This design comes from an exercise in tuning for small area and a short achievable clock period on the open sky130 flow, not from production work. RTL that was checked went through simulation tests only; none was proved equivalent to the original. Some runs may be left out. An edit can pass the tests and still lose a function that they never use. Function not checked in runs 5 and 12: the RTL went through the layout flow alone. Power is estimated from default activity; no workload was simulated.

## flow/design.v in outline (module list and top-level ports)
// module systolic_top: 50 lines
// module pe00: 2412 lines
// module pe01: 2407 lines
// module pe10: 2412 lines
// module pe11: 2407 lines
module systolic_top (
    input  wire        clk,
    input  wire        reset,
    input  wire        enable,
    input  wire [63:0] data_input,
    input  wire [63:0] weights_input,
    output wire [63:0] result_out,
    output wire        finished
);
  // ...
==> flow/run.sh <==
#!/bin/bash
# synth_recipe.tcl (not shown) runs the flow's synth.tcl, then flattens the netlist and writes it again
# the make line also repeats each setting of config.mk as NAME=value (left out here)
make -C /OpenROAD-flow-scripts/flow DESIGN_CONFIG=/design/flow/config.mk WORK_HOME=/design/flow/orfs CLKGATE_MAP_FILE= SYNTH_SCRIPT=/design/flow/synth_recipe.tcl finish
==> flow/config.mk <==
export PLATFORM = sky130hd
export DESIGN_NAME = systolic_top
export DESIGN_NICKNAME = systolic_top
export VERILOG_FILES = /design/flow/design.v
export SDC_FILE = /design/flow/constraint.sdc
export NUM_CORES = 4
export LEC_CHECK = 0
export CAP_MARGIN = 20
export CORE_MARGIN = 2
export CORE_UTILIZATION = 40
export PLACE_DENSITY = 0.6
export SLEW_MARGIN = 20
==> flow/constraint.sdc <==
create_clock -name core_clock -period 10.0 [get_ports {clk}]
set_input_delay 2.0000 -clock core_clock [delete_from_list [all_inputs] [get_ports {clk}]]
set_output_delay 2.0000 -clock core_clock [all_outputs]
set_load 0.01 [all_outputs]
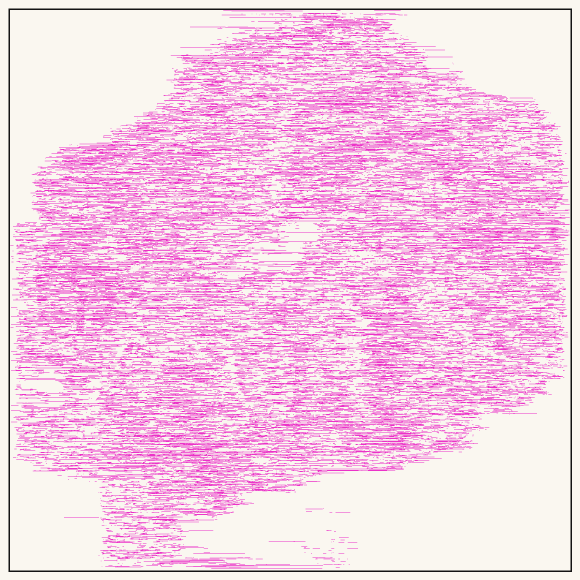
Fig. 1. Met1 routing (run 1).
(1 px per um)
main direction: horizontal
nets with wire on the layer: 14661
longest straight run: 122 um
wire length on this layer: 149 mm
share of all routed wire: 46%

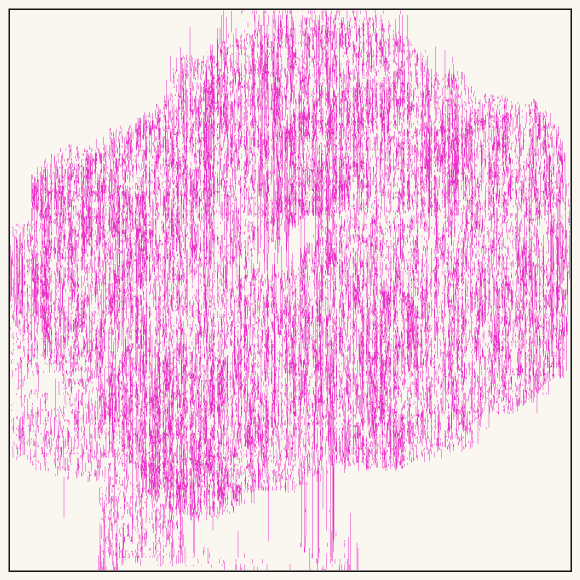
Fig. 2. The metal 2 layer (run 1).
(1 px per um)
wire length on this layer: 151 mm
main direction: vertical
share of all routed wire: 47%
nets with wire on the layer: 12515
longest straight run: 145 um

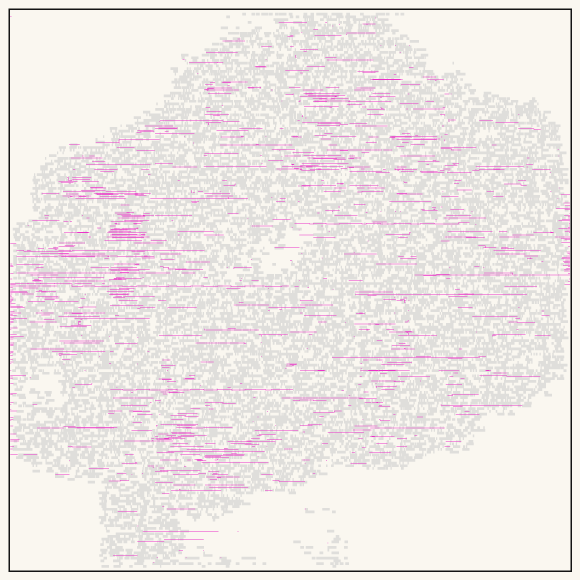
Fig. 3. Metal 3 (run 1).
(1 px per um)
share of all routed wire: 4.5%
longest straight run: 172 um
Final Routed Wirelength: 323600 um
Vias: 88910

==> flow_summary.json, run 1 <==
{
  "ys_ff_latch": 1804,
  "grt_pass1_wl_um": 520600,
  "instances_no_fill": 18100,
  "largest_register_ffs": 192,
  "die_area_um2": 314100,
  "post_cts_buffers": 0,
  "numPortBuffers": 195,
  "synth_cell_type_count": 57,
  "die_h_um": 560.5,
  "yosysSeqAreaShare_pct": 29.16,
  "place_area_um2": 128400,
  "p_total_mw": 15.88,
  "fin_ws_ps": 5155,
  "yosysMostFrequentCell": "nand2_1",
  "nets": 15940,
  "drive_gt1_share_pct": 3.385,
  "holdBufCountCts": 0,
  "antenna_left": 0,
  "syn_nets": 16340,
  "h-tree-depth": 4,
  "worst_slew_pin_slew_ps": 1150,
  "utilization_pct": 43.85,
  "cp_common_cell": "fa_1",
  "dp_cells": 17720,
  "clock.fmax_mhz": 206.4,
  "grt_pass1_vias": 90760,
  "crit_required_ps": 10770,
  "numCtsBuffers": 204,
  "worst-path-stages": 12,
  "place.detailed.hpwl_um": 224600,
  "r2r_cells": 12,
  "clock_latency_ps": 910,
  "globalplace.congestion": 0.8432,
  "mostFrequentLayoutCells": "nand2_1 (3529), dfxtp_1 (1795), inv_1 (1790)",
  "cts_tree": "yes",
  "yosys-top-cells-count": "nand2_1 (3531), dfxtp_1 (1804), inv_1 (1790), fa_1 (1768), a21oi_1 (1318)",
  "hold_viol": 0,
  "period_share_pct": 48.45,
  "regToRegSetupSlack_ps": 5160,
  "antenna_found_initial": 12,
  "synth.avg_cell_area_um2": 8.719,
  "wl_per_cell_um": 17.88,
  "status": "no timing/DRC/antenna violations"
}
[run 1: cell families after synthesis]
logic type,after synthesis,share of synthesized area [%]
AO/OA/AOI/OAI,1561,6.785
XOR/XNOR,343,2.425
AND/OR/NAND/NOR,5361,18.80
multiplexers,434,3.508
adder cells (fa/ha/maj),2000,30.92
flip-flops,1804,29.16
buffers and inverters,2703,8.400
[run 1: layout make-up]
cell class              instances  area, um^2
diodes                          5       12.51
clock buffers                 293        5931
clock inverters                79        1012
fillers                     30490      173300
inverters                    1790        6719
multi-input cells            9699       77370
flip-flops and latches       1804       36130
well taps                    4120        5155
repair buffers                307        2990
[run 1: routing by layer]
| metal | global-route usage, % | vias to the layer above | wire length (um) |
|---|---|---|---|
| li1 | - | 42080 | - |
| met1 | 28.69 | 44620 | 149000 |
| met2 | 33.84 | 1802 | 151000 |
| met3 | 2.392 | 406 | 14530 |
| met4 | 5.623 | 2 | 9012 |
| met5 | 0 | - | 19 |
[run 1: report_power, final]
group	switching [mW]	total [mW]	internal, mW
Combinational	0.527	0.745	0.218
Clock	3.23	7.81	4.57
Sequential	0.0740	7.33	7.26
Total	3.84	15.9	12.0
Fig. 4: run 1, port wiring
(1 px per um)
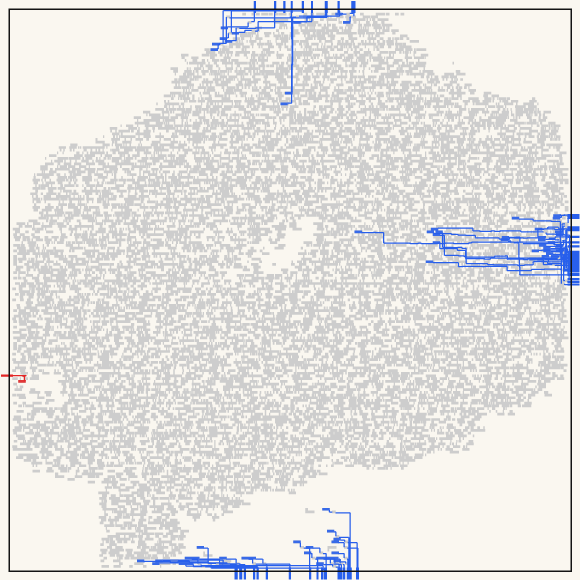

==> run 1 -> run 2 <==
==> flow/flow/run.sh (new file) <==
#!/bin/bash
# Standard synthesis and layout (standard.sh), with timing repair
# aimed at a setup slack margin well beyond the 10 ns clock period's needs,
# so that the resizer works the critical paths down instead of stopping
# once 10 ns is met. The SDC is not touched.
set -euo pipefail
bash standard.sh SETUP_SLACK_MARGIN=6.6 TNS_END_PERCENT=100 finish > standard_flow.log 2>&1
==> flow/standard.sh (new file) <==
#!/bin/bash
# synth_recipe.tcl (not shown) runs the flow's synth.tcl, then flattens the netlist and writes it again
# the make line also repeats each setting of config.mk as NAME=value (left out here)
make -C /OpenROAD-flow-scripts/flow DESIGN_CONFIG=/design/flow/config.mk WORK_HOME=/design/flow/orfs CLKGATE_MAP_FILE= SYNTH_SCRIPT=/design/flow/synth_recipe.tcl "${@:-finish}"
removed: flow/run.sh
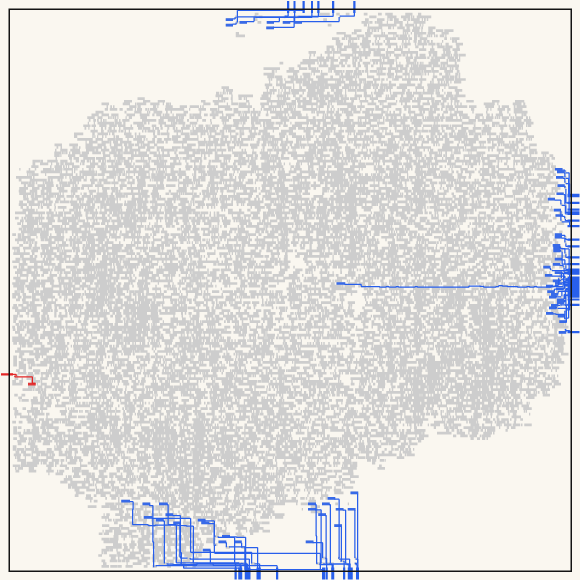
Fig. 5. Port wiring (run 2).
(1 px per um)
legend:
  finished:
    color: red
    bits: 1
    direction: output
    edge: left
    end_cells: 1
    buffers: 1
    wire: 34.7 um
  result_out:
    color: blue
    bits: 64
    direction: output
    edge: 34 right, 23 bottom, 7 top
    end_cells: 64
    buffers: 64
    wire: 3570 um
Ports: 196
Port Buf Inserts: 195

==> run 2 against run 1 <==
Compared with the run above:
- worst setup slack improved by 1000 ps
- largest cell class unchanged
- still clean
- cell count rose by 3.0%
- global-route usage rose by 2.1 points
- sequential share of layout area fell by 1.8 points
- critical endpoint is now u10.x0_28_0
- synthesized cell count did not move
- power rose by 2.1%
- sequential cell count did not move
- hold slack improved by 8.7 ps
- wire length rose by 13%
- first-iteration DRC count rose by 19%
==> flow_summary.json, run 2 <==
{
  "p_total_mw": 16.22,
  "period_share_pct": 38.35,
  "seq_cell_count": 1804,
  "globalplace.congestion": 0.8472,
  "p_clk_share_pct": 49.6,
  "r2r_cells": 15,
  "dr_total_vias": 93840,
  "clock.fmax_mhz": 260.8,
  "worst_slew_pin_slew_ps": 1136,
  "crit_required_ps": 10820,
  "p_int_mw": 12.25,
  "fillers": 29230,
  "grt_pass1_wl_um": 564100,
  "place_area_um2": 129000,
  "p_switching_mw": 3.965,
  "wl_per_cell_um": 19.63,
  "largest_register_ffs": 192,
  "numCtsBuffers": 211,
  "antenna_found_initial": 23,
  "met2WireLength_um": 171500,
  "seq-cell-share_pct": 24.91,
  "status": "no timing/DRC/antenna violations",
  "grt_use_met1_pct": 31.09,
  "buffers": 813,
  "multi_input_area_um2": 81390,
  "seqCellArea_um2": 36830,
  "grt_use_met3_pct": 3.259,
  "die_h_um": 560.5,
  "wl_met3_um": 22880,
  "swShare_pct": 24.45,
  "multi_input_cells": 9702,
  "mostFrequentLayoutCells": "nand2_1 (3166), inv_1 (1563), dfxtp_1 (1548)",
  "yosys-top-cells-count": "nand2_1 (3531), dfxtp_1 (1804), inv_1 (1790), fa_1 (1768), a21oi_1 (1318)"
}
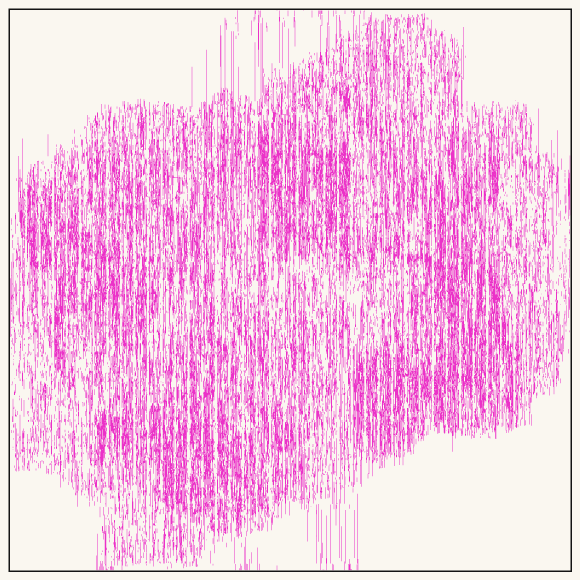
Fig. 6. The metal 2 layer (run 2).
(1 px per um)
main direction: vertical
nets with wire on the layer: 13295
wire length on this layer: 171 mm

[run 2: cell counts after synthesis]
Identical to the previous run, type by type.
[run 2: critical path: stages (launching register included)]
cell	delay (ps)
dfxtp_4	360
buf_12	130
buf_12	110
buf_12	110
buf_12	130
nand2_4	50
fa_1	500
inv_2	50
fa_1	510
inv_1	50
fa_2	420
fa_1	550
inv_1	70
fa_2	530
nand2_1	50
a21oi_1	140
[run 2: power by group through the flow]
stage               Combinational (mW)  Sequential, mW  Clock [mW]
floorplan                        0.544            7.44           0
global placement                 0.760            7.49           0
detailed placement               0.761            7.49           0
CTS                              0.824            7.29        8.19
global route                     0.959            7.29        8.48
finish                           0.890            7.29        8.04
[run 2: cells by family (layout without fill, tap and decap cells)]
group,after synthesis,in the layout,synth area share (%)
simple gates,5361,5364,18.80
buf+inv,2703,2988,8.400
fa+ha+maj,2000,2000,30.92
flops,1804,1804,29.16
compound gates,1561,1561,6.785
mux,434,434,3.508
xor+xnor,343,343,2.425
other cells,0,19,0
[run 2: timing repair]
action / in CTS / in global routing
endpoints found under the setup margin: 1628 / 1104
gates cloned: 38 / 19
pin swaps: 704 / 526
gates resized for setup: 1658 / 769
buffers inserted: 371 / 104
hold buffers: 0 / 0
Fig. 7: run 2, the clock network
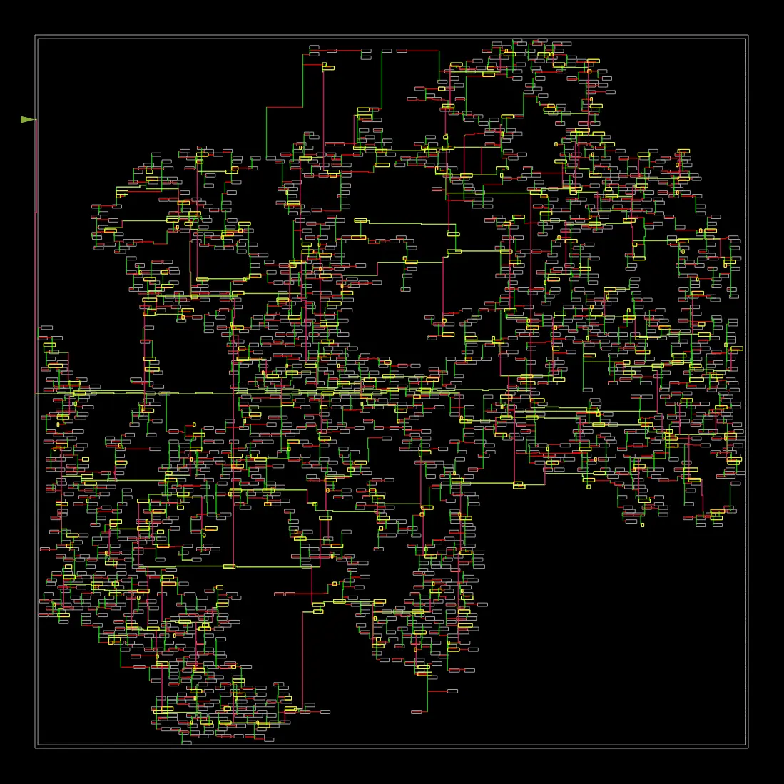

==> run 2 -> run 3 <==
==> flow/flow/run.sh (replaced) <==
#!/bin/bash
# Standard synthesis and layout (standard.sh). Timing repair aims at a
# setup margin well beyond what the 10 ns period needs, so the resizer keeps
# working the worst path down; TNS_END_PERCENT 0 limits it to the worst path.
# The SDC is not touched.
set -euo pipefail
bash standard.sh SETUP_SLACK_MARGIN=6.6 TNS_END_PERCENT=0 finish > standard_flow.log 2>&1
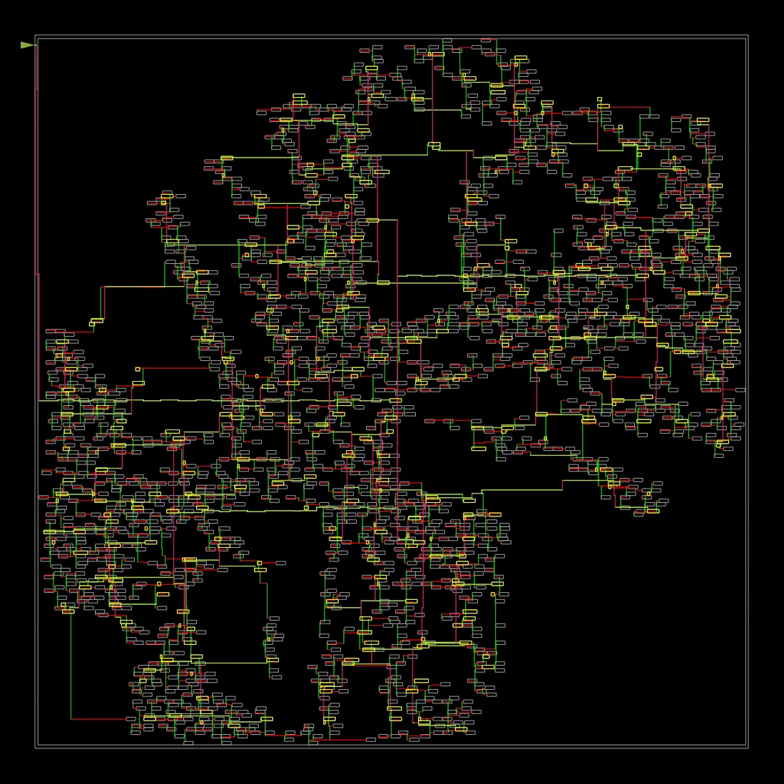
Fig. 8. The clock network (run 3).
clk pwr: 8.06 mW
CTS Sinks: 1804

==> run 3 against run 2 <==
Compared with the run above:
- fmax down 2.4%
- sequential cell count unchanged
- combinational power shrank 14%
- hold slack got worse by 19 ps
- worst setup slack got worse by 96 ps
- synthesized cell count unchanged
- power decreased by 0.46%
- final area shrank 7.3%
- clock-buffer cell count down 23
- cell count is 2.6% lower
==> flow_summary.json, run 3 <==
{
  "antenna_found_initial": 14,
  "powerDensity_nw_per_um2": 117.7,
  "cp-end-kind": "register",
  "multi_input_cells": 9701,
  "clock_area_share_pct": 5.258,
  "clock.fmax_mhz": 254.4,
  "swShare_pct": 24.23,
  "path_cells": "clkdlybuf4s50_1 -> nand2b_1 -> fa_1 -> inv_1 -> ha_1 -> a2111o_1 -> o311ai_2 -> xnor2_1 -> a211oi_1",
  "holdBufCountCts": 0,
  "synth_top_family_by_area": "adder cells",
  "synth_xor_area_share_pct": 2.425,
  "synth-simple-area-share_pct": 18.80,
  "numCtsBuffers": 208,
  "core-area_um2": 308600,
  "numPortBuffers": 195,
  "yosysWarnings": 9,
  "grt_overflow": 0,
  "p_int_mw": 12.23,
  "r2r_cells": 14,
  "worst-path-stages": 9,
  "routed_wl_um": 331300,
  "crit_family": "compound AO/OA/AOI/OAI gates",
  "period_share_pct": 39.31,
  "maxSlewHeadroom_pct": 14.42,
  "p_switching_mw": 3.911,
  "seqCellArea_um2": 36380,
  "place_area_um2": 128400,
  "mostFrequentLayoutCells": "nand2_1 (3527), inv_1 (1788), fa_1 (1762)",
  "synth_compound_area_share_pct": 6.785,
  "die_h_um": 560.5,
  "synth_fa_ha_area_share_pct": 30.92,
  "critPathMaxFanout": 3,
  "synth.area.mux_share_pct": 3.508,
  "worst_slew_pin_slew_ps": 1268,
  "seq_cell_count": 1804,
  "multi_input_area_share_pct": 56.56,
  "globalplace.congestion": 0.8450,
  "synth_area_leaders": "dfxtp_1 (29%), fa_1 (29%), nand2_1 (11%), inv_1 (5.4%), a21oi_1 (5.3%)",
  "yosys-top-cells-count": "nand2_1 (3531), dfxtp_1 (1804), inv_1 (1790), fa_1 (1768), a21oi_1 (1318)",
  "buffers": 355,
  "drv_slew": 0,
  "ioPinCount": 196,
  "peakVddDrop_uv": 163.2,
  "cp_slowest_cell": "clkdlybuf4s50_1",
  "multi_input_area_um2": 77550,
  "p_clk_share_pct": 49.9,
  "antenna_cells": 6,
  "crit_required_ps": 10760,
  "grt_pass1_wl_um": 528600,
  "crit_buf_inv": 2,
  "status": "no timing/DRC/antenna violations",
  "seq-cell-share_pct": 26.53,
  "fillers": 30320,
  "largest_register_ffs": 192,
  "fin_worst_skew_ps": 85.50,
  "grt_pass1_vias": 90790,
  "wl_per_cell_um": 18.25,
  "dr_total_vias": 89570,
  "cp_slowest_stage_delay_ps": 640
}
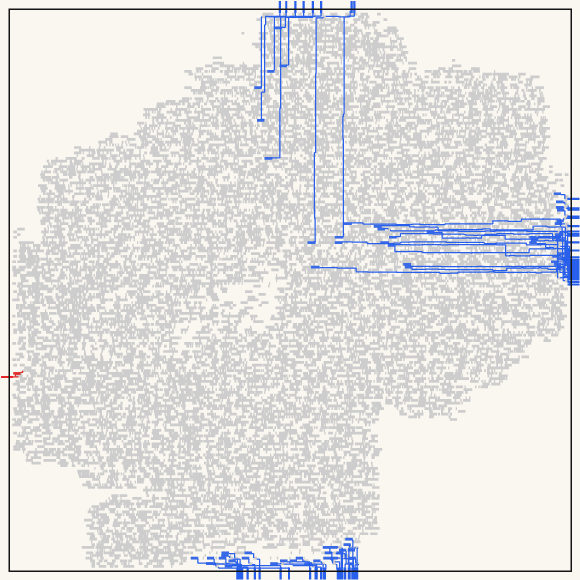
Fig. 9. Port wiring (run 3).
(1 px per um)
legend:
  finished:
    color: red
    bits: 1
    direction: output
    edge: left
    end_cells: 1
    buffers: 1
    wire: 19.3 um
  result_out:
    color: blue
    bits: 64
    direction: output
    edge: 29 right, 27 bottom, 8 top
    end_cells: 64
    buffers: 64
    wire: 4540 um

## run 3: power by group through the flow
stage / sequential, mW / clock, mW / combinational [mW]
6_report: 7.32 / 8.06 / 0.767
5_1_grt: 7.32 / 8.53 / 0.842
4_1_cts: 7.32 / 8.24 / 0.772
3_5_place_dp: 7.49 / 0 / 0.752
3_3_place_gp: 7.49 / 0 / 0.749
2_1_floorplan: 7.44 / 0 / 0.532
## run 3: repair_timing
item,in CTS,in global routing
cloned,9,1
pin swaps,40,6
endpoints found under the setup margin,1583,1415
endpoints found under the hold margin,0,0
gates resized for setup,295,18
buffers inserted,40,7
## run 3: per-stage QoR
stage	hold WS (ps)	worst slack (ps)	cells	total power [mW]	util, %
2_1_floorplan	424.9	5826	14210	7.976	-
3_3_place_gp	435.0	4148	17710	8.235	41.59
3_5_place_dp	441.9	4104	17710	8.239	41.59
4_1_cts	416.3	6119	18140	16.33	44.38
5_1_grt	448.8	5951	18150	16.69	44.43
6_report	412.8	6069	18150	16.14	44.43
## run 3: routing by layer
layer	up-vias	GRT usage (%)	wire [um]
li1	42210	-	-
met1	44760	29.32	149700
met2	2131	34.23	153100
met3	453	2.862	18440
met4	4	6.069	9956
met5	-	0	23
Fig. 10: run 3, metal 3
(1 px per um)
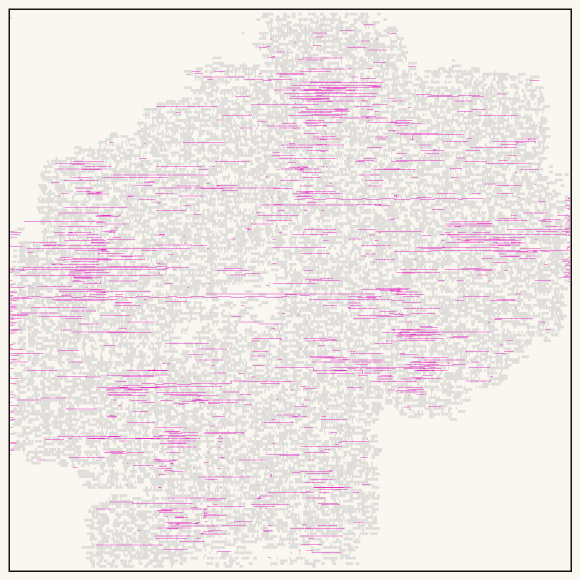

==> run 3 -> run 4 <==
==> flow/flow/run.sh (replaced) <==
#!/bin/bash
# Standard synthesis and layout (standard.sh). Timing repair aims at a
# setup margin well beyond what the 10 ns period needs, so the resizer keeps
# working the worst path down; TNS_END_PERCENT 0 limits it to the worst path.
# Denser core. The SDC is not touched.
set -euo pipefail
bash standard.sh SETUP_SLACK_MARGIN=6.6 TNS_END_PERCENT=0 CORE_UTILIZATION=60 PLACE_DENSITY=0.7 finish > standard_flow.log 2>&1
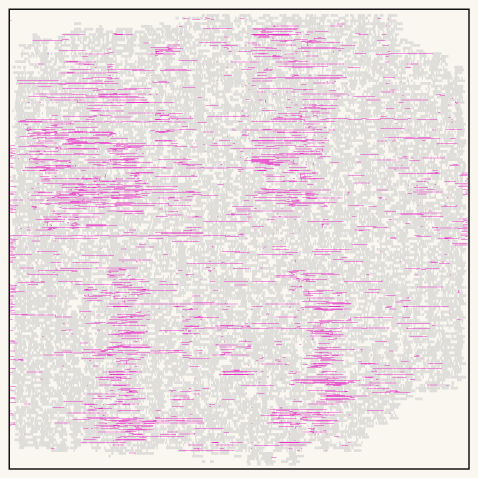
Fig. 11. Metal 3 (run 4).
(1 px per um)
main direction: horizontal
longest straight run: 129 um
Vias: 92850
Final Routed Wirelength: 334000 um
met3 Usage GRT: 4.929%

==> run 4 against run 3 <==
Compared with the run above:
- clock skew shrank 47 ps
- critical path type unchanged
- clock power fell by 6.0%
- clock-buffer cell count shrank 20
- synthesized cell count unchanged
==> flow_summary.json, run 4 <==
{
  "fillers": 16600,
  "globalplace.congestion": 0.9009,
  "p_switching_mw": 3.775,
  "synth_compound_area_share_pct": 6.785,
  "r2r_cells": 11,
  "synth_area_leaders": "dfxtp_1 (29%), fa_1 (29%), nand2_1 (11%), inv_1 (5.4%), a21oi_1 (5.3%)",
  "cts_sinks": 1804,
  "numCtsBuffers": 193,
  "crit_required_ps": 10710,
  "period_share_pct": 38.95,
  "holdBufCountCts": 0,
  "wl_per_cell_um": 19.96,
  "powerDensity_nw_per_um2": 115.1,
  "multi_input_area_um2": 77610,
  "mostFrequentLayoutCells": "nand2_1 (3524), inv_1 (1788), fa_1 (1756)",
  "crit_family": "compound AO/OA/AOI/OAI gates",
  "ioPinCount": 196,
  "synth.area.mux_share_pct": 3.508,
  "grt_overflow": 0,
  "yosysWarnings": 9,
  "p_clk_mw": 7.58,
  "p_int_mw": 11.89,
  "core-area_um2": 205000,
  "status": "no timing/DRC/antenna violations",
  "clock.fmax_mhz": 256.8,
  "powerSeq_mw": 7.31,
  "fin_worst_skew_ps": 38.99,
  "drv_slew": 0,
  "peakVddDrop_uv": 184.2,
  "crit_buf_inv": 2,
  "power.group.top": "clock",
  "synth-simple-area-share_pct": 18.80,
  "antenna_found_initial": 14,
  "synth_top_family_by_area": "adder cells",
  "holdWs_ps": 423.8,
  "seqCellArea_um2": 36500,
  "combPwrFrac_pct": 5.0,
  "p_total_mw": 15.67,
  "swShare_pct": 24.09,
  "place_area_um2": 126500,
  "grt_pass1_vias": 97530,
  "die_h_um": 458.3,
  "grt_pass1_wl_um": 534800,
  "yosys-top-cells-count": "nand2_1 (3531), dfxtp_1 (1804), inv_1 (1790), fa_1 (1768), a21oi_1 (1318)",
  "combinationalPower_mw": 0.779,
  "utilization_pct": 66.40,
  "fin_ws_ps": 6105
}
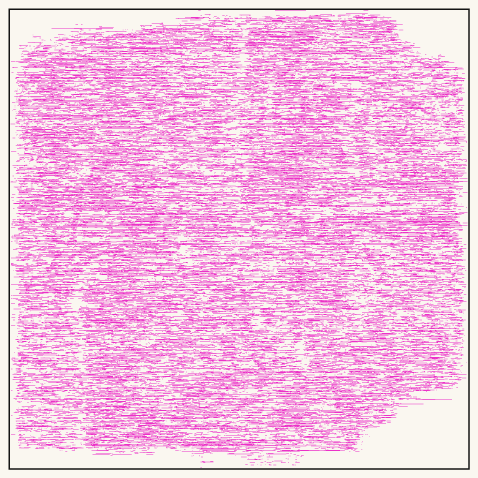
Fig. 12. Met1 routing (run 4).
(1 px per um)
nets with wire on the layer: 14851
longest straight run: 80.5 um
wire length on this layer: 133 mm
share of all routed wire: 40%
main direction: horizontal
met1 Use GR: 40.94%

==> run 4: cell counts after synthesis <==
Identical to the previous run, type by type.
==> run 4: cell type report <==
| cell class | instances | area share (%) |
|---|---|---|
| repair buffers | 390 | 3.797 |
| diodes | 4 | 0.007354 |
| clock buffers | 261 | 4.008 |
| well taps | 2688 | 2.471 |
| flip-flops and latches | 1804 | 26.81 |
| clock inverters | 97 | 0.9505 |
| inverters | 1790 | 4.936 |
| multi-input cells | 9703 | 57.02 |
==> run 4: timing repair <==
action	CTS	global route
endpoints found under the setup margin	1808	1534
gates cloned	37	1
setup buffers	57	11
pin swaps	135	14
gates resized for setup	453	28
==> run 4: cells by family after synthesis <==
group / after synthesis
compound gates: 1561
xor+xnor: 343
fa+ha+maj: 2000
buf+inv: 2703
flops: 1804
mux: 434
simple gates: 5361
==> run 4: metal layers <==
metal	up-vias	share of wire, %	GRT usage [%]
met5	-	0.029	0
met4	10	5.7	16.30
met3	895	6.7	4.929
met2	3374	48	53.16
met1	46300	40	40.94
li1	42270	-	-
==> run 4: tightest hold or removal path: stages (launching register included) <==
cell and delay [ps]:
dfxtp_1 310, nand2_1 50, a21oi_1 50
Fig. 13: run 4, port wiring
(1 px per um)
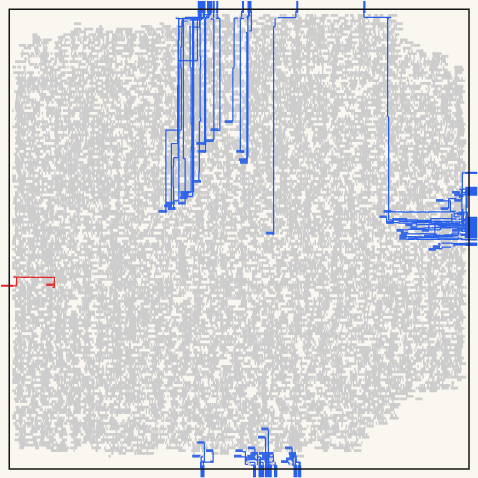

## Run 5: files that changed since run 4, shown whole
removed: flow/flow/run.sh
removed: flow/standard.sh
==> flow/design.v <==
module VX_shift_register_nr #( 
    parameter DATAW  = 1,
    parameter DEPTH  = 1,
    parameter NTAPS  = 1,
    parameter DEPTHW = $clog2(DEPTH),
    parameter [(DEPTHW*NTAPS)-1:0] TAPS = {NTAPS{DEPTHW'(DEPTH-1)}}
) (
    input wire clk,
    input wire enable,
    input wire [DATAW-1:0]          data_in,
    output wire [(NTAPS*DATAW)-1:0] data_out
);
    reg [DEPTH-1:0][DATAW-1:0] entries;
    always @(posedge clk) begin
        if (enable) begin                    
            for (integer i = DEPTH-1; i > 0; --i)
                entries[i] <= entries[i-1];
            entries[0] <= data_in;
        end
    end
    for (genvar i = 0; i < NTAPS; ++i) begin
        assign data_out [i*DATAW+:DATAW] = entries [TAPS[i*DEPTHW+:DEPTHW]];
    end
endmodule
module VX_shift_register_wr #( 
    parameter DATAW  = 1, 
    parameter DEPTH  = 1,
    parameter NTAPS  = 1,
    parameter DEPTHW = $clog2(DEPTH),
    parameter [(DEPTHW*NTAPS)-1:0] TAPS = {NTAPS{DEPTHW'(DEPTH-1)}}
) (
    input wire clk,
    input wire reset,
    input wire enable,
    input wire [DATAW-1:0]          data_in,
    output wire [(NTAPS*DATAW)-1:0] data_out
);
    reg [DEPTH-1:0][DATAW-1:0] entries;
    always @(posedge clk) begin
        if (reset) begin
            entries <= '0;
        end else if (enable) begin                    
            for (integer i = DEPTH-1; i > 0; --i)
                entries[i] <= entries[i-1];
            entries[0] <= data_in;
        end
    end
    for (genvar i = 0; i < NTAPS; ++i) begin
        assign data_out [i*DATAW+:DATAW] = entries [TAPS[i*DEPTHW+:DEPTHW]];
    end
endmodule
module VX_shift_register #( 
    parameter DATAW  = 1, 
    parameter RESETW = 0,
    parameter DEPTH  = 1,
    parameter NTAPS  = 1,
    parameter DEPTHW = $clog2(DEPTH),
    parameter [(DEPTHW*NTAPS)-1:0] TAPS = {NTAPS{DEPTHW'(DEPTH-1)}}
) (
    input wire clk,
    input wire reset,
    input wire enable,
    input wire [DATAW-1:0]          data_in,
    output wire [(NTAPS*DATAW)-1:0] data_out
);
    if (RESETW != 0) begin
        if (RESETW == DATAW) begin
            VX_shift_register_wr #(
                .DATAW (DATAW),
                .DEPTH (DEPTH),
                .NTAPS (NTAPS),
                .TAPS  (TAPS)
            ) sr (
                .clk      (clk),
                .reset    (reset),
                .enable   (enable),
                .data_in  (data_in),
                .data_out (data_out)
            );
        end else begin
            VX_shift_register_wr #(
                .DATAW (RESETW),
                .DEPTH (DEPTH),
                .NTAPS (NTAPS),
                .TAPS  (TAPS)
            ) sr_wr (
                .clk      (clk),
                .reset    (reset),
                .enable   (enable),
                .data_in  (data_in[DATAW-1:DATAW-RESETW]),
                .data_out (data_out[DATAW-1:DATAW-RESETW])
            );
            VX_shift_register_nr #(
                .DATAW (DATAW-RESETW),
                .DEPTH (DEPTH),
                .NTAPS (NTAPS),
                .TAPS  (TAPS)
            ) sr_nr (
                .clk      (clk),
                .enable   (enable),
                .data_in  (data_in[DATAW-RESETW-1:0]),
                .data_out (data_out[DATAW-RESETW-1:0])
            );
        end
    end else begin        
        VX_shift_register_nr #(
            .DATAW (DATAW),
            .DEPTH (DEPTH),
            .NTAPS (NTAPS),
            .TAPS  (TAPS)
        ) sr (
            .clk      (clk),
            .enable   (enable),
            .data_in  (data_in),
            .data_out (data_out)
        );
    end    
endmodule
module VX_multiplier #(
    parameter WIDTHA  = 1,
    parameter WIDTHB  = 1,
    parameter WIDTHP  = 1,
    parameter SIGNED  = 0,
    parameter LATENCY = 0
) (
    input wire clk,    
    input wire enable,
    input wire reset,
    input wire [WIDTHA-1:0]  dataa,
    input wire [WIDTHB-1:0]  datab,
    output wire [WIDTHP-1:0] result
);
    wire [WIDTHP-1:0] result_unqual;
    if (SIGNED) begin
        assign result_unqual = $signed(dataa) * $signed(datab);
    end else begin
        assign result_unqual = dataa * datab;
    end
    if (LATENCY == 0) begin
        assign result = result_unqual;
    end else begin        
        reg [WIDTHP-1:0] result_pipe [LATENCY-1:0];
        always @(posedge clk) begin
            if (reset) begin
                result_pipe[0] <= '0;
            end else if (enable) begin
                result_pipe[0] <= result_unqual;
            end
        end
        for (genvar i = 1; i < LATENCY; i++) begin
            always @(posedge clk) begin
                if (reset) begin
                    result_pipe[i] <= '0;
                end else if (enable) begin
                    result_pipe[i] <= result_pipe[i-1];
                end
            end
        end
        assign result = result_pipe[LATENCY-1]; 
    end
endmodule
module madd #(
    parameter DATA_SIZE = 32, MULTIPLY_CYCLES = 3
) (
    input wire clk,    
    input wire enable,
    input wire reset,
    input wire [DATA_SIZE-1:0]  dataa,
    input wire [DATA_SIZE-1:0]  datab,
    input wire [DATA_SIZE-1:0]  datac,
    output wire [DATA_SIZE-1:0] result
);
    wire[DATA_SIZE-1:0] mult_out, add_out;
    VX_multiplier #(.WIDTHA(DATA_SIZE), 
                    .WIDTHB(DATA_SIZE), 
                    .WIDTHP(DATA_SIZE), 
                    .SIGNED(1), 
                    .LATENCY(MULTIPLY_CYCLES+1)) 
                    multiplier (.clk(clk), .enable(enable), .reset(reset), .dataa(dataa), .datab(datab), .result(mult_out));
    VX_shift_register #(.DATAW(DATA_SIZE), .RESETW(DATA_SIZE), .DEPTH(MULTIPLY_CYCLES), .NTAPS(1))
                    shift_reg (.clk(clk), .reset(reset), .enable(enable), .data_in(datac), .data_out(add_out));
    assign result = mult_out + add_out;
endmodule
module systolic_pe
#(parameter DATA_SIZE = 32)
(
 input wire [DATA_SIZE-1:0] in_data,
 input wire [DATA_SIZE-1:0] in_sum,  
 input wire clk, reset, enable, ld_weight,
 output reg [DATA_SIZE-1:0] out_data,
 output reg [DATA_SIZE-1:0] out_sum);
reg [DATA_SIZE-1:0] weight;
wire[DATA_SIZE-1:0] madd_out;
wire[DATA_SIZE-1:0] shift_out;
wire [DATA_SIZE-1:0] add;
assign add = ld_weight ? 0 : in_sum;
madd #(.DATA_SIZE(DATA_SIZE), .MULTIPLY_CYCLES(3)) madd_unit (.clk(clk), .enable(enable), .reset(reset), .dataa(in_data), .datab(weight), .datac(add), .result(madd_out));
VX_shift_register #(.DATAW(DATA_SIZE), .RESETW(DATA_SIZE), .DEPTH(3), .NTAPS(1))
				shift_reg (.clk(clk), .reset(reset), .enable(enable), .data_in(in_data), .data_out(shift_out));
always_ff @(posedge clk)
	begin
		if(reset || !enable)
			begin
				out_data <= 0;
				out_sum <= 0;
				if (reset)
					weight <= 0;
			end
		else if(ld_weight) 
			begin 
				weight <= in_sum;
				out_sum <= in_sum;
			end 	
		else
			begin
				out_data <= shift_out;
				out_sum <= madd_out;
			end
	end
endmodule
module systolic_array
#(parameter MATRIX_SIZE = 2, DATA_SIZE = 32)
(
    input logic [MATRIX_SIZE-1:0][DATA_SIZE-1:0] in_data,
    input logic [MATRIX_SIZE-1:0][DATA_SIZE-1:0] in_weights,
    input logic load_weight,             
    input logic enable,                  
    input logic reset, clk,
    output logic [MATRIX_SIZE-1:0][DATA_SIZE-1:0] out_sum
);
logic [MATRIX_SIZE*MATRIX_SIZE-1:0][DATA_SIZE-1:0] row_wire;
logic [MATRIX_SIZE*MATRIX_SIZE-1:0][DATA_SIZE-1:0] col_wire;
logic ld_weight [MATRIX_SIZE-1:0];
logic PE_enable [MATRIX_SIZE-1:0];
genvar i, j;     
generate
    for (i = 1; i < MATRIX_SIZE; i++)        
    begin
        for (j = 1; j < MATRIX_SIZE; j++)        
        begin
            localparam PE_index = MATRIX_SIZE * i + j;
            localparam in_data_wire_index = PE_index - 1;
            localparam out_data_wire_index = PE_index;
            localparam in_sum_wire_index = PE_index - MATRIX_SIZE;
            localparam out_sum_wire_index = PE_index;
            systolic_pe #   (   .DATA_SIZE(DATA_SIZE)) pe_1 
                            (   .in_data(row_wire[in_data_wire_index]), 
                                .in_sum(col_wire[in_sum_wire_index]), 
                                .out_data(row_wire[out_data_wire_index]), 
                                .out_sum(col_wire[out_sum_wire_index]), 
                                .reset(reset), 
                                .clk(clk), 
                                .enable(enable),
                                .ld_weight(load_weight));
        end
    end
    for (j = 1; j < MATRIX_SIZE; j++)        
    begin
        localparam PE_index = j;
        localparam in_data_wire_index = PE_index - 1;
        localparam out_data_wire_index = PE_index;
        localparam out_sum_wire_index = PE_index;
        systolic_pe #   (   .DATA_SIZE(DATA_SIZE)) pe_2 
                        (   .in_data(row_wire[in_data_wire_index]), 
                            .in_sum(in_weights[j]), 
                            .out_data(row_wire[out_data_wire_index]), 
                            .out_sum(col_wire[out_sum_wire_index]), 
                            .reset(reset), 
                            .clk(clk), 
                            .enable(enable),
                            .ld_weight(load_weight));
    end
    for (i = 1; i < MATRIX_SIZE; i++)        
    begin
        localparam PE_index = MATRIX_SIZE * i;
        localparam out_data_wire_index = PE_index;
        localparam in_sum_wire_index = PE_index - MATRIX_SIZE;
        localparam out_sum_wire_index = PE_index;
        systolic_pe #   (   .DATA_SIZE(DATA_SIZE)) pe_3 
                        (   .in_data(in_data[i]), 
                            .in_sum(col_wire[in_sum_wire_index]), 
                            .out_data(row_wire[out_data_wire_index]), 
                            .out_sum(col_wire[out_sum_wire_index]), 
                            .reset(reset), 
                            .clk(clk), 
                            .enable(enable),
                            .ld_weight(load_weight));
    end
    systolic_pe #   (   .DATA_SIZE(DATA_SIZE)) pe_4
                    (   .in_data(in_data[0]), 
                        .in_sum(in_weights[0]), 
                        .out_data(row_wire[0]), 
                        .out_sum(col_wire[0]), 
                        .reset(reset), 
                        .clk(clk), 
                        .enable(enable),
                        .ld_weight(load_weight));
    for (j = 0; j < MATRIX_SIZE; j++)
    begin
        assign out_sum[j] = col_wire[MATRIX_SIZE * (MATRIX_SIZE - 1) + j];
    end
endgenerate
endmodule
module input_skewer
#(parameter MATRIX_SIZE = 2, DATA_SIZE = 32)
(
    input logic [MATRIX_SIZE-1:0][DATA_SIZE-1:0] data,
    input logic reset, clk, enable_in,
    output logic [MATRIX_SIZE-1:0][DATA_SIZE-1:0] data_skewed
);
genvar i;
generate
    for (i = 0; i < MATRIX_SIZE; i++)
    begin
        VX_shift_register   #(.DATAW(DATA_SIZE), .RESETW(DATA_SIZE), .DEPTH(4*i + MATRIX_SIZE), .NTAPS(1))
				            shift_reg (.clk(clk), .reset(reset), .enable(enable_in), .data_in(data[i]), .data_out(data_skewed[i]));
    end
endgenerate
endmodule
module scheduler #(
    parameter MATRIX_SIZE = 2, 
    parameter DATA_SIZE = 32
) (
    input wire clk, reset, general_enable, 
    output wire load_weight,      
    output wire [MATRIX_SIZE-1:0] enable_mult,      
    output wire module_busy_out,
    output wire done
);
    reg[MATRIX_SIZE:0] load_counter;
    reg[MATRIX_SIZE+2 : 0] mult_counter;
    reg[MATRIX_SIZE+2 : 0] cycle_count;
    reg done_load;       
    reg done_next;
    reg [MATRIX_SIZE-1:0] load_weight_next;
    reg [MATRIX_SIZE-1:0] enable_mult_next;
    reg load_weight_reg;
    reg enable_mult_reg;
    reg module_busy;
    reg done_reg;
    always @(posedge clk) begin
        if (reset) begin
            cycle_count <= 0;
            module_busy <= 0;
        end
        else if (general_enable) begin
            cycle_count <= cycle_count + 1;
            if (!done)
                module_busy <= 1;
            else
                module_busy <= 0;
        end
        else
            module_busy <= 0;
    end
    assign module_busy_out = module_busy;
    assign done = (cycle_count < ((2*MATRIX_SIZE) * 4 + MATRIX_SIZE + 4)) ? 0 : 1;
    assign enable_mult = (cycle_count - 3 < ((2*MATRIX_SIZE - 1) * 4 + MATRIX_SIZE) && general_enable) ? {MATRIX_SIZE{1'b1}} : {MATRIX_SIZE{1'b0}};
    assign load_weight = (general_enable && (cycle_count - 3 < MATRIX_SIZE)) ? 1 : 0;
endmodule
module systolic_array_frame
#(parameter MATRIX_SIZE = 2, DATA_SIZE = 32)
(
    input logic [MATRIX_SIZE-1:0][DATA_SIZE-1:0] data_input,
    input logic [MATRIX_SIZE-1:0][DATA_SIZE-1:0] weights_input,
    input logic clk, reset, enable,
    output logic [MATRIX_SIZE-1:0][DATA_SIZE-1:0] result_out,
    output logic finished
);
wire [MATRIX_SIZE-1:0][DATA_SIZE-1:0] data_skewed_out;
wire [MATRIX_SIZE-1:0] load_weight;
wire [MATRIX_SIZE-1:0] enable_mult;
input_skewer #(.MATRIX_SIZE(MATRIX_SIZE), .DATA_SIZE(DATA_SIZE))   
my_input_skewer (
    .reset(reset),
    .clk(clk),
    .enable_in(enable),
    .data(data_input),
    .data_skewed(data_skewed_out)
);
scheduler #(.MATRIX_SIZE(MATRIX_SIZE), .DATA_SIZE(DATA_SIZE))
my_scheduler (
    .reset(reset),
    .clk(clk),
    .general_enable(enable),
    .load_weight(load_weight),
    .enable_mult(enable_mult),
    .done(finished)
);
systolic_array #(.MATRIX_SIZE(MATRIX_SIZE), .DATA_SIZE(DATA_SIZE))
my_systolic_array (
    .reset(reset),
    .clk(clk),
    .in_data(data_skewed_out),
    .in_weights(weights_input),
    .load_weight(load_weight),
    .enable(enable_mult[0]),
    .out_sum(result_out)
);
endmodule
module systolic_top (
    input  wire        clk,
    input  wire        reset,
    input  wire        enable,
    input  wire [63:0] data_input,
    input  wire [63:0] weights_input,
    output wire [63:0] result_out,
    output wire        finished
);
logic [1:0][31:0] data_in_arr;
logic [1:0][31:0] weights_in_arr;
logic [1:0][31:0] result_arr;
assign data_in_arr[0]    = data_input[31:0];
assign data_in_arr[1]    = data_input[63:32];
assign weights_in_arr[0] = weights_input[31:0];
assign weights_in_arr[1] = weights_input[63:32];
assign result_out        = {result_arr[1], result_arr[0]};
systolic_array_frame #(.MATRIX_SIZE(2), .DATA_SIZE(32)) frame (
    .data_input(data_in_arr),
    .weights_input(weights_in_arr),
    .clk(clk),
    .reset(reset),
    .enable(enable),
    .result_out(result_arr),
    .finished(finished)
);
endmodule
==> flow/run.sh <==
#!/bin/bash
# synth_recipe.tcl (not shown) runs the flow's synth.tcl, then flattens the netlist and writes it again
# the make line also repeats each setting of config.mk as NAME=value (left out here)
make -C /OpenROAD-flow-scripts/flow DESIGN_CONFIG=/design/flow/config.mk WORK_HOME=/design/flow/orfs CLKGATE_MAP_FILE= SYNTH_SCRIPT=/design/flow/synth_recipe.tcl finish
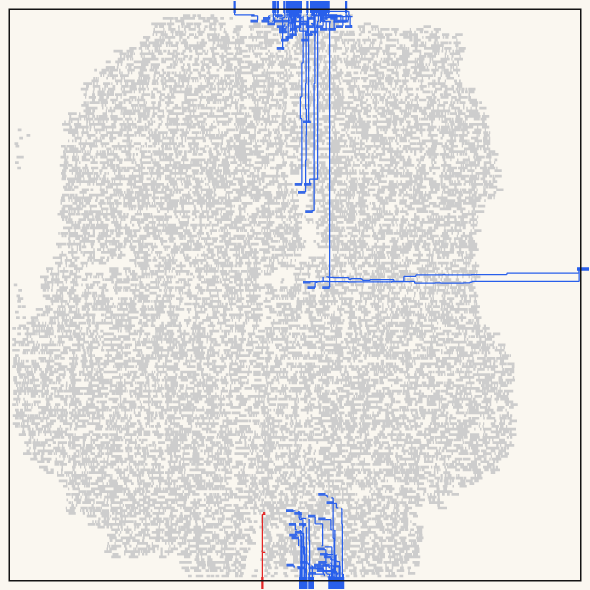
Fig. 14. Port wiring (run 5).
(1 px per um)
legend:
  result_out:
    color: blue
    bits: 64
    direction: output
    edge: 38 top, 24 bottom, 2 right
    end_cells: 64
    buffers: 64
    wire: 3550 um
  finished:
    color: red
    bits: 1
    direction: output
    edge: bottom
    end_cells: 1
    buffers: 1
    wire: 70.4 um

==> run 5 against run 4 <==
Compared with the run above:
- still clean on timing, DRC and antenna
- fmax down 50%
- hold slack worse by 34 ps
- utilization down 23 points
- final area up 2.2%
- critical path type is now reg -> reg
- largest cell class unchanged
==> flow_summary.json, run 5 <==
{
  "status": "no timing/DRC/antenna violations",
  "holdWs_ps": 389.4,
  "cts_resized": 0,
  "combinationalPower_mw": 0.860,
  "multi_input_area_um2": 83290,
  "fin_ws_ps": 2133,
  "path_clk_slew_ps": 60,
  "swShare_pct": 24.23,
  "top_layer_used": "met5",
  "critPathMaxFanout": 24,
  "p_total_mw": 14.80,
  "p_switching_mw": 3.586,
  "cts_sinks": 1669,
  "grt_use_met1_pct": 30.05,
  "yosysWarnings": 9,
  "peakVddDrop_uv": 145.4,
  "grt_pass1_wl_um": 560300,
  "p_int_mw": 11.21,
  "yosys-top-cells-count": "nand2_1 (2991), inv_1 (1719), fa_1 (1636), dfxtp_1 (1541), and2_1 (1471)",
  "r2r_cells": 25,
  "powerSeq_mw": 6.90,
  "clock.fmax_mhz": 127.1,
  "grt_use_met3_pct": 2.364,
  "drv_slew": 0,
  "post_cts_buffers": 0,
  "seq_power_share_pct": 46.6,
  "numCtsBuffers": 185,
  "crit_required_ps": 10690,
  "crit_family": "adder cells",
  "combPwrFrac_pct": 5.8,
  "period_share_pct": 78.67,
  "antenna_found_initial": 24,
  "power.group.top": "clock",
  "die_h_um": 570.1,
  "globalplace.congestion": 0.9004,
  "wl_per_cell_um": 19.21,
  "utilization_pct": 43.70,
  "p_clk_mw": 7.04,
  "grt_pass1_vias": 95610,
  "instances_no_fill": 18450,
  "met2WireLength_um": 165800,
  "fillers": 31220,
  "drt-vias-per-instance": 5.069,
  "fin_worst_skew_ps": 89.38,
  "cts_tree": "yes",
  "core-area_um2": 318300,
  "synth_edf_count": 128,
  "holdBufCountCts": 0,
  "drt-met1-wl_um": 158400,
  "seqCellArea_um2": 34700,
  "powerDensity_nw_per_um2": 106.4,
  "crit_buf_inv": 5,
  "grt_overflow": 0,
  "grt.busiest_layer": "met2",
  "synth_area_leaders": "fa_1 (26%), dfxtp_1 (24%), nand2_1 (8.8%), and2_1 (7.2%), ha_1 (7.1%)",
  "place_area_um2": 132900
}
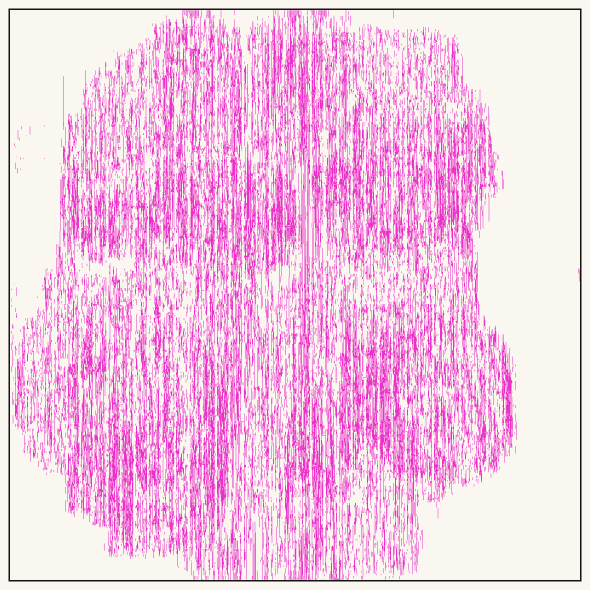
Fig. 15. The metal 2 layer (run 5).
(1 px per um)
nets with wire on the layer: 13367
wire length on this layer: 166 mm
Vias: 93550
Final Routed Wirelength: 354500 um
met2 usage: 36.14%

[run 5: cell count changes after synthesis, moves of 71 or more]
cell and change:
nand2_1 -540, ha_1 +493, and2_1 +422, dfxtp_1 -263, mux2i_1 -169, nand3_1 +149, fa_1 -132, edfxtp_1 +128
nor2_1 -127, buf_2 -117, clkbuf_1 +82, xnor2_1 +78, inv_1 -71
[run 5: tightest hold or removal path, delay by kind of cell (launching register included)]
| family | cells | cell delay [ps] |
|---|---|---|
| flip-flops | 1 | 310 |
| AND/OR/NAND/NOR | 1 | 50 |
| AO/OA/AOI/OAI | 1 | 50 |
[run 5: cell type report]
type / instances / share of cell area, %
well taps: 4180 / 3.760
diodes: 4 / 0.007195
clock inverters: 67 / 0.5441
flip-flops and latches: 1669 / 24.94
inverters: 1719 / 4.638
repair buffers: 347 / 2.321
clock buffers: 258 / 3.915
multi-input cells: 10210 / 59.87
[run 5: kinds of logic after synthesis]
family / Yosys count / share of synthesized area [%]
AO/OA/AOI/OAI: 1852 / 8.281
buffers and inverters: 2657 / 7.994
multiplexers: 264 / 2.062
adder cells (fa/ha/maj): 2361 / 32.63
AND/OR/NAND/NOR: 5290 / 18.94
flip-flops: 1669 / 27.07
XOR/XNOR: 443 / 3.027
Fig. 16: run 5, the clock network
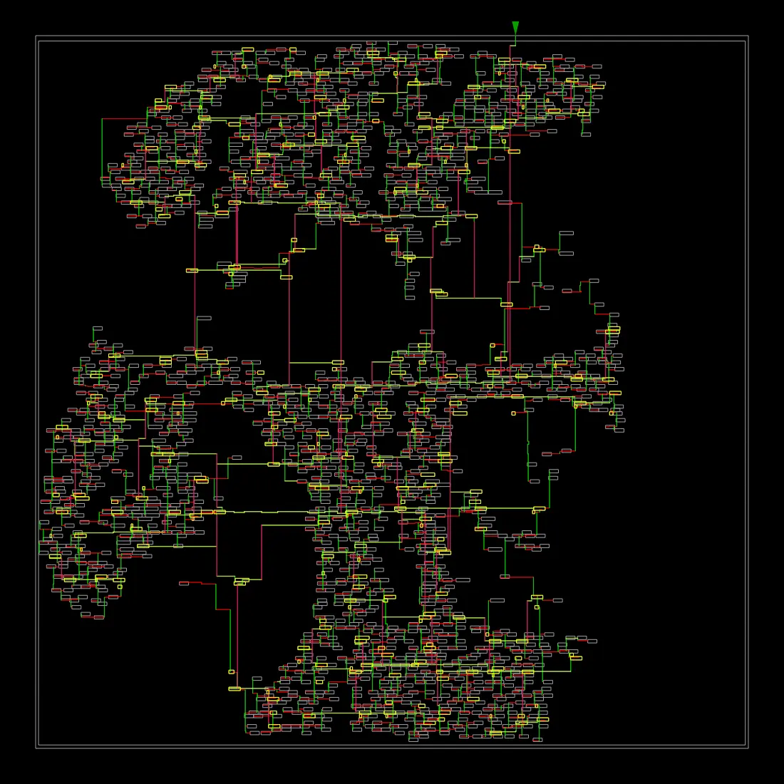

--- run 6: outline of the changes from run 5 ---
flow/design.v: 427 -> 8168 lines; modules unchanged: 0
  systolic_top: edited, 27 -> 50 lines
  pe00: new, 2032 lines
  pe01: new, 2027 lines
  pe10: new, 2032 lines
  pe11: new, 2027 lines
  removed: VX_shift_register_nr, VX_shift_register_wr, VX_shift_register, VX_multiplier, madd, systolic_pe, systolic_array, input_skewer, scheduler, systolic_array_frame
==> module systolic_top as of run 6 <==
module systolic_top (
    input  wire        clk,
    input  wire        reset,
    input  wire        enable,
    input  wire [63:0] data_input,
    input  wire [63:0] weights_input,
    output wire [63:0] result_out,
    output wire        finished
);
    reg [4:0] cnt;
    reg       fin;    
    reg       win;    
    reg       L;      
    wire [4:0] cnt_n = cnt + 5'd1;
    always @(posedge clk) begin
        if (reset) begin
            cnt <= 5'd0;
            fin <= 1'b0;
            win <= 1'b0;
            L   <= 1'b0;
        end else if (enable) begin
            cnt <= cnt_n;
            fin <= (cnt_n >= 5'd22);
            win <= (cnt_n >= 5'd3) && (cnt_n <= 5'd16);
            L   <= (cnt_n == 5'd3) || (cnt_n == 5'd4);
        end
    end
    assign finished = fin;
    wire S = enable && win;
    reg [31:0] sk0 [0:1];
    reg [31:0] sk1 [0:5];
    integer i;
    always @(posedge clk) begin
        if (reset) begin
            for (i = 0; i < 2; i = i + 1) sk0[i] <= 32'd0;
            for (i = 0; i < 6; i = i + 1) sk1[i] <= 32'd0;
        end else if (enable) begin
            sk0[0] <= data_input[31:0];
            sk0[1] <= sk0[0];
            sk1[0] <= data_input[63:32];
            for (i = 1; i < 6; i = i + 1) sk1[i] <= sk1[i-1];
        end
    end
    wire [31:0] os00, os01, os10, os11, od00, od10;
    pe00 u00 (.clk(clk), .reset(reset), .S(S), .L(L), .din(sk0[1]), .sin(weights_input[31:0]),  .os(os00), .od(od00));
    pe01 u01 (.clk(clk), .reset(reset), .S(S), .L(L), .din(od00),   .sin(weights_input[63:32]), .os(os01));
    pe10 u10 (.clk(clk), .reset(reset), .S(S), .L(L), .din(sk1[5]), .sin(os00), .os(os10), .od(od10));
    pe11 u11 (.clk(clk), .reset(reset), .S(S), .L(L), .din(od10),   .sin(os01), .os(os11));
    assign result_out = {os11, os10};
endmodule
==> flow/flow/run.sh (new file) <==
#!/bin/bash
# Standard synthesis and layout (standard.sh) with these changes:
# - timing repair aims at a setup margin well beyond what the 10 ns period
#   needs, so the resizer keeps working the worst path down (TNS_END_PERCENT 0
#   keeps it on the worst path), and may resize across cell footprints;
# - a denser core;
# - larger clock-tree sink clusters (fewer clock buffers);
# - port buffers are buf_4 cells.
# The SDC is not touched.
set -euo pipefail
bash standard.sh SETUP_SLACK_MARGIN=6.8 TNS_END_PERCENT=0 MATCH_CELL_FOOTPRINT=0 \
  CORE_UTILIZATION=60 PLACE_DENSITY=0.7 \
  CTS_CLUSTER_SIZE=24 CTS_CLUSTER_DIAMETER=80 \
  "BUFFER_PORTS_ARGS=-buffer_cell sky130_fd_sc_hd__buf_4" \
  finish > standard_flow.log 2>&1
==> flow/standard.sh (new file) <==
#!/bin/bash
# synth_recipe.tcl (not shown) runs the flow's synth.tcl, then flattens the netlist and writes it again
# the make line also repeats each setting of config.mk as NAME=value (left out here)
make -C /OpenROAD-flow-scripts/flow DESIGN_CONFIG=/design/flow/config.mk WORK_HOME=/design/flow/orfs CLKGATE_MAP_FILE= SYNTH_SCRIPT=/design/flow/synth_recipe.tcl "${@:-finish}"
removed: flow/run.sh
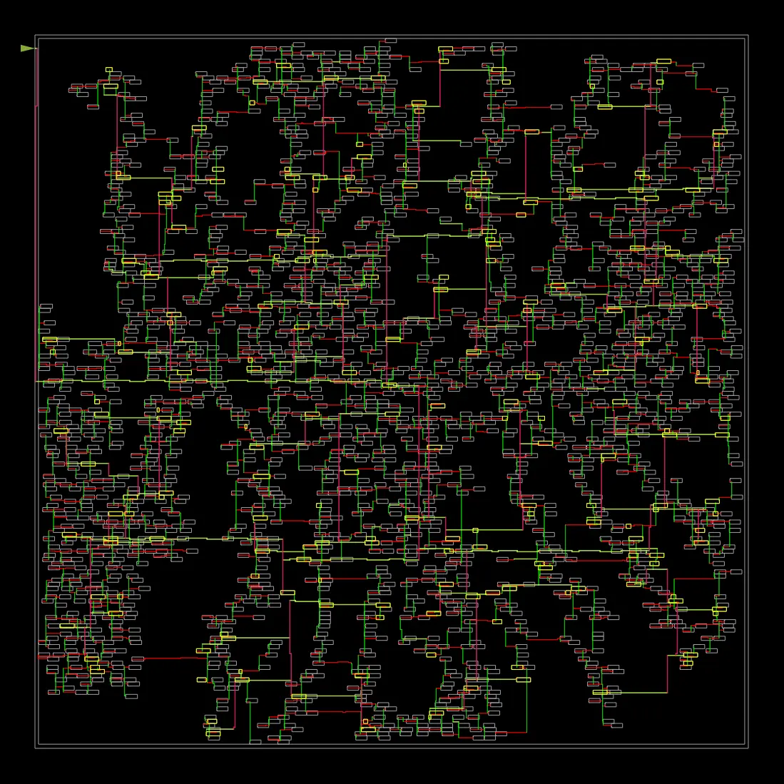
Fig. 17. The clock network (run 6).
clock buffers: 148
flip-flop and latch count: 2014
final clock skew: 49.01 ps

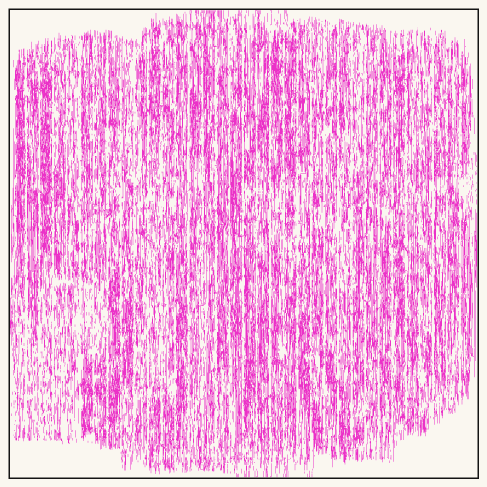
Fig. 18. The metal 2 layer (run 6).
(1 px per um)
wire length on this layer: 162 mm
main direction: vertical
nets with wire on the layer: 13347
Final Routed Wirelength: 337400 um
Vias: 95610
met2 usage: 52.06%

==> run 6 against run 5 <==
Compared with the run above:
- largest power group is now sequential cells
- synthesized cell count grew 1.3%
- largest cell class unchanged
- cell count shrank 7.1%
- global-route usage grew 8.9 points
- combinational power grew 2.8%
- critical path type is now reg -> out
- sequential cell count grew 345
- sequential power grew 18%
- register-to-register slack gained 4500 ps
- first-iteration DRC count grew 14%
- non-clock buffer count shrank 16
- critical path depth shrank 24
==> flow_summary.json, run 6 <==
{
  "synth_area_leaders": "dfxtp_1 (31%), fa_1 (27%), nand2_1 (12%), a21oi_1 (5.6%), inv_1 (4.2%)",
  "globalplace.congestion": 0.8819,
  "yosys-top-cells-count": "nand2_1 (4176), dfxtp_1 (2014), fa_1 (1756), a21oi_1 (1450), inv_1 (1450)",
  "place.detailed.hpwl_um": 233500,
  "r2r_cells": 8,
  "synth_top_area_share_pct": 31.29,
  "drt-met1-wl_um": 137300,
  "instances_no_fill": 17150,
  "powerDensity_nw_per_um2": 108.7,
  "dr.pass1.iters": 7,
  "clock.fmax_mhz": 293.9,
  "cts_sinks": 2014,
  "drt-vias-per-instance": 5.576,
  "yosysWarnings": 9,
  "peakVddDrop_uv": 208.8,
  "path_clk_slew_ps": 90,
  "grt_use_met1_pct": 39.34,
  "die_h_um": 467.4,
  "combPwrFrac_pct": 5.9,
  "p_switching_mw": 3.841,
  "cts_resized": 133,
  "top_layer_used": "met5",
  "period_share_pct": 34.02,
  "holdBufCountCts": 0,
  "core-area_um2": 214000,
  "grt.busiest_layer": "met2",
  "p_int_mw": 11.03,
  "grt_use_met3_pct": 4.189,
  "place_area_um2": 130700,
  "fin_ws_ps": 6598,
  "root_buffer": "clkbuf_16",
  "crit_buf_inv": 1,
  "numCtsBuffers": 130,
  "drv_slew": 0,
  "synth_cell_type_count": 62,
  "grt_pass1_vias": 99310,
  "utilization_pct": 63.92,
  "wl_per_cell_um": 19.68,
  "grt_pass1_wl_um": 536600,
  "cts_tree": "yes",
  "post_cts_buffers": 10,
  "p_total_mw": 14.87,
  "met2WireLength_um": 162100,
  "status": "no timing/DRC/antenna violations",
  "grt_overflow": 0,
  "holdWs_ps": 441.0,
  "crit_required_ps": 8000,
  "synth_edf_count": 0,
  "seq_power_share_pct": 54.9,
  "cp.arrival_ps": 1400,
  "antenna_found_initial": 8,
  "gr-usage-all-layers_pct": 30.85,
  "crit_family": "flip-flops",
  "critPathMaxFanout": 1,
  "swShare_pct": 25.83
}
## run 6: cell count changes after synthesis, moves of 146 or more
cell,delta
mux2i_1,+151
clkbuf_1,-178
ha_1,-462
nand2_1,+1185
inv_1,-269
nor2_1,+191
nand3_1,-146
buf_2,+275
and2_1,-737
dfxtp_1,+473
## run 6: cell type report
class	count	area, um^2
fillers	18060	77210
flip-flops and latches	2014	40520
repair buffers	331	3558
multi-input cells	10290	79340
clock buffers	148	3456
well taps	2838	3551
clock inverters	67	872.1
inverters	1451	5459
diodes	5	12.51
## run 6: power by group through the flow
stage / registers [mW] / clock network [mW] / logic, mW
5_1_grt: 8.18 / 6.22 / 0.957
3_3_place_gp: 8.36 / 0 / 0.773
4_1_cts: 8.17 / 5.93 / 0.845
2_1_floorplan: 8.32 / 0 / 0.590
3_5_place_dp: 8.36 / 0 / 0.788
6_report: 8.17 / 5.82 / 0.884
## run 6: kinds of logic after synthesis
group | count (synthesis) | synth area share, %
xor+xnor | 327 | 2.223
compound gates | 1800 | 7.613
flops | 2014 | 31.29
simple gates | 5724 | 18.43
buf+inv | 2428 | 7.385
mux | 415 | 3.224
fa+ha+maj | 2019 | 29.83
Fig. 19: run 6, metal 3
(1 px per um)
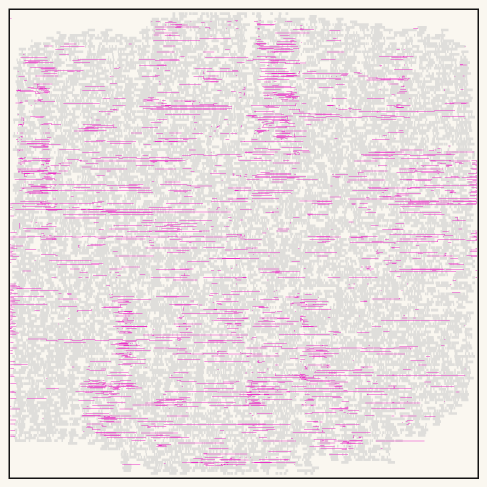

==> run 6 -> run 7 <==
--- a/flow/flow/run.sh
+++ b/flow/flow/run.sh
@@ -1,5 +1,8 @@
 #!/bin/bash
 # Standard synthesis and layout (standard.sh) with these changes:
+# - after the standard Yosys synthesis, flow/fa_polarity.tcl flips the logical
+#   polarity of full adders where that removes inverters between them
+#   (FA(~a,~b,~c) = (~sum,~cout)); registers are untouched;
 # - timing repair aims at a setup margin well beyond what the 10 ns period
 #   needs, so the resizer keeps working the worst path down (TNS_END_PERCENT 0
 #   keeps it on the worst path), and may resize across cell footprints;
@@ -12,4 +15,5 @@
   CORE_UTILIZATION=60 PLACE_DENSITY=0.7 \
   CTS_CLUSTER_SIZE=24 CTS_CLUSTER_DIAMETER=80 \
   "BUFFER_PORTS_ARGS=-buffer_cell sky130_fd_sc_hd__buf_4" \
+  "POST_SYNTH_TCL=$PWD/flow/fa_polarity.tcl" \
   finish > standard_flow.log 2>&1
==> flow/flow/fa_polarity.tcl (new file) <==
# Full adders are self-dual: FA(~a,~b,~c) = (~sum, ~cout). Synthesis leaves
# many inverters between full adders; this flips the logical polarity of full
# adders where that removes inverters, and rewires each full-adder input (and
# each load of a full-adder output) straight to its source net or to one shared
# inverter of it. Registers and all other cells are left as they are.
proc fap_master {inst} { return [[$inst getMaster] getName] }
proc fap_is_fa {inst} { return [string match "sky130_fd_sc_hd__fa_*" [fap_master $inst]] }
proc fap_is_inv {inst} { return [string match "sky130_fd_sc_hd__inv_*" [fap_master $inst]] }
proc fap_driver {net} {
  foreach it [$net getITerms] {
    if {[$it getIoType] == "OUTPUT"} { return $it }
  }
  return ""
}
proc fa_polarity {} {
  set block [ord::get_db_block]
  set db [ord::get_db]
  set invm [$db findMaster sky130_fd_sc_hd__inv_1]
  # full adders
  set fas {}
  foreach inst [$block getInsts] {
    if {[fap_is_fa $inst]} { lappend fas $inst }
  }
  set idx [dict create]
  set i 0
  foreach f $fas { dict set idx [$f getName] $i; incr i }
  set nfa [llength $fas]
  # edges: list of {srcnet srcfa sinkiterm sinkfa c}
  set edges {}
  proc_src_of $block
  foreach f $fas {
    set fi [dict get $idx [$f getName]]
    foreach pin {A B CIN} {
      set it [$f findITerm $pin]
      set net [$it getNet]
      if {$net == "NULL"} { continue }
      set c 0
      set src $net
      set d [fap_driver $net]
      if {$d != "" && [fap_is_inv [$d getInst]]} {
        set n2 [[[$d getInst] findITerm A] getNet]
        if {$n2 != "NULL"} { set c 1; set src $n2 }
      }
      set sd [fap_driver $src]
      set sf -1
      if {$sd != "" && [fap_is_fa [$sd getInst]]} { set sf [dict get $idx [[$sd getInst] getName]] }
      lappend edges [list $src $sf $it $fi $c]
    }
  }
  # loads of full-adder outputs that are not full adders
  foreach f $fas {
    set fi [dict get $idx [$f getName]]
    foreach pin {SUM COUT} {
      set net [[$f findITerm $pin] getNet]
      if {$net == "NULL"} { continue }
      if {[llength [$net getBTerms]] > 0} { return "skip: full adder drives a port" }
      foreach it [$net getITerms] {
        if {[$it getIoType] == "OUTPUT"} { continue }
        set li [$it getInst]
        if {[fap_is_fa $li]} { continue }
        if {[fap_is_inv $li]} {
          set on [[$li findITerm Y] getNet]
          if {$on == "NULL"} { continue }
          if {[llength [$on getBTerms]] > 0} { return "skip: inverter drives a port" }
          foreach it2 [$on getITerms] {
            if {[$it2 getIoType] == "OUTPUT"} { continue }
            if {[fap_is_fa [$it2 getInst]]} { continue }
            lappend edges [list $net $fi $it2 -1 1]
          }
        } else {
          lappend edges [list $net $fi $it -1 0]
        }
      }
    }
  }
  # greedy polarity assignment
  set p [lrepeat $nfa 0]
  set adj [lrepeat $nfa {}]
  set e 0
  foreach ed $edges {
    lassign $ed src sf it tf c
    if {$sf >= 0} { lset adj $sf [concat [lindex $adj $sf] $e] }
    if {$tf >= 0 && $tf != $sf} { lset adj $tf [concat [lindex $adj $tf] $e] }
    incr e
  }
  set cost 0
  foreach ed $edges { incr cost [lindex $ed 4] }
  
  for {set pass 0} {$pass < 20} {incr pass} {
    set flips 0
    for {set f 0} {$f < $nfa} {incr f} {
      set gain 0
      foreach e [lindex $adj $f] {
        lassign [lindex $edges $e] src sf it tf c
        set ps [expr {$sf >= 0 ? [lindex $p $sf] : 0}]
        set pt [expr {$tf >= 0 ? [lindex $p $tf] : 0}]
        set now [expr {$c ^ $ps ^ $pt}]
        incr gain [expr {$now ? 1 : -1}]
      }
      if {$gain > 0} { lset p $f [expr {1 - [lindex $p $f]}]; incr flips }
    }
    if {$flips == 0} { break }
  }
  set ncost 0
  foreach ed $edges {
    lassign $ed src sf it tf c
    set ps [expr {$sf >= 0 ? [lindex $p $sf] : 0}]
    set pt [expr {$tf >= 0 ? [lindex $p $tf] : 0}]
    incr ncost [expr {$c ^ $ps ^ $pt}]
  }
  puts "fa_polarity: inverted edges after: $ncost"
  # rewire
  set invof [dict create]
  set k 0
  foreach ed $edges {
    lassign $ed src sf it tf c
    set ps [expr {$sf >= 0 ? [lindex $p $sf] : 0}]
    set pt [expr {$tf >= 0 ? [lindex $p $tf] : 0}]
    set need [expr {$c ^ $ps ^ $pt}]
    if {$need} {
      set sname [$src getName]
      if {![dict exists $invof $sname]} {
        incr k
        set ni [odb::dbInst_create $block $invm "fap_inv_$k"]
        set nn [odb::dbNet_create $block "fap_n_$k"]
        [$ni findITerm A] connect $src
        [$ni findITerm Y] connect $nn
        dict set invof $sname $nn
      }
      set target [dict get $invof $sname]
    } else {
      set target $src
    }
    $it disconnect
    $it connect $target
  }
  # remove inverters left without loads
  set removed 0
  foreach inst [$block getInsts] {
    if {![fap_is_inv $inst]} { continue }
    set on [[$inst findITerm Y] getNet]
    if {$on == "NULL"} { continue }
    if {[llength [$on getBTerms]] > 0} { continue }
    set used 0
    foreach it [$on getITerms] { if {[$it getIoType] != "OUTPUT"} { set used 1; break } }
    if {!$used} {
      odb::dbInst_destroy $inst
      odb::dbNet_destroy $on
      incr removed
    }
  }
  puts "fa_polarity: added $k inverters, removed $removed"
  return ok
}
proc proc_src_of {block} {}
puts [fa_polarity]
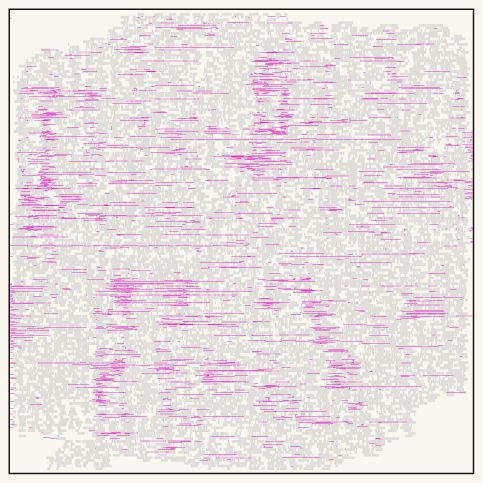
Fig. 20. Metal 3 (run 7).
(1 px per um)
nets with wire on the layer: 880
wire length on this layer: 20.4 mm
share of all routed wire: 6.1%
main direction: horizontal
longest straight run: 156 um

==> run 7 against run 6 <==
Compared with the run above:
- still clean
- cell count down 4.5%
- utilization down 0.19 points
- clock-buffer cell count down 18
- sequential share of layout area up 0.75 points
- hold slack worse by 15 ps
- non-clock buffer count down 25
- wire length down 1.2%
- via count down 3.0%
- highest routed layer is now met4
==> flow_summary.json, run 7 <==
{
  "status": "no timing/DRC/antenna violations",
  "root_buffer": "clkbuf_16",
  "grt_pass1_wl_um": 531100,
  "seqCellArea_um2": 40530,
  "r2r_cells": 8,
  "cts_tree": "yes",
  "crit_required_ps": 8000,
  "holdWs_ps": 426.2,
  "routed_wl_um": 333300,
  "grt_pass1_vias": 95950,
  "multi_input_area_um2": 79180,
  "dr.pass1.iters": 8,
  "p_total_mw": 14.74,
  "utilization_pct": 63.73,
  "top_layer_used": "met4",
  "place_area_um2": 128000,
  "core-area_um2": 209400,
  "crit_family": "flip-flops",
  "dr_total_vias": 92750,
  "gr-usage-all-layers_pct": 30.90,
  "yosysWarnings": 9,
  "globalplace.congestion": 0.8862,
  "critPathMaxFanout": 1,
  "drv_slew": 0,
  "wl_per_cell_um": 20.36,
  "path_clk_slew_ps": 90,
  "instances_no_fill": 16370,
  "met2WireLength_um": 158300,
  "antenna_found_initial": 1,
  "holdBufCountCts": 0,
  "crit_buf_inv": 1,
  "cp.arrival_ps": 1400,
  "period_share_pct": 34.03
}
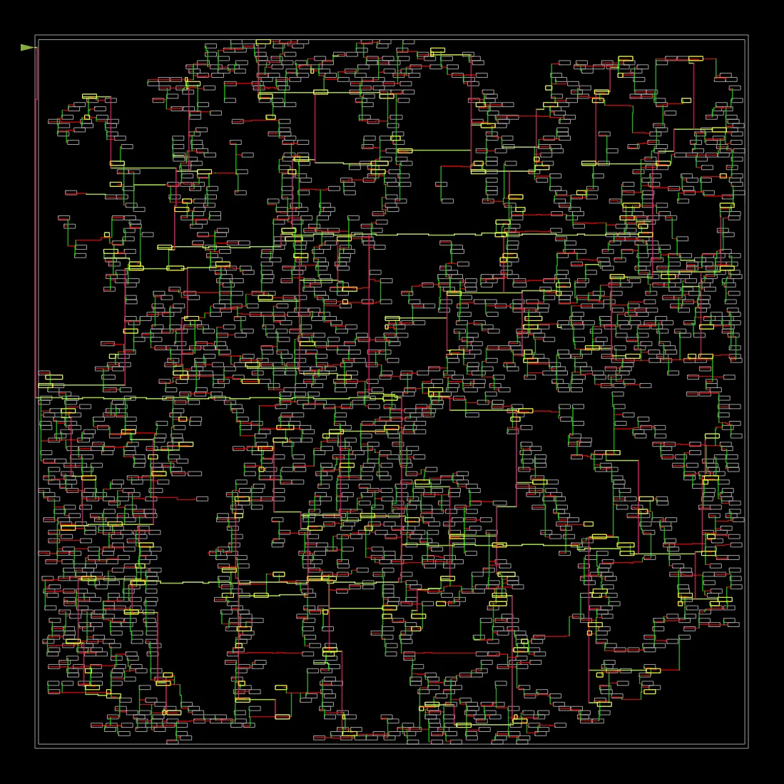
Fig. 21. The clock network (run 7).
CTS Sinks: 2014
clk pwr: 5.72 mW
Clock Latency Late Sink: 850 ps
total CTS buffers: 120
final clock skew: 53.51 ps

[run 7: report_power, final]
group	switching (mW)	total (mW)	internal [mW]
sequential	0.0844	8.17	8.09
clock	3.16	5.72	2.56
combinational	0.600	0.850	0.250
total	3.84	14.7	10.9
[run 7: layout make-up]
cell class / instances / share of cell area [%]
Clock inverter: 69 / 0.8177
Timing Repair Buffer: 306 / 2.350
Inverter: 756 / 2.136
Tap cell: 2805 / 2.630
Antenna cell: 2 / 0.003751
Sequential cell: 2014 / 30.38
Multi-Input combinational cell: 10290 / 59.35
Clock buffer: 130 / 2.339
[run 7: tightest hold or removal path, stage by stage, from the launching register on]
cell and delay [ps]:
dfxtp_1 320, nand2_1 50, a21oi_1 50
[run 7: routing by layer]
layer | vias up | global-route usage (%)
li1 | 42530 | -
met1 | 46330 | 40.57
met2 | 3165 | 51.27
met3 | 731 | 4.001
met4 | 0 | 13.94
met5 | - | 0
[run 7: what timing repair did]
item / 4_1_cts / 5_1_grt
setup buffers: 7 / 10
cloned: 15 / 5
gates resized for setup: 109 / 130
endpoints found under the setup margin: 2000 / 1660
pin swaps: 3 / 21
Fig. 22: run 7, the metal 2 layer
(1 px per um)
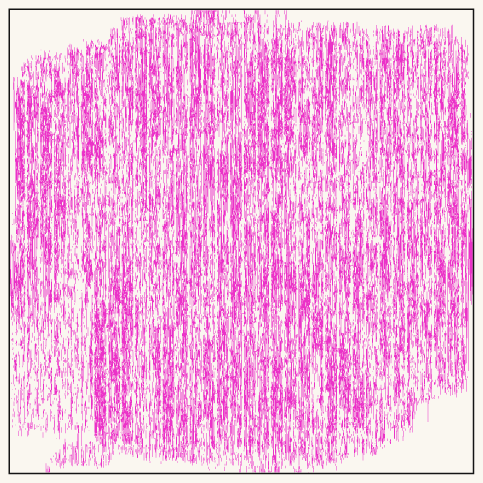

==> run 7 -> run 8 <==
--- a/flow/flow/run.sh
+++ b/flow/flow/run.sh
@@ -13,7 +13,7 @@
 set -euo pipefail
 bash standard.sh SETUP_SLACK_MARGIN=6.8 TNS_END_PERCENT=0 MATCH_CELL_FOOTPRINT=0 \
   CORE_UTILIZATION=60 PLACE_DENSITY=0.7 \
-  CTS_CLUSTER_SIZE=24 CTS_CLUSTER_DIAMETER=80 \
+  CTS_CLUSTER_SIZE=28 CTS_CLUSTER_DIAMETER=85 \
   "BUFFER_PORTS_ARGS=-buffer_cell sky130_fd_sc_hd__buf_4" \
   "POST_SYNTH_TCL=$PWD/flow/fa_polarity.tcl" \
   finish > standard_flow.log 2>&1
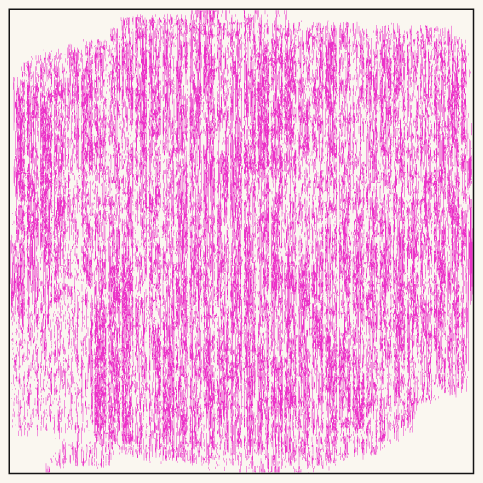
Fig. 23. The metal 2 layer (run 8).
(1 px per um)
longest straight run: 136 um
main direction: vertical
wire length on this layer: 158 mm

==> run 8 against run 7 <==
Compared with the run above:
- critical endpoint is now u10.x1_22_0
- worst setup slack got worse by 29 ps
- hold slack improved by 14 ps
- cell count about the same
- still clean on timing, DRC and antenna
- largest cell class unchanged
- sequential cell count unchanged
==> flow_summary.json, run 8 <==
{
  "status": "no timing/DRC/antenna violations",
  "biggestCellCategory": "multi-input combinational cells",
  "numCtsBuffers": 115,
  "gr-usage-all-layers_pct": 30.95,
  "multi_input_area_share_pct": 59.37,
  "period_share_pct": 34.32,
  "num-nonclk-inverters": 756,
  "seq_cell_count": 2014,
  "seq_power_share_pct": 55.6,
  "p_int_mw": 10.71,
  "p_clk_mw": 5.68,
  "yosysWarnings": 9,
  "core-area_um2": 209400,
  "combPwrFrac_pct": 5.8,
  "p_clk_share_pct": 38.7,
  "antenna_cells": 3,
  "cts_tree": "yes",
  "powerSeq_mw": 8.17,
  "crit_required_ps": 10780,
  "cts_sinks": 2014,
  "p_switching_mw": 3.995,
  "multi_input_area_um2": 79180,
  "clkbuf_count": 118,
  "holdWs_ps": 439.8,
  "grt_pass1_vias": 95970,
  "seqCellArea_um2": 40510,
  "root_buffer": "clkbuf_16",
  "antenna_found_initial": 3,
  "power.group.top": "sequential cells",
  "drv_slew": 0,
  "multi_input_cells": 10290,
  "clock_area_share_pct": 3.151,
  "tap_cells": 2805,
  "fin_worst_skew_ps": 49.56,
  "dr.pass1.iters": 6,
  "grt_pass1_wl_um": 531900,
  "critPathMaxFanout": 4,
  "globalplace.congestion": 0.8862,
  "instances_no_fill": 16380,
  "routed_wl_um": 332400,
  "buffer_area_share_pct": 2.326,
  "seq-cell-share_pct": 30.38,
  "r2r_cells": 8,
  "dr_total_vias": 92690,
  "combinationalPower_mw": 0.847
}
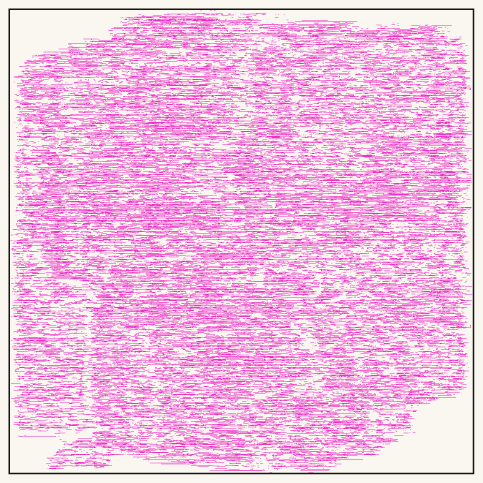
Fig. 24. Met1 routing (run 8).
(1 px per um)
main direction: horizontal
wire length on this layer: 137 mm

-- run 8: changes by cell type in the layout (fill, tap and decap cells not counted), moves of 4 or more --
cell | previous run | this run
buf_6 | 28 | 23
clkinv_8 | 11 | 15
inv_16 | 9 | 17
buf_4 | 233 | 237
dfxtp_4 | 33 | 28
clkbuf_16 | 135 | 130
clkinv_16 | 5 | 9
inv_6 | 5 | 10
clkbuf_8 | 8 | 2
dfxtp_1 | 1908 | 1915
bufinv_16 | 6 | 0
-- run 8: worst max-delay path, stage by stage, from the launching register on --
cell and delay (ps):
dfxtp_1 750, nand2_1 260, fa_1 540, inv_1 60, fa_1 510, fa_1 530, fa_1 510, nand2_1 60
a21oi_1 130
-- run 8: timing repair --
item,4_1_cts,5_1_grt
buffers inserted,7,10
gates resized for setup,103,114
pin swaps,3,13
endpoints found under the setup margin,2001,1659
gates cloned,16,4
hold buffers,0,0
-- run 8: layer usage --
layer / share of wire [%] / GRT usage (%) / wire (um) / vias up
met1: 41 / 40.90 / 137500 / 46340
met5: 0.0033 / 0 / 11 / -
met2: 47 / 51.34 / 157900 / 3119
li1: - / - / - / 42520
met3: 6.1 / 3.690 / 20270 / 707
met4: 5.1 / 13.86 / 16830 / 2
Fig. 25: run 8, metal 3
(1 px per um)
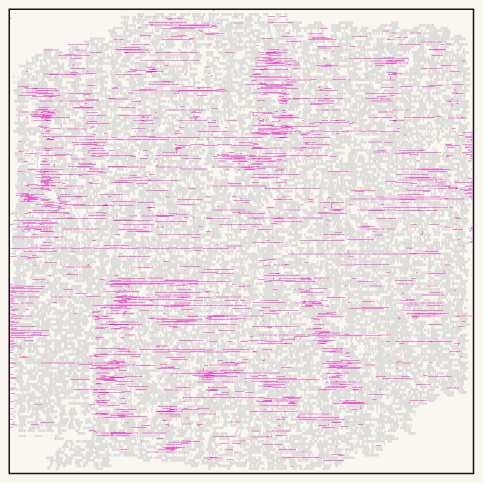

==> run 8 -> run 9 <==
--- a/flow/flow/run.sh
+++ b/flow/flow/run.sh
@@ -12,8 +12,8 @@
 # The SDC is not touched.
 set -euo pipefail
 bash standard.sh SETUP_SLACK_MARGIN=6.8 TNS_END_PERCENT=0 MATCH_CELL_FOOTPRINT=0 \
-  CORE_UTILIZATION=60 PLACE_DENSITY=0.7 \
-  CTS_CLUSTER_SIZE=28 CTS_CLUSTER_DIAMETER=85 \
+  CORE_UTILIZATION=66 PLACE_DENSITY=0.74 \
+  CTS_CLUSTER_SIZE=24 CTS_CLUSTER_DIAMETER=80 \
   "BUFFER_PORTS_ARGS=-buffer_cell sky130_fd_sc_hd__buf_4" \
   "POST_SYNTH_TCL=$PWD/flow/fa_polarity.tcl" \
   finish > standard_flow.log 2>&1
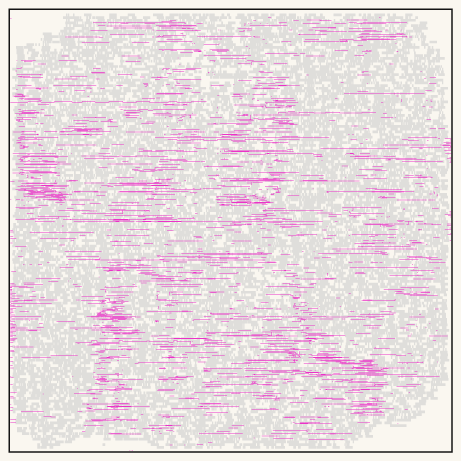
Fig. 26. Metal 3 (run 9).
(1 px per um)
wire length on this layer: 23.2 mm
main direction: horizontal
share of all routed wire: 6.9%
longest straight run: 170 um
Final Routed Wirelength: 337600 um
Vias: 93630
met3 Usage GRT: 5.012%

==> run 9 against run 8 <==
Compared with the run above:
- still clean on timing, DRC and antenna
- clock power fell by 0.9%
- power fell by 0.14%
- clock-buffer cell count rose by 14
- synthesized area did not move
- non-clock buffer count rose by 11
- clock skew rose by 8.5 ps
- wire length rose by 1.6%
==> flow_summary.json, run 9 <==
{
  "status": "no timing/DRC/antenna violations",
  "period_share_pct": 33.91,
  "path_cells": "buf_16 -> buf_8 -> buf_6 -> buf_4 -> mux2i_1 -> nor2_1",
  "die_area_um2": 194800,
  "clock_latency_ps": 860,
  "maxSlewHeadroom_pct": 27.03,
  "dr.pass1.iters": 8,
  "grt.busiest_layer": "met2",
  "utilization_pct": 70.10,
  "final_common_cell": "nand2_1",
  "root_buffer": "clkbuf_16",
  "largest_register_ffs": 192,
  "cp_slowest_cell": "mux2i_1",
  "holdWs_ps": 437.8,
  "powerDensity_nw_per_um2": 110.2,
  "crit_required_ps": 10680,
  "grt_setup_unrepaired": "yes",
  "fin_worst_skew_ps": 58.02,
  "ioPinCount": 196,
  "grt_use_met1_pct": 44.41,
  "cp.arrival_ps": 4070,
  "clock_path_buffers": 3,
  "multi_input_area_um2": 79220,
  "globalplace.congestion": 0.8986,
  "instances_no_fill": 16100,
  "wl_per_cell_um": 20.97,
  "antenna_left": 0,
  "core-area_um2": 190200,
  "worst_slew_pin_slew_ps": 1095,
  "drv_slew": 0,
  "hold_path.class": "reg -> reg",
  "syn_to_final_growth_pct": 5.589,
  "cts_sinks": 2014,
  "cts_tree": "yes",
  "synth.avg_cell_area_um2": 8.997,
  "crit_buf_inv": 4,
  "r2r_cells": 6,
  "rows": 160,
  "antenna_found_initial": 9,
  "cp_slowest_stage_delay_ps": 850,
  "yosysWarnings": 9,
  "fillers": 14950,
  "setup_viol": 0,
  "worst-path-stages": 6,
  "numCtsBuffers": 120,
  "cp-start-kind": "register",
  "crit_family": "buffers and inverters",
  "gr-usage-all-layers_pct": 34.72,
  "clock.fmax_mhz": 294.9,
  "grt_pass1_wl_um": 532800,
  "seqCellArea_um2": 40500,
  "power.leakage_nw": 51.26,
  "stdcell_area_um2": 133300,
  "critPathMaxFanout": 36,
  "peakVddDrop_uv": 202.3,
  "grt_pass1_vias": 96690
}
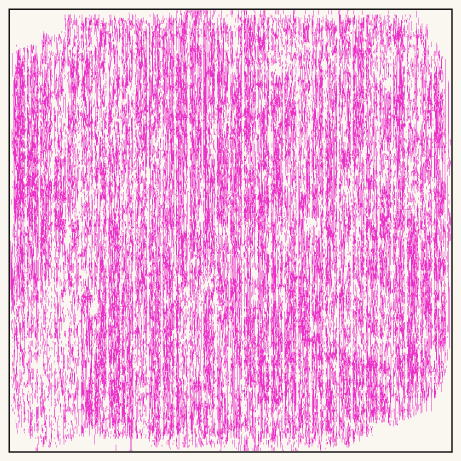
Fig. 27. The metal 2 layer (run 9).
(1 px per um)
wire length on this layer: 159 mm
nets with wire on the layer: 12843
share of all routed wire: 47%
longest straight run: 212 um
met2 usage: 56.99%

==> run 9: report_power, final <==
part	leakage, nW	internal (mW)	switching (mW)
clock	1.99	2.50	3.13
combinational	33.0	0.260	0.624
sequential	16.3	8.09	0.0857
total	51.3	10.8	3.84
==> run 9: layout make-up <==
class | count | area share [%]
multi-input combinational | 10290 | 59.43
clock inverter | 73 | 0.7687
clock buffer | 132 | 2.331
sequential | 2014 | 30.38
tap | 2511 | 2.357
timing repair buffer | 317 | 2.574
timing repair inverter | 1 | 0.008447
inverter | 756 | 2.148
antenna | 5 | 0.009386
==> run 9: per-layer routing <==
metal | wire [um] | vias to the layer above
li1 | - | 42590
met1 | 133000 | 46690
met2 | 159400 | 3488
met3 | 23210 | 863
met4 | 21960 | 2
met5 | 14 | -
==> run 9: timing repair <==
item	CTS	global route
pin swaps	3	9
hold endpoints to repair	0	0
gates resized for setup	132	138
setup endpoints to repair	2053	1659
gates cloned	21	8
hold buffers	0	0
buffers inserted	12	5
==> run 9: worst min-delay path: stages, from the launching register on <==
cell     delay (ps)
dfxtp_1         320
nand2_1          50
a21oi_1          50
Fig. 28: run 9, met1 routing
(1 px per um)
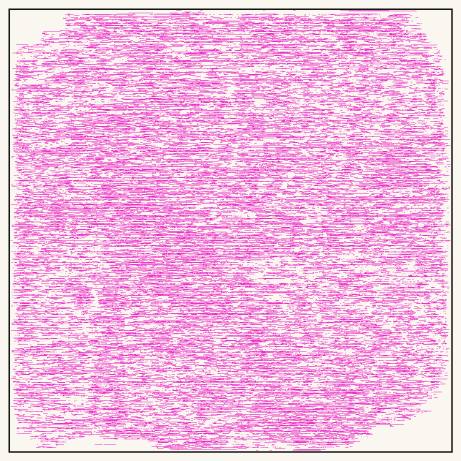

==> run 9 -> run 10 <==
--- a/flow/flow/run.sh
+++ b/flow/flow/run.sh
@@ -12,7 +12,7 @@
 # The SDC is not touched.
 set -euo pipefail
 bash standard.sh SETUP_SLACK_MARGIN=6.8 TNS_END_PERCENT=0 MATCH_CELL_FOOTPRINT=0 \
-  CORE_UTILIZATION=66 PLACE_DENSITY=0.74 \
+  CORE_UTILIZATION=72 PLACE_DENSITY=0.8 \
   CTS_CLUSTER_SIZE=24 CTS_CLUSTER_DIAMETER=80 \
   "BUFFER_PORTS_ARGS=-buffer_cell sky130_fd_sc_hd__buf_4" \
   "POST_SYNTH_TCL=$PWD/flow/fa_polarity.tcl" \
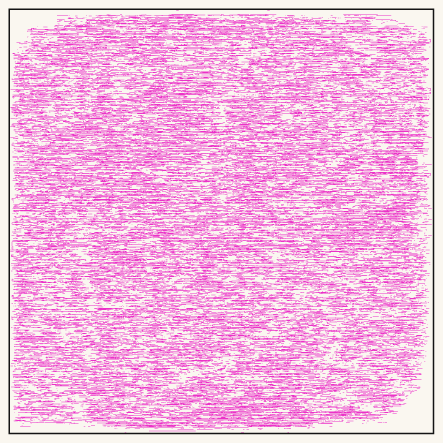
Fig. 29. Met1 routing (run 10).
(1 px per um)
wire length on this layer: 127 mm
nets with wire on the layer: 14351
share of all routed wire: 38%
longest straight run: 92.9 um
Final Routed Wirelength: 335200 um
Vias: 94950

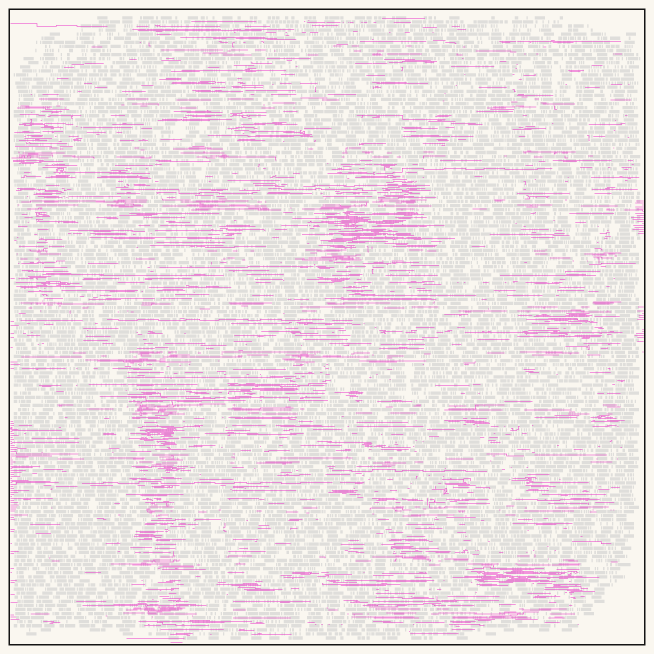
Fig. 30. Metal 3 (run 10).
(1.5 px per um)
nets with wire on the layer: 1106
share of all routed wire: 7.4%
met3 Usage GRT: 5.227%

==> run 10 against run 9 <==
Compared with the run above:
- worst setup slack got worse by 73 ps
- clock-buffer cell count is 4 lower
- register-to-register slack got worse by 50 ps
- power is 1.4% lower
- synthesized area unchanged
- utilization rose by 6.4 points
- fmax fell by 2.1%
- global-route usage grew 2.6 points
- critical path depth is the same
- die area down 8.3%
- sequential power about the same
- critical endpoint is now u11.x0_31_0
- largest cell class unchanged
- highest routed layer is now met4
==> flow_summary.json, run 10 <==
{
  "syn_to_final_growth_pct": 5.430,
  "cp_slowest_stage_delay_ps": 590,
  "wl_per_cell_um": 21.08,
  "seq_power_share_pct": 56.5,
  "power.leakage_nw": 51.25,
  "setup_viol": 0,
  "cts_tree": "yes",
  "numCtsBuffers": 116,
  "met2_usage_pct": 60.68,
  "final_common_cell": "nand2_1",
  "core-area_um2": 174000,
  "holdWs_ps": 444.8,
  "clock.fmax_mhz": 288.7,
  "status": "no timing/DRC/antenna violations",
  "largest_register_ffs": 192,
  "period_share_pct": 34.64,
  "peakVddDrop_uv": 161.2,
  "cp-start-kind": "input pin",
  "holdBufCountCts": 0,
  "yosysWarnings": 9,
  "powerDensity_nw_per_um2": 108.7,
  "grt_use_met1_pct": 47.61,
  "combinationalPower_mw": 0.875,
  "grt_setup_unrepaired": "yes",
  "p_clk_mw": 5.43,
  "grt_pass1_wl_um": 530100,
  "clock_path_buffers": 3,
  "dr.pass1.iters": 7,
  "r2r_cells": 8,
  "p_clk_share_pct": 37.5,
  "globalplace.congestion": 0.9293,
  "grt_pass1_vias": 97570,
  "rows": 153,
  "cp.arrival_ps": 4190,
  "grt.busiest_layer": "met2"
}
## run 10: worst max-delay path: cells and delay by family
kind,cells,cell delay [ps]
AO/OA/AOI/OAI,1,100
buffers and inverters,3,1090
AND/OR/NAND/NOR,2,730
## run 10: metal layers
layer | up-vias | part of all wire (%)
met1 | 47190 | 38
li1 | 42550 | -
met2 | 4156 | 47
met5 | - | 0
met4 | 0 | 7.6
met3 | 1059 | 7.4
## run 10: final cells by class
cell class,instances,area [um^2]
fill,12270,40910
timing repair buffer,319,3615
antenna,1,2.502
tap,2325,2909
timing repair inverter,1,11.26
multi-input combinational,10290,79260
inverter,756,2864
clock inverter,63,870.8
clock buffer,128,3019
sequential,2014,40560
## run 10: repair_timing
action / CTS / global route
gates resized for setup: 197 / 133
endpoints found under the hold margin: 0 / 0
buffers inserted: 9 / 16
cloned: 20 / 10
setup endpoints to repair: 2073 / 1750
pin swaps: 6 / 19
Fig. 31: run 10, the metal 2 layer
(1.5 px per um)
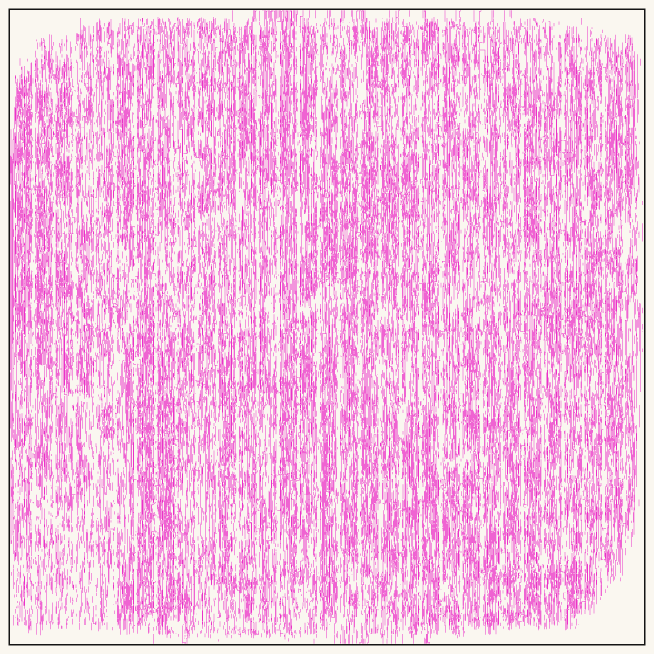

==> run 10 -> run 11 <==
==> flow/flow/run.sh (replaced) <==
#!/bin/bash
# Standard synthesis and layout (standard.sh) with these changes:
# - after the standard Yosys synthesis, flow/fa_polarity.tcl flips the logical
#   polarity of full adders where that removes inverters between them
#   (FA(~a,~b,~c) = (~sum,~cout)); registers are untouched;
# - timing repair aims at a setup margin well beyond what the 10 ns period
#   needs, so the resizer keeps working the worst path down (TNS_END_PERCENT 3
#   keeps it on the worst 3% of endpoints), and may resize across cell footprints;
# - a denser core;
# - larger clock-tree sink clusters (fewer clock buffers);
# - port buffers are buf_4 cells.
# The SDC is not touched.
set -euo pipefail
bash standard.sh SETUP_SLACK_MARGIN=6.8 TNS_END_PERCENT=3 MATCH_CELL_FOOTPRINT=0 \
  CORE_UTILIZATION=60 PLACE_DENSITY=0.7 \
  CTS_CLUSTER_SIZE=24 CTS_CLUSTER_DIAMETER=80 \
  "BUFFER_PORTS_ARGS=-buffer_cell sky130_fd_sc_hd__buf_4" \
  "POST_SYNTH_TCL=$PWD/flow/fa_polarity.tcl" \
  finish > standard_flow.log 2>&1
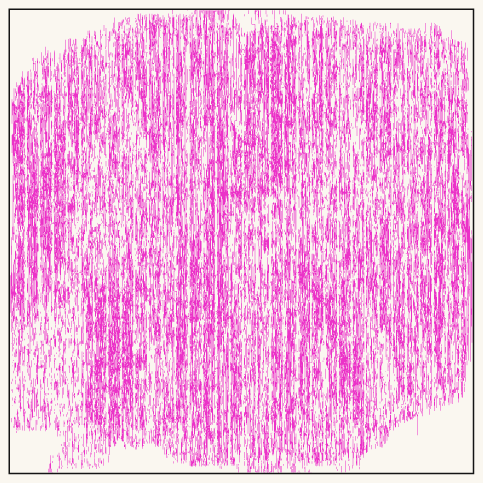
Fig. 32. The metal 2 layer (run 11).
(1 px per um)
main direction: vertical
nets with wire on the layer: 12701
wire length on this layer: 163 mm
longest straight run: 193 um
share of all routed wire: 48%
Vias: 93640
Final Routed Wirelength: 343200 um
met2 usage: 51.82%

==> run 11 against run 10 <==
Compared with the run above:
- still clean
- clock skew is 21 ps higher
- worst setup slack better by 29 ps
- synthesized cell count stayed put
- combinational power is 3.0% higher
- critical path depth stayed put
- power is 1.0% higher
- clock-buffer cell count is 1 higher
- cell count is 3.6% higher
- global-route usage is 6.3 points lower
- non-clock buffer count is 77 higher
- critical path type unchanged
- largest power group unchanged
- highest routed layer is now met5
==> flow_summary.json, run 11 <==
{
  "status": "no timing/DRC/antenna violations",
  "cp_slowest_stage_delay_ps": 420,
  "largest_register_ffs": 192,
  "grt_setup_unrepaired": "yes",
  "yosysWarnings": 9,
  "drt_iter0_markers": 8313,
  "p_clk_share_pct": 38.1,
  "numCtsBuffers": 118,
  "grt_pass1_wl_um": 531900,
  "numPortBuffers": 195,
  "powerDensity_nw_per_um2": 108.1,
  "cp-start-kind": "input pin",
  "crit_buf_inv": 3,
  "wl_per_cell_um": 20.85,
  "final_common_cell": "nand2_1",
  "syn_to_final_growth_pct": 7.097,
  "clock.fmax_mhz": 291.2,
  "rows": 168,
  "syn_nets": 16180,
  "holdBufCountCts": 0,
  "clock_path_buffers": 3,
  "core-area_um2": 209400,
  "combinationalPower_mw": 0.901,
  "power.leakage_nw": 51.91,
  "setup_viol": 0,
  "period_share_pct": 34.34,
  "globalplace.congestion": 0.8786,
  "mostFrequentLayoutCells": "nand2_1 (4162), dfxtp_1 (1857), fa_1 (1740)",
  "p_clk_mw": 5.57,
  "cp.arrival_ps": 4140,
  "seq_power_share_pct": 55.8,
  "crit_family": "buffers and inverters",
  "r2r_cells": 10,
  "grt_pass1_vias": 95680,
  "cts_tree": "yes"
}
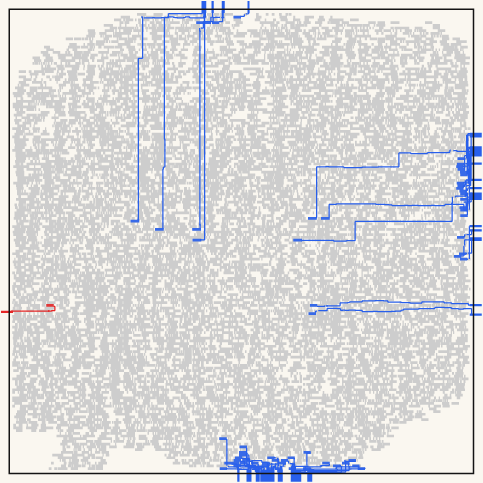
Fig. 33. Port wiring (run 11).
(1 px per um)
legend:
  finished:
    color: red
    bits: 1
    direction: output
    edge: left
    end_cells: 1
    buffers: 1
    wire: 52.6 um
  result_out:
    color: blue
    bits: 64
    direction: output
    edge: 32 bottom, 24 right, 8 top
    end_cells: 64
    buffers: 64
    wire: 3460 um

-- run 11: per-layer routing --
layer,global-route usage (%),up-vias,wire length (um)
met5,0,-,16
met4,12.96,4,17420
met3,3.696,755,21860
met2,51.82,3438,163300
met1,41.07,46700,140600
li1,-,42740,-
-- run 11: through the flow --
step                      hold slack [ps]  cell area [um^2]
after global placement              434.0            128000
after global routing                457.9            135200
after floorplan                     424.9            126300
after detailed placement            439.4            128000
final                               426.4            135200
after CTS                           430.5            133100
-- run 11: area by class of cell --
| class | instances | area (um^2) |
|---|---|---|
| Antenna cell | 5 | 12.51 |
| Clock inverter | 66 | 944.7 |
| Clock buffer | 129 | 3094 |
| Multi-Input combinational cell | 10290 | 79330 |
| Timing Repair inverter | 1 | 8.758 |
| Tap cell | 2805 | 3510 |
| Inverter | 756 | 2850 |
| Sequential cell | 2014 | 40720 |
| Fill cell | 17400 | 74150 |
| Timing Repair Buffer | 396 | 4737 |
-- run 11: repair_timing --
action / 4_1_cts / 5_1_grt
buffers inserted: 6 / 74
endpoints found under the hold margin: 0 / 0
endpoints found under the setup margin: 1974 / 1419
gates resized for setup: 144 / 305
cloned: 21 / 23
pin swaps: 3 / 53
Fig. 34: run 11, the clock network
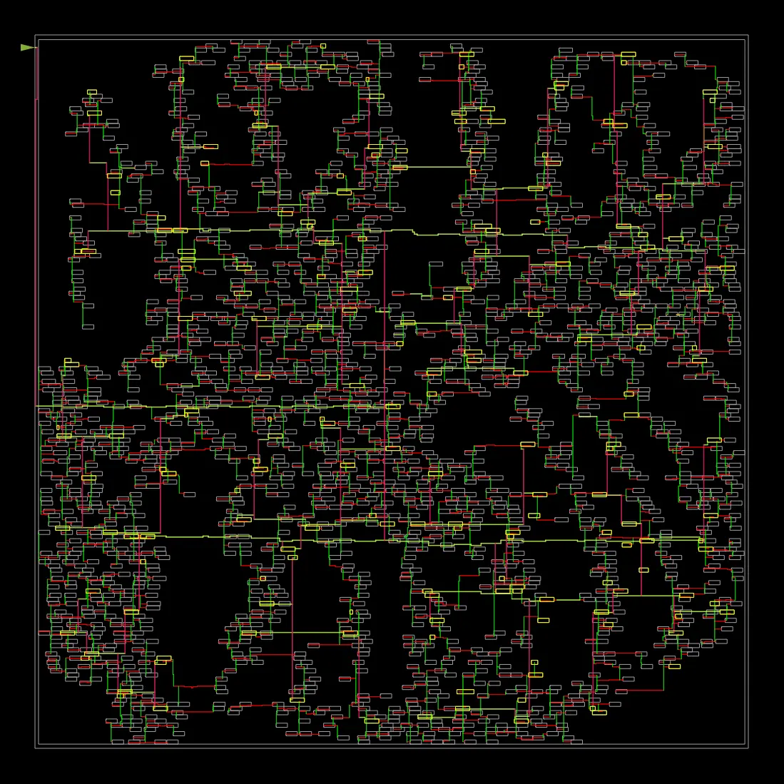

==> run 12: too many edits to list; what changed since run 11 <==
flow/design.v: 8168 -> 9688 lines; modules unchanged: 1
  pe00: edited, 2032 -> 2412 lines
  pe01: edited, 2027 -> 2407 lines
  pe10: edited, 2032 -> 2412 lines
  pe11: edited, 2027 -> 2407 lines
==> flow/run.sh (new file) <==
#!/bin/bash
# synth_recipe.tcl (not shown) runs the flow's synth.tcl, then flattens the netlist and writes it again
# the make line also repeats each setting of config.mk as NAME=value (left out here)
make -C /OpenROAD-flow-scripts/flow DESIGN_CONFIG=/design/flow/config.mk WORK_HOME=/design/flow/orfs CLKGATE_MAP_FILE= SYNTH_SCRIPT=/design/flow/synth_recipe.tcl finish
removed: flow/flow/run.sh
removed: flow/flow/fa_polarity.tcl
removed: flow/standard.sh
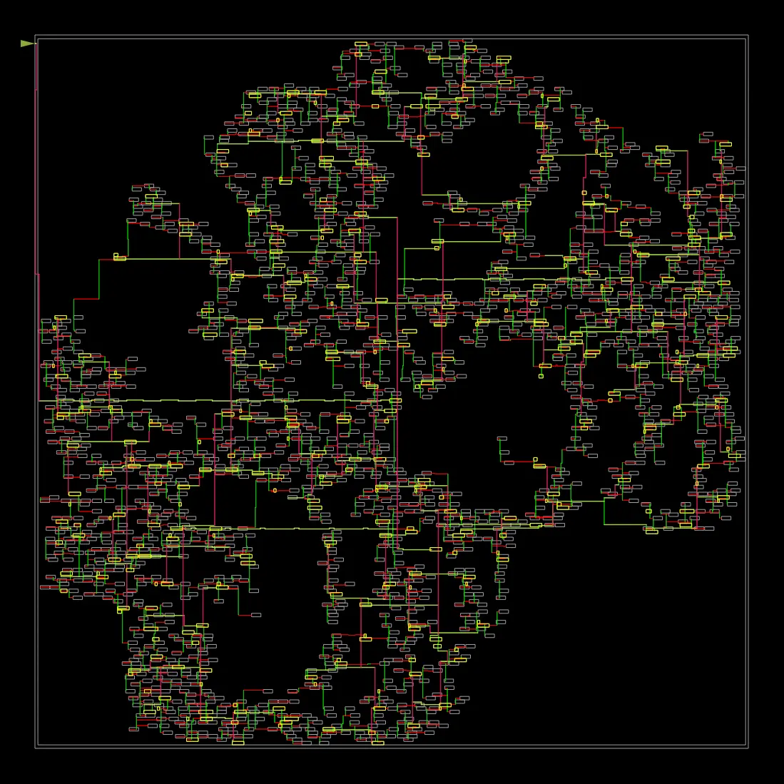
Fig. 35. The clock network (run 12).
Clock Latency Late Sink: 900 ps
flip-flop and latch count: 1804
total CTS buffers: 209
final clock skew: 76.90 ps

==> run 12 against run 11 <==
Compared with the run above:
- register-to-register slack lost 1400 ps
- clock skew grew 28 ps
- still clean
- die area grew 47%
- global-route usage shrank 11 points
- sequential share of layout area shrank 3.5 points
- via count shrank 5.8%
- clock-buffer cell count grew 159
- utilization shrank 21 points
- sequential cell count shrank 210
- non-clock buffer count shrank 94
- power grew 9.7%
- critical path type is now reg -> reg
- critical path depth grew 5
==> flow_summary.json, run 12 <==
{
  "syn_to_final_growth_pct": 9.609,
  "cp-start-kind": "register",
  "cts_resized": 0,
  "grt.busiest_layer": "met2",
  "holdBufCountCts": 0,
  "p_clk_share_pct": 49.7,
  "p_switching_mw": 3.806,
  "die_area_um2": 314300,
  "status": "no timing/DRC/antenna violations",
  "wl_met3_um": 14650,
  "die_h_um": 560.6,
  "routed_wl_um": 317200,
  "crit_buf_inv": 4,
  "clock.fmax_mhz": 210.1,
  "grt_pass1_vias": 90210,
  "cts_tree": "yes",
  "top_layer_used": "met5",
  "worst_slew_pin_slew_ps": 1205,
  "wl_per_cell_um": 17.49,
  "setup_viol": 0,
  "period_share_pct": 47.60,
  "met2_usage_pct": 33.12,
  "combinationalPower_mw": 0.750,
  "drt_iter0_markers": 5920,
  "power.leakage_nw": 51.38,
  "numPortBuffers": 195,
  "cp.arrival_ps": 5520,
  "core-area_um2": 308600,
  "powerDensity_nw_per_um2": 118.1,
  "cp_slowest_stage_delay_ps": 710,
  "crit_family": "adder cells",
  "syn_nets": 16350,
  "p_clk_mw": 7.97,
  "final_common_cell": "nand2_1",
  "post_cts_buffers": 0,
  "yosysWarnings": 9,
  "mostFrequentLayoutCells": "nand2_1 (3428), inv_1 (1827), dfxtp_1 (1792)",
  "largest_register_ffs": 192,
  "grt_use_met1_pct": 28.29,
  "globalplace.congestion": 0.8337,
  "clock_path_buffers": 4,
  "grt_use_met3_pct": 2.710,
  "grt_setup_unrepaired": "no",
  "synth_cell_type_count": 55,
  "holdWs_ps": 436.1,
  "r2r_cells": 11,
  "grt_pass1_wl_um": 514200,
  "drt-met1-wl_um": 147900,
  "dr_total_vias": 88170,
  "seq_power_share_pct": 45.7,
  "met2WireLength_um": 146000
}
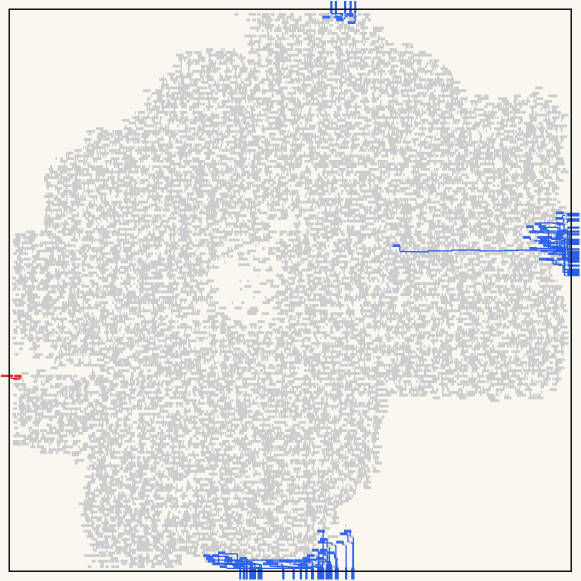
Fig. 36. Port wiring (run 12).
(1 px per um)
legend:
  result_out:
    color: blue
    bits: 64
    direction: output
    edge: 33 bottom, 26 right, 5 top
    end_cells: 64
    buffers: 64
    wire: 2000 um
  finished:
    color: red
    bits: 1
    direction: output
    edge: left
    end_cells: 1
    buffers: 1
    wire: 19.0 um

run 12: logic make-up after synthesis:
| kind of cell | after synthesis | synth area share (%) |
|---|---|---|
| and+or+nand+nor | 5352 | 18.92 |
| buffers and inverters | 2715 | 8.299 |
| adders and majority gates | 2002 | 30.92 |
| DFF | 1804 | 29.14 |
| AOI/OAI and AO/OA | 1571 | 6.801 |
| muxes | 434 | 3.507 |
| xor gates and xnor gates | 340 | 2.403 |
run 12: per-stage QoR:
step	total power [mW]	area [um^2]	setup slack [ps]	instances	utilization (%)
2_1_floorplan	7.969	123900	5503	14220	-
3_3_place_gp	8.236	128700	4717	17750	41.71
3_5_place_dp	8.239	128700	4715	17750	41.71
4_1_cts	16.25	135800	5305	18140	44.01
5_1_grt	16.60	135800	5021	18140	44.01
6_report	16.04	135800	5240	18140	44.02
run 12: layout make-up:
class	instances	area [um^2]
repair buffers	302	2995
diodes	3	7.507
clock inverters	94	1150
clock buffers	288	5969
multi-input cells	9699	77560
fillers	30460	172800
inverters	1828	6862
well taps	4120	5155
flip-flops and latches	1804	36130
run 12: worst min-delay path, cell delays in order (launching register included):
cell and delay [ps]:
dfxtp_1 310, nand2_1 60, a21oi_1 50
Fig. 37: run 12, met1 routing
(1 px per um)
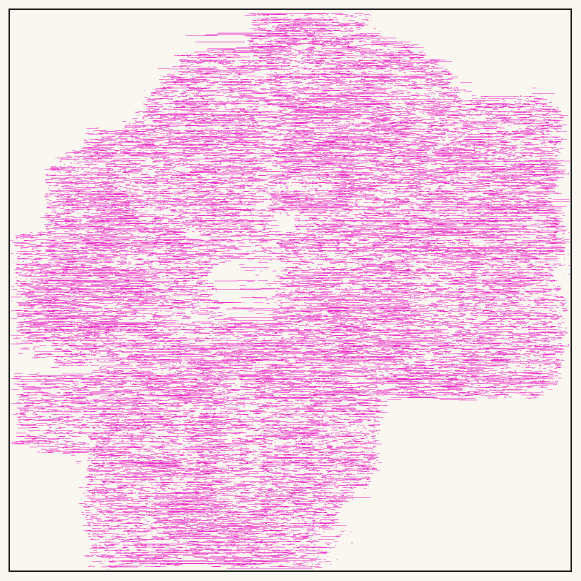

## Run 13: large edit since run 12, in outline
flow/design.v: 9688 -> 10024 lines; modules unchanged: 1
  pe00: edited, 2412 -> 2495 lines
  pe01: edited, 2407 -> 2490 lines
  pe10: edited, 2412 -> 2497 lines
  pe11: edited, 2407 -> 2492 lines
==> flow/flow/run.sh (new file) <==
#!/bin/bash
# Standard synthesis and layout (standard.sh). Timing repair aims at a
# setup margin well beyond what the 10 ns period needs, so the resizer keeps
# working the worst path down; TNS_END_PERCENT 0 limits it to the worst path.
# The SDC is not touched.
set -euo pipefail
bash standard.sh SETUP_SLACK_MARGIN=6.6 TNS_END_PERCENT=0 finish > standard_flow.log 2>&1
==> flow/standard.sh (new file) <==
#!/bin/bash
# synth_recipe.tcl (not shown) runs the flow's synth.tcl, then flattens the netlist and writes it again
# the make line also repeats each setting of config.mk as NAME=value (left out here)
make -C /OpenROAD-flow-scripts/flow DESIGN_CONFIG=/design/flow/config.mk WORK_HOME=/design/flow/orfs CLKGATE_MAP_FILE= SYNTH_SCRIPT=/design/flow/synth_recipe.tcl "${@:-finish}"
removed: flow/run.sh
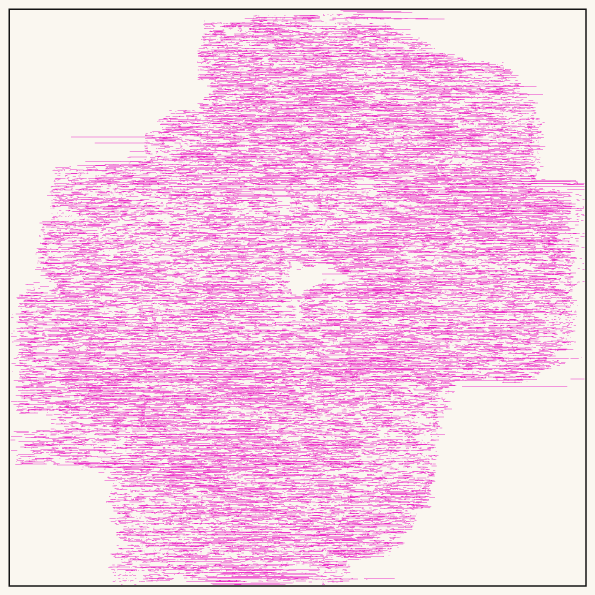
Fig. 38. Met1 routing (run 13).
(1 px per um)
main direction: horizontal
wire length on this layer: 160 mm
nets with wire on the layer: 15450
share of all routed wire: 47%
longest straight run: 109 um
Vias: 93760
Final Routed Wirelength: 339400 um
met1 Use GR: 29.06%

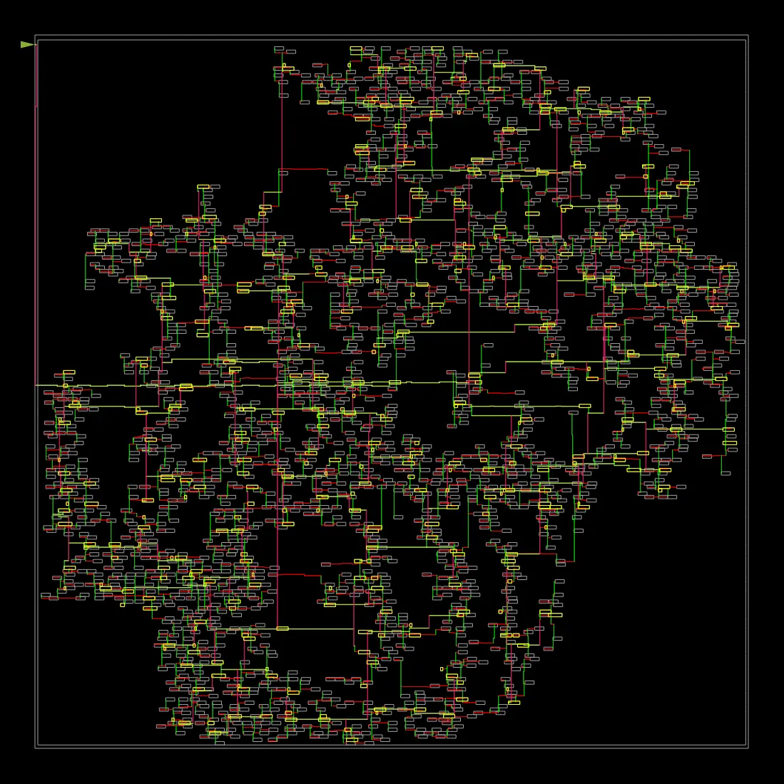
Fig. 39. The clock network (run 13).
Clock Latency Late Sink: 920 ps
final clock skew: 69.95 ps
flip-flop and latch count: 2014

==> run 13 against run 12 <==
Compared with the run above:
- combinational power grew 9.9%
- critical path depth shrank 4
- first-iteration DRC count grew 4.4%
- final area rose by 5.7%
- critical endpoint is now u11.os[26]
- largest cell class unchanged
- highest routed layer unchanged
==> flow_summary.json, run 13 <==
{
  "syn_nets": 17120,
  "instances_no_fill": 19070,
  "clkbuf_count": 311,
  "drt_iter0_markers": 6183,
  "seqCellArea_um2": 40420,
  "setup_viol": 0,
  "stdcell_area_um2": 143500,
  "cp_slowest_stage_delay_ps": 610,
  "yosysWarnings": 9,
  "power.leakage_nw": 53.81,
  "post_cts_buffers": 7,
  "multi_input_cells": 10330,
  "clock_area_share_pct": 5.463,
  "wl_per_cell_um": 17.80,
  "biggestCellCategory": "multi-input combinational cells",
  "buffer_area_share_pct": 2.474,
  "cp-start-kind": "input pin",
  "clock_path_buffers": 4,
  "cp.arrival_ps": 4420,
  "grt_pass1_vias": 93480,
  "crit_family": "simple AND/OR/NAND/NOR gates",
  "pre_cts_ws_ps": 4945,
  "largest_register_ffs": 192,
  "cts_tree": "yes",
  "powerDensity_nw_per_um2": 123.6,
  "mostFrequentLayoutCells": "nand2_1 (4014), dfxtp_1 (1958), fa_1 (1753)",
  "syn_to_final_growth_pct": 9.978,
  "num-nonclk-inverters": 1664,
  "r2r_cells": 11,
  "status": "no timing/DRC/antenna violations",
  "grt_setup_unrepaired": "yes",
  "multi_input_area_share_pct": 55.75,
  "grt_pass1_wl_um": 541500,
  "utilization_pct": 44.23,
  "holdBufCountCts": 0,
  "clock.fmax_mhz": 277.8
}
==> run 13: changes by cell type in the layout (fill, tap and decap cells not counted), sizes merged, moves of 33 or more <==
cell,delta
dfxtp,+210
clkdlybuf4s50,-67
dlygate4sd2,+53
a21o,-36
inv,-167
nand2,+587
a22o,+46
nand2b,-63
clkbuf,+33
a21oi,+169
and2,-166
==> run 13: routing by layer <==
metal,global-route usage [%],vias up,share of wire (%)
li1,-,44890,-
met1,29.06,46560,47
met2,32.77,1871,46
met3,2.163,433,4.4
met4,5.207,4,2.5
met5,0,-,0.0068
==> run 13: cell families (layout without fill, tap and decap cells) <==
| kind of cell | count (synthesis) | after routing | synth area share (%) |
|---|---|---|---|
| compound gates | 1809 | 1809 | 7.493 |
| xor+xnor | 333 | 333 | 2.256 |
| fa+ha+maj | 2018 | 2018 | 29.45 |
| buf+inv | 2632 | 2395 | 7.897 |
| flops | 2014 | 2014 | 30.89 |
| mux | 416 | 416 | 3.191 |
| other cells | 0 | 6 | 0 |
| simple gates | 5748 | 5752 | 18.83 |
==> run 13: power by group <==
group	total (mW)	internal, mW	leakage (nW)	switching, mW
clock	8.76	5.17	3.83	3.59
sequential	8.15	8.09	16.3	0.0668
combinational	0.824	0.236	33.7	0.589

==> gallery <==
The clock network.
(a)
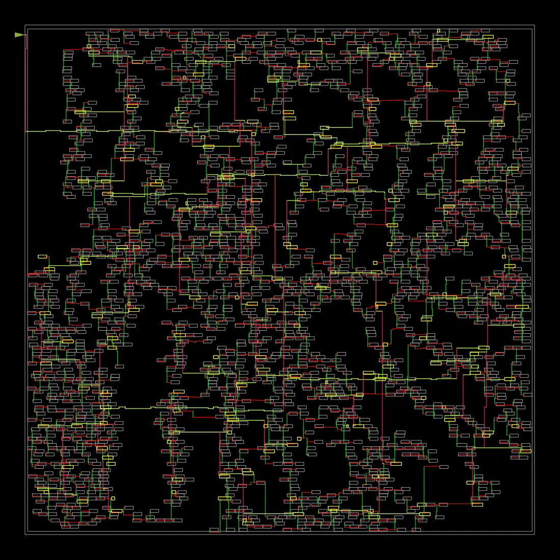
(b)
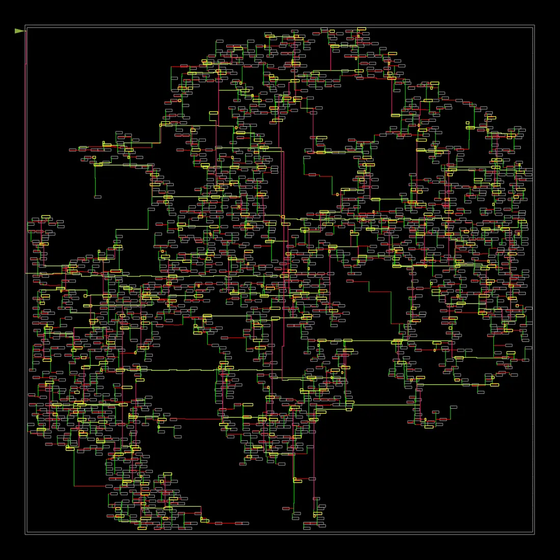
(c)
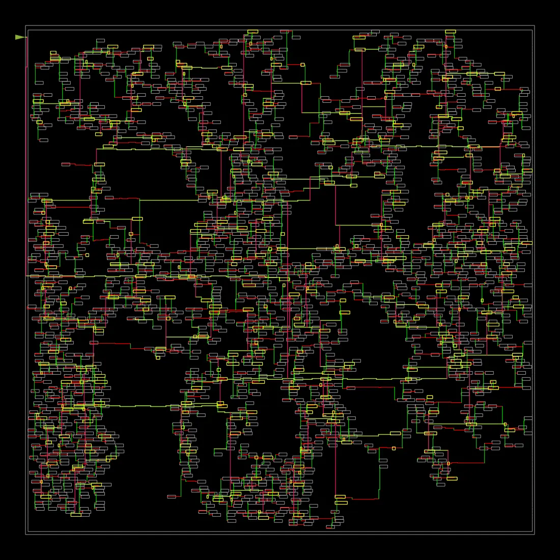
run 4 -> (c)
run 1 -> (b)
run 9 -> (a)
The one with the fewest clock buffers is (a).

-- what the ideal ports hide --
How much do the figures lean on ideal ports? The routed layouts below were timed once more, with nothing changed but the port constraints.
Step 1 sets driving cells, clkbuf_16 on the clock port and buf_2 on the other inputs (assumed; they add their load-dependent delay and slew).
Step 2 moves the port delays by t, midway between the first and last clock arrival at a register: inputs arrive t later, outputs are due t later. That takes back most of the time a late clock gives input paths.
Slacks: ideal / step 1 / step 2; pairs: ideal / step 1.
run | t (ns) | slack for setup (ns) | worst setup path after step 2 | clock arrival spread, ns | worst register clock-pin slew, ns
run 1 | 0.962 | 5.155 / 5.155 / 4.610 | input to register | 0.090 / 0.091 | 0.07 / 0.07
run 2 | 0.969 | 6.165 / 6.165 / 5.471 | input to register | 0.072 / 0.072 | 0.07 / 0.07
run 3 | 0.982 | 6.069 / 6.089 / 5.106 | input to register | 0.086 / 0.087 | 0.07 / 0.07
run 4 | 0.938 | 6.105 / 6.124 / 5.204 | input to register | 0.049 / 0.049 | 0.08 / 0.08
run 5 | 0.937 | 2.133 / 2.133 / 2.133 | register to register | 0.092 / 0.092 | 0.07 / 0.07
run 6 | 0.917 | 6.598 / 6.506 / 5.639 | input to register | 0.053 / 0.053 | 0.10 / 0.10
run 7 | 0.918 | 6.597 / 6.509 / 5.633 | input to register | 0.072 / 0.072 | 0.10 / 0.10
run 8 | 0.916 | 6.568 / 6.493 / 5.637 | input to register | 0.061 / 0.061 | 0.11 / 0.11
run 9 | 0.926 | 6.609 / 6.518 / 5.650 | input to register | 0.062 / 0.062 | 0.10 / 0.10
run 10 | 0.901 | 6.536 / 6.499 / 5.670 | input to register | 0.030 / 0.030 | 0.10 / 0.10
run 11 | 0.899 | 6.566 / 6.461 / 5.562 | input to register | 0.062 / 0.061 | 0.10 / 0.10
run 12 | 0.963 | 5.240 / 5.240 / 4.694 | input to register | 0.082 / 0.083 | 0.07 / 0.07
run 13 | 0.979 | 6.401 / 6.365 / 5.458 | input to register | 0.081 / 0.080 | 0.07 / 0.07
After both steps every run listed still meets setup and hold. For run 11, which loses most, drivers alone change the setup slack by -0.105 ns; drivers and shift together by -1.004 ns.
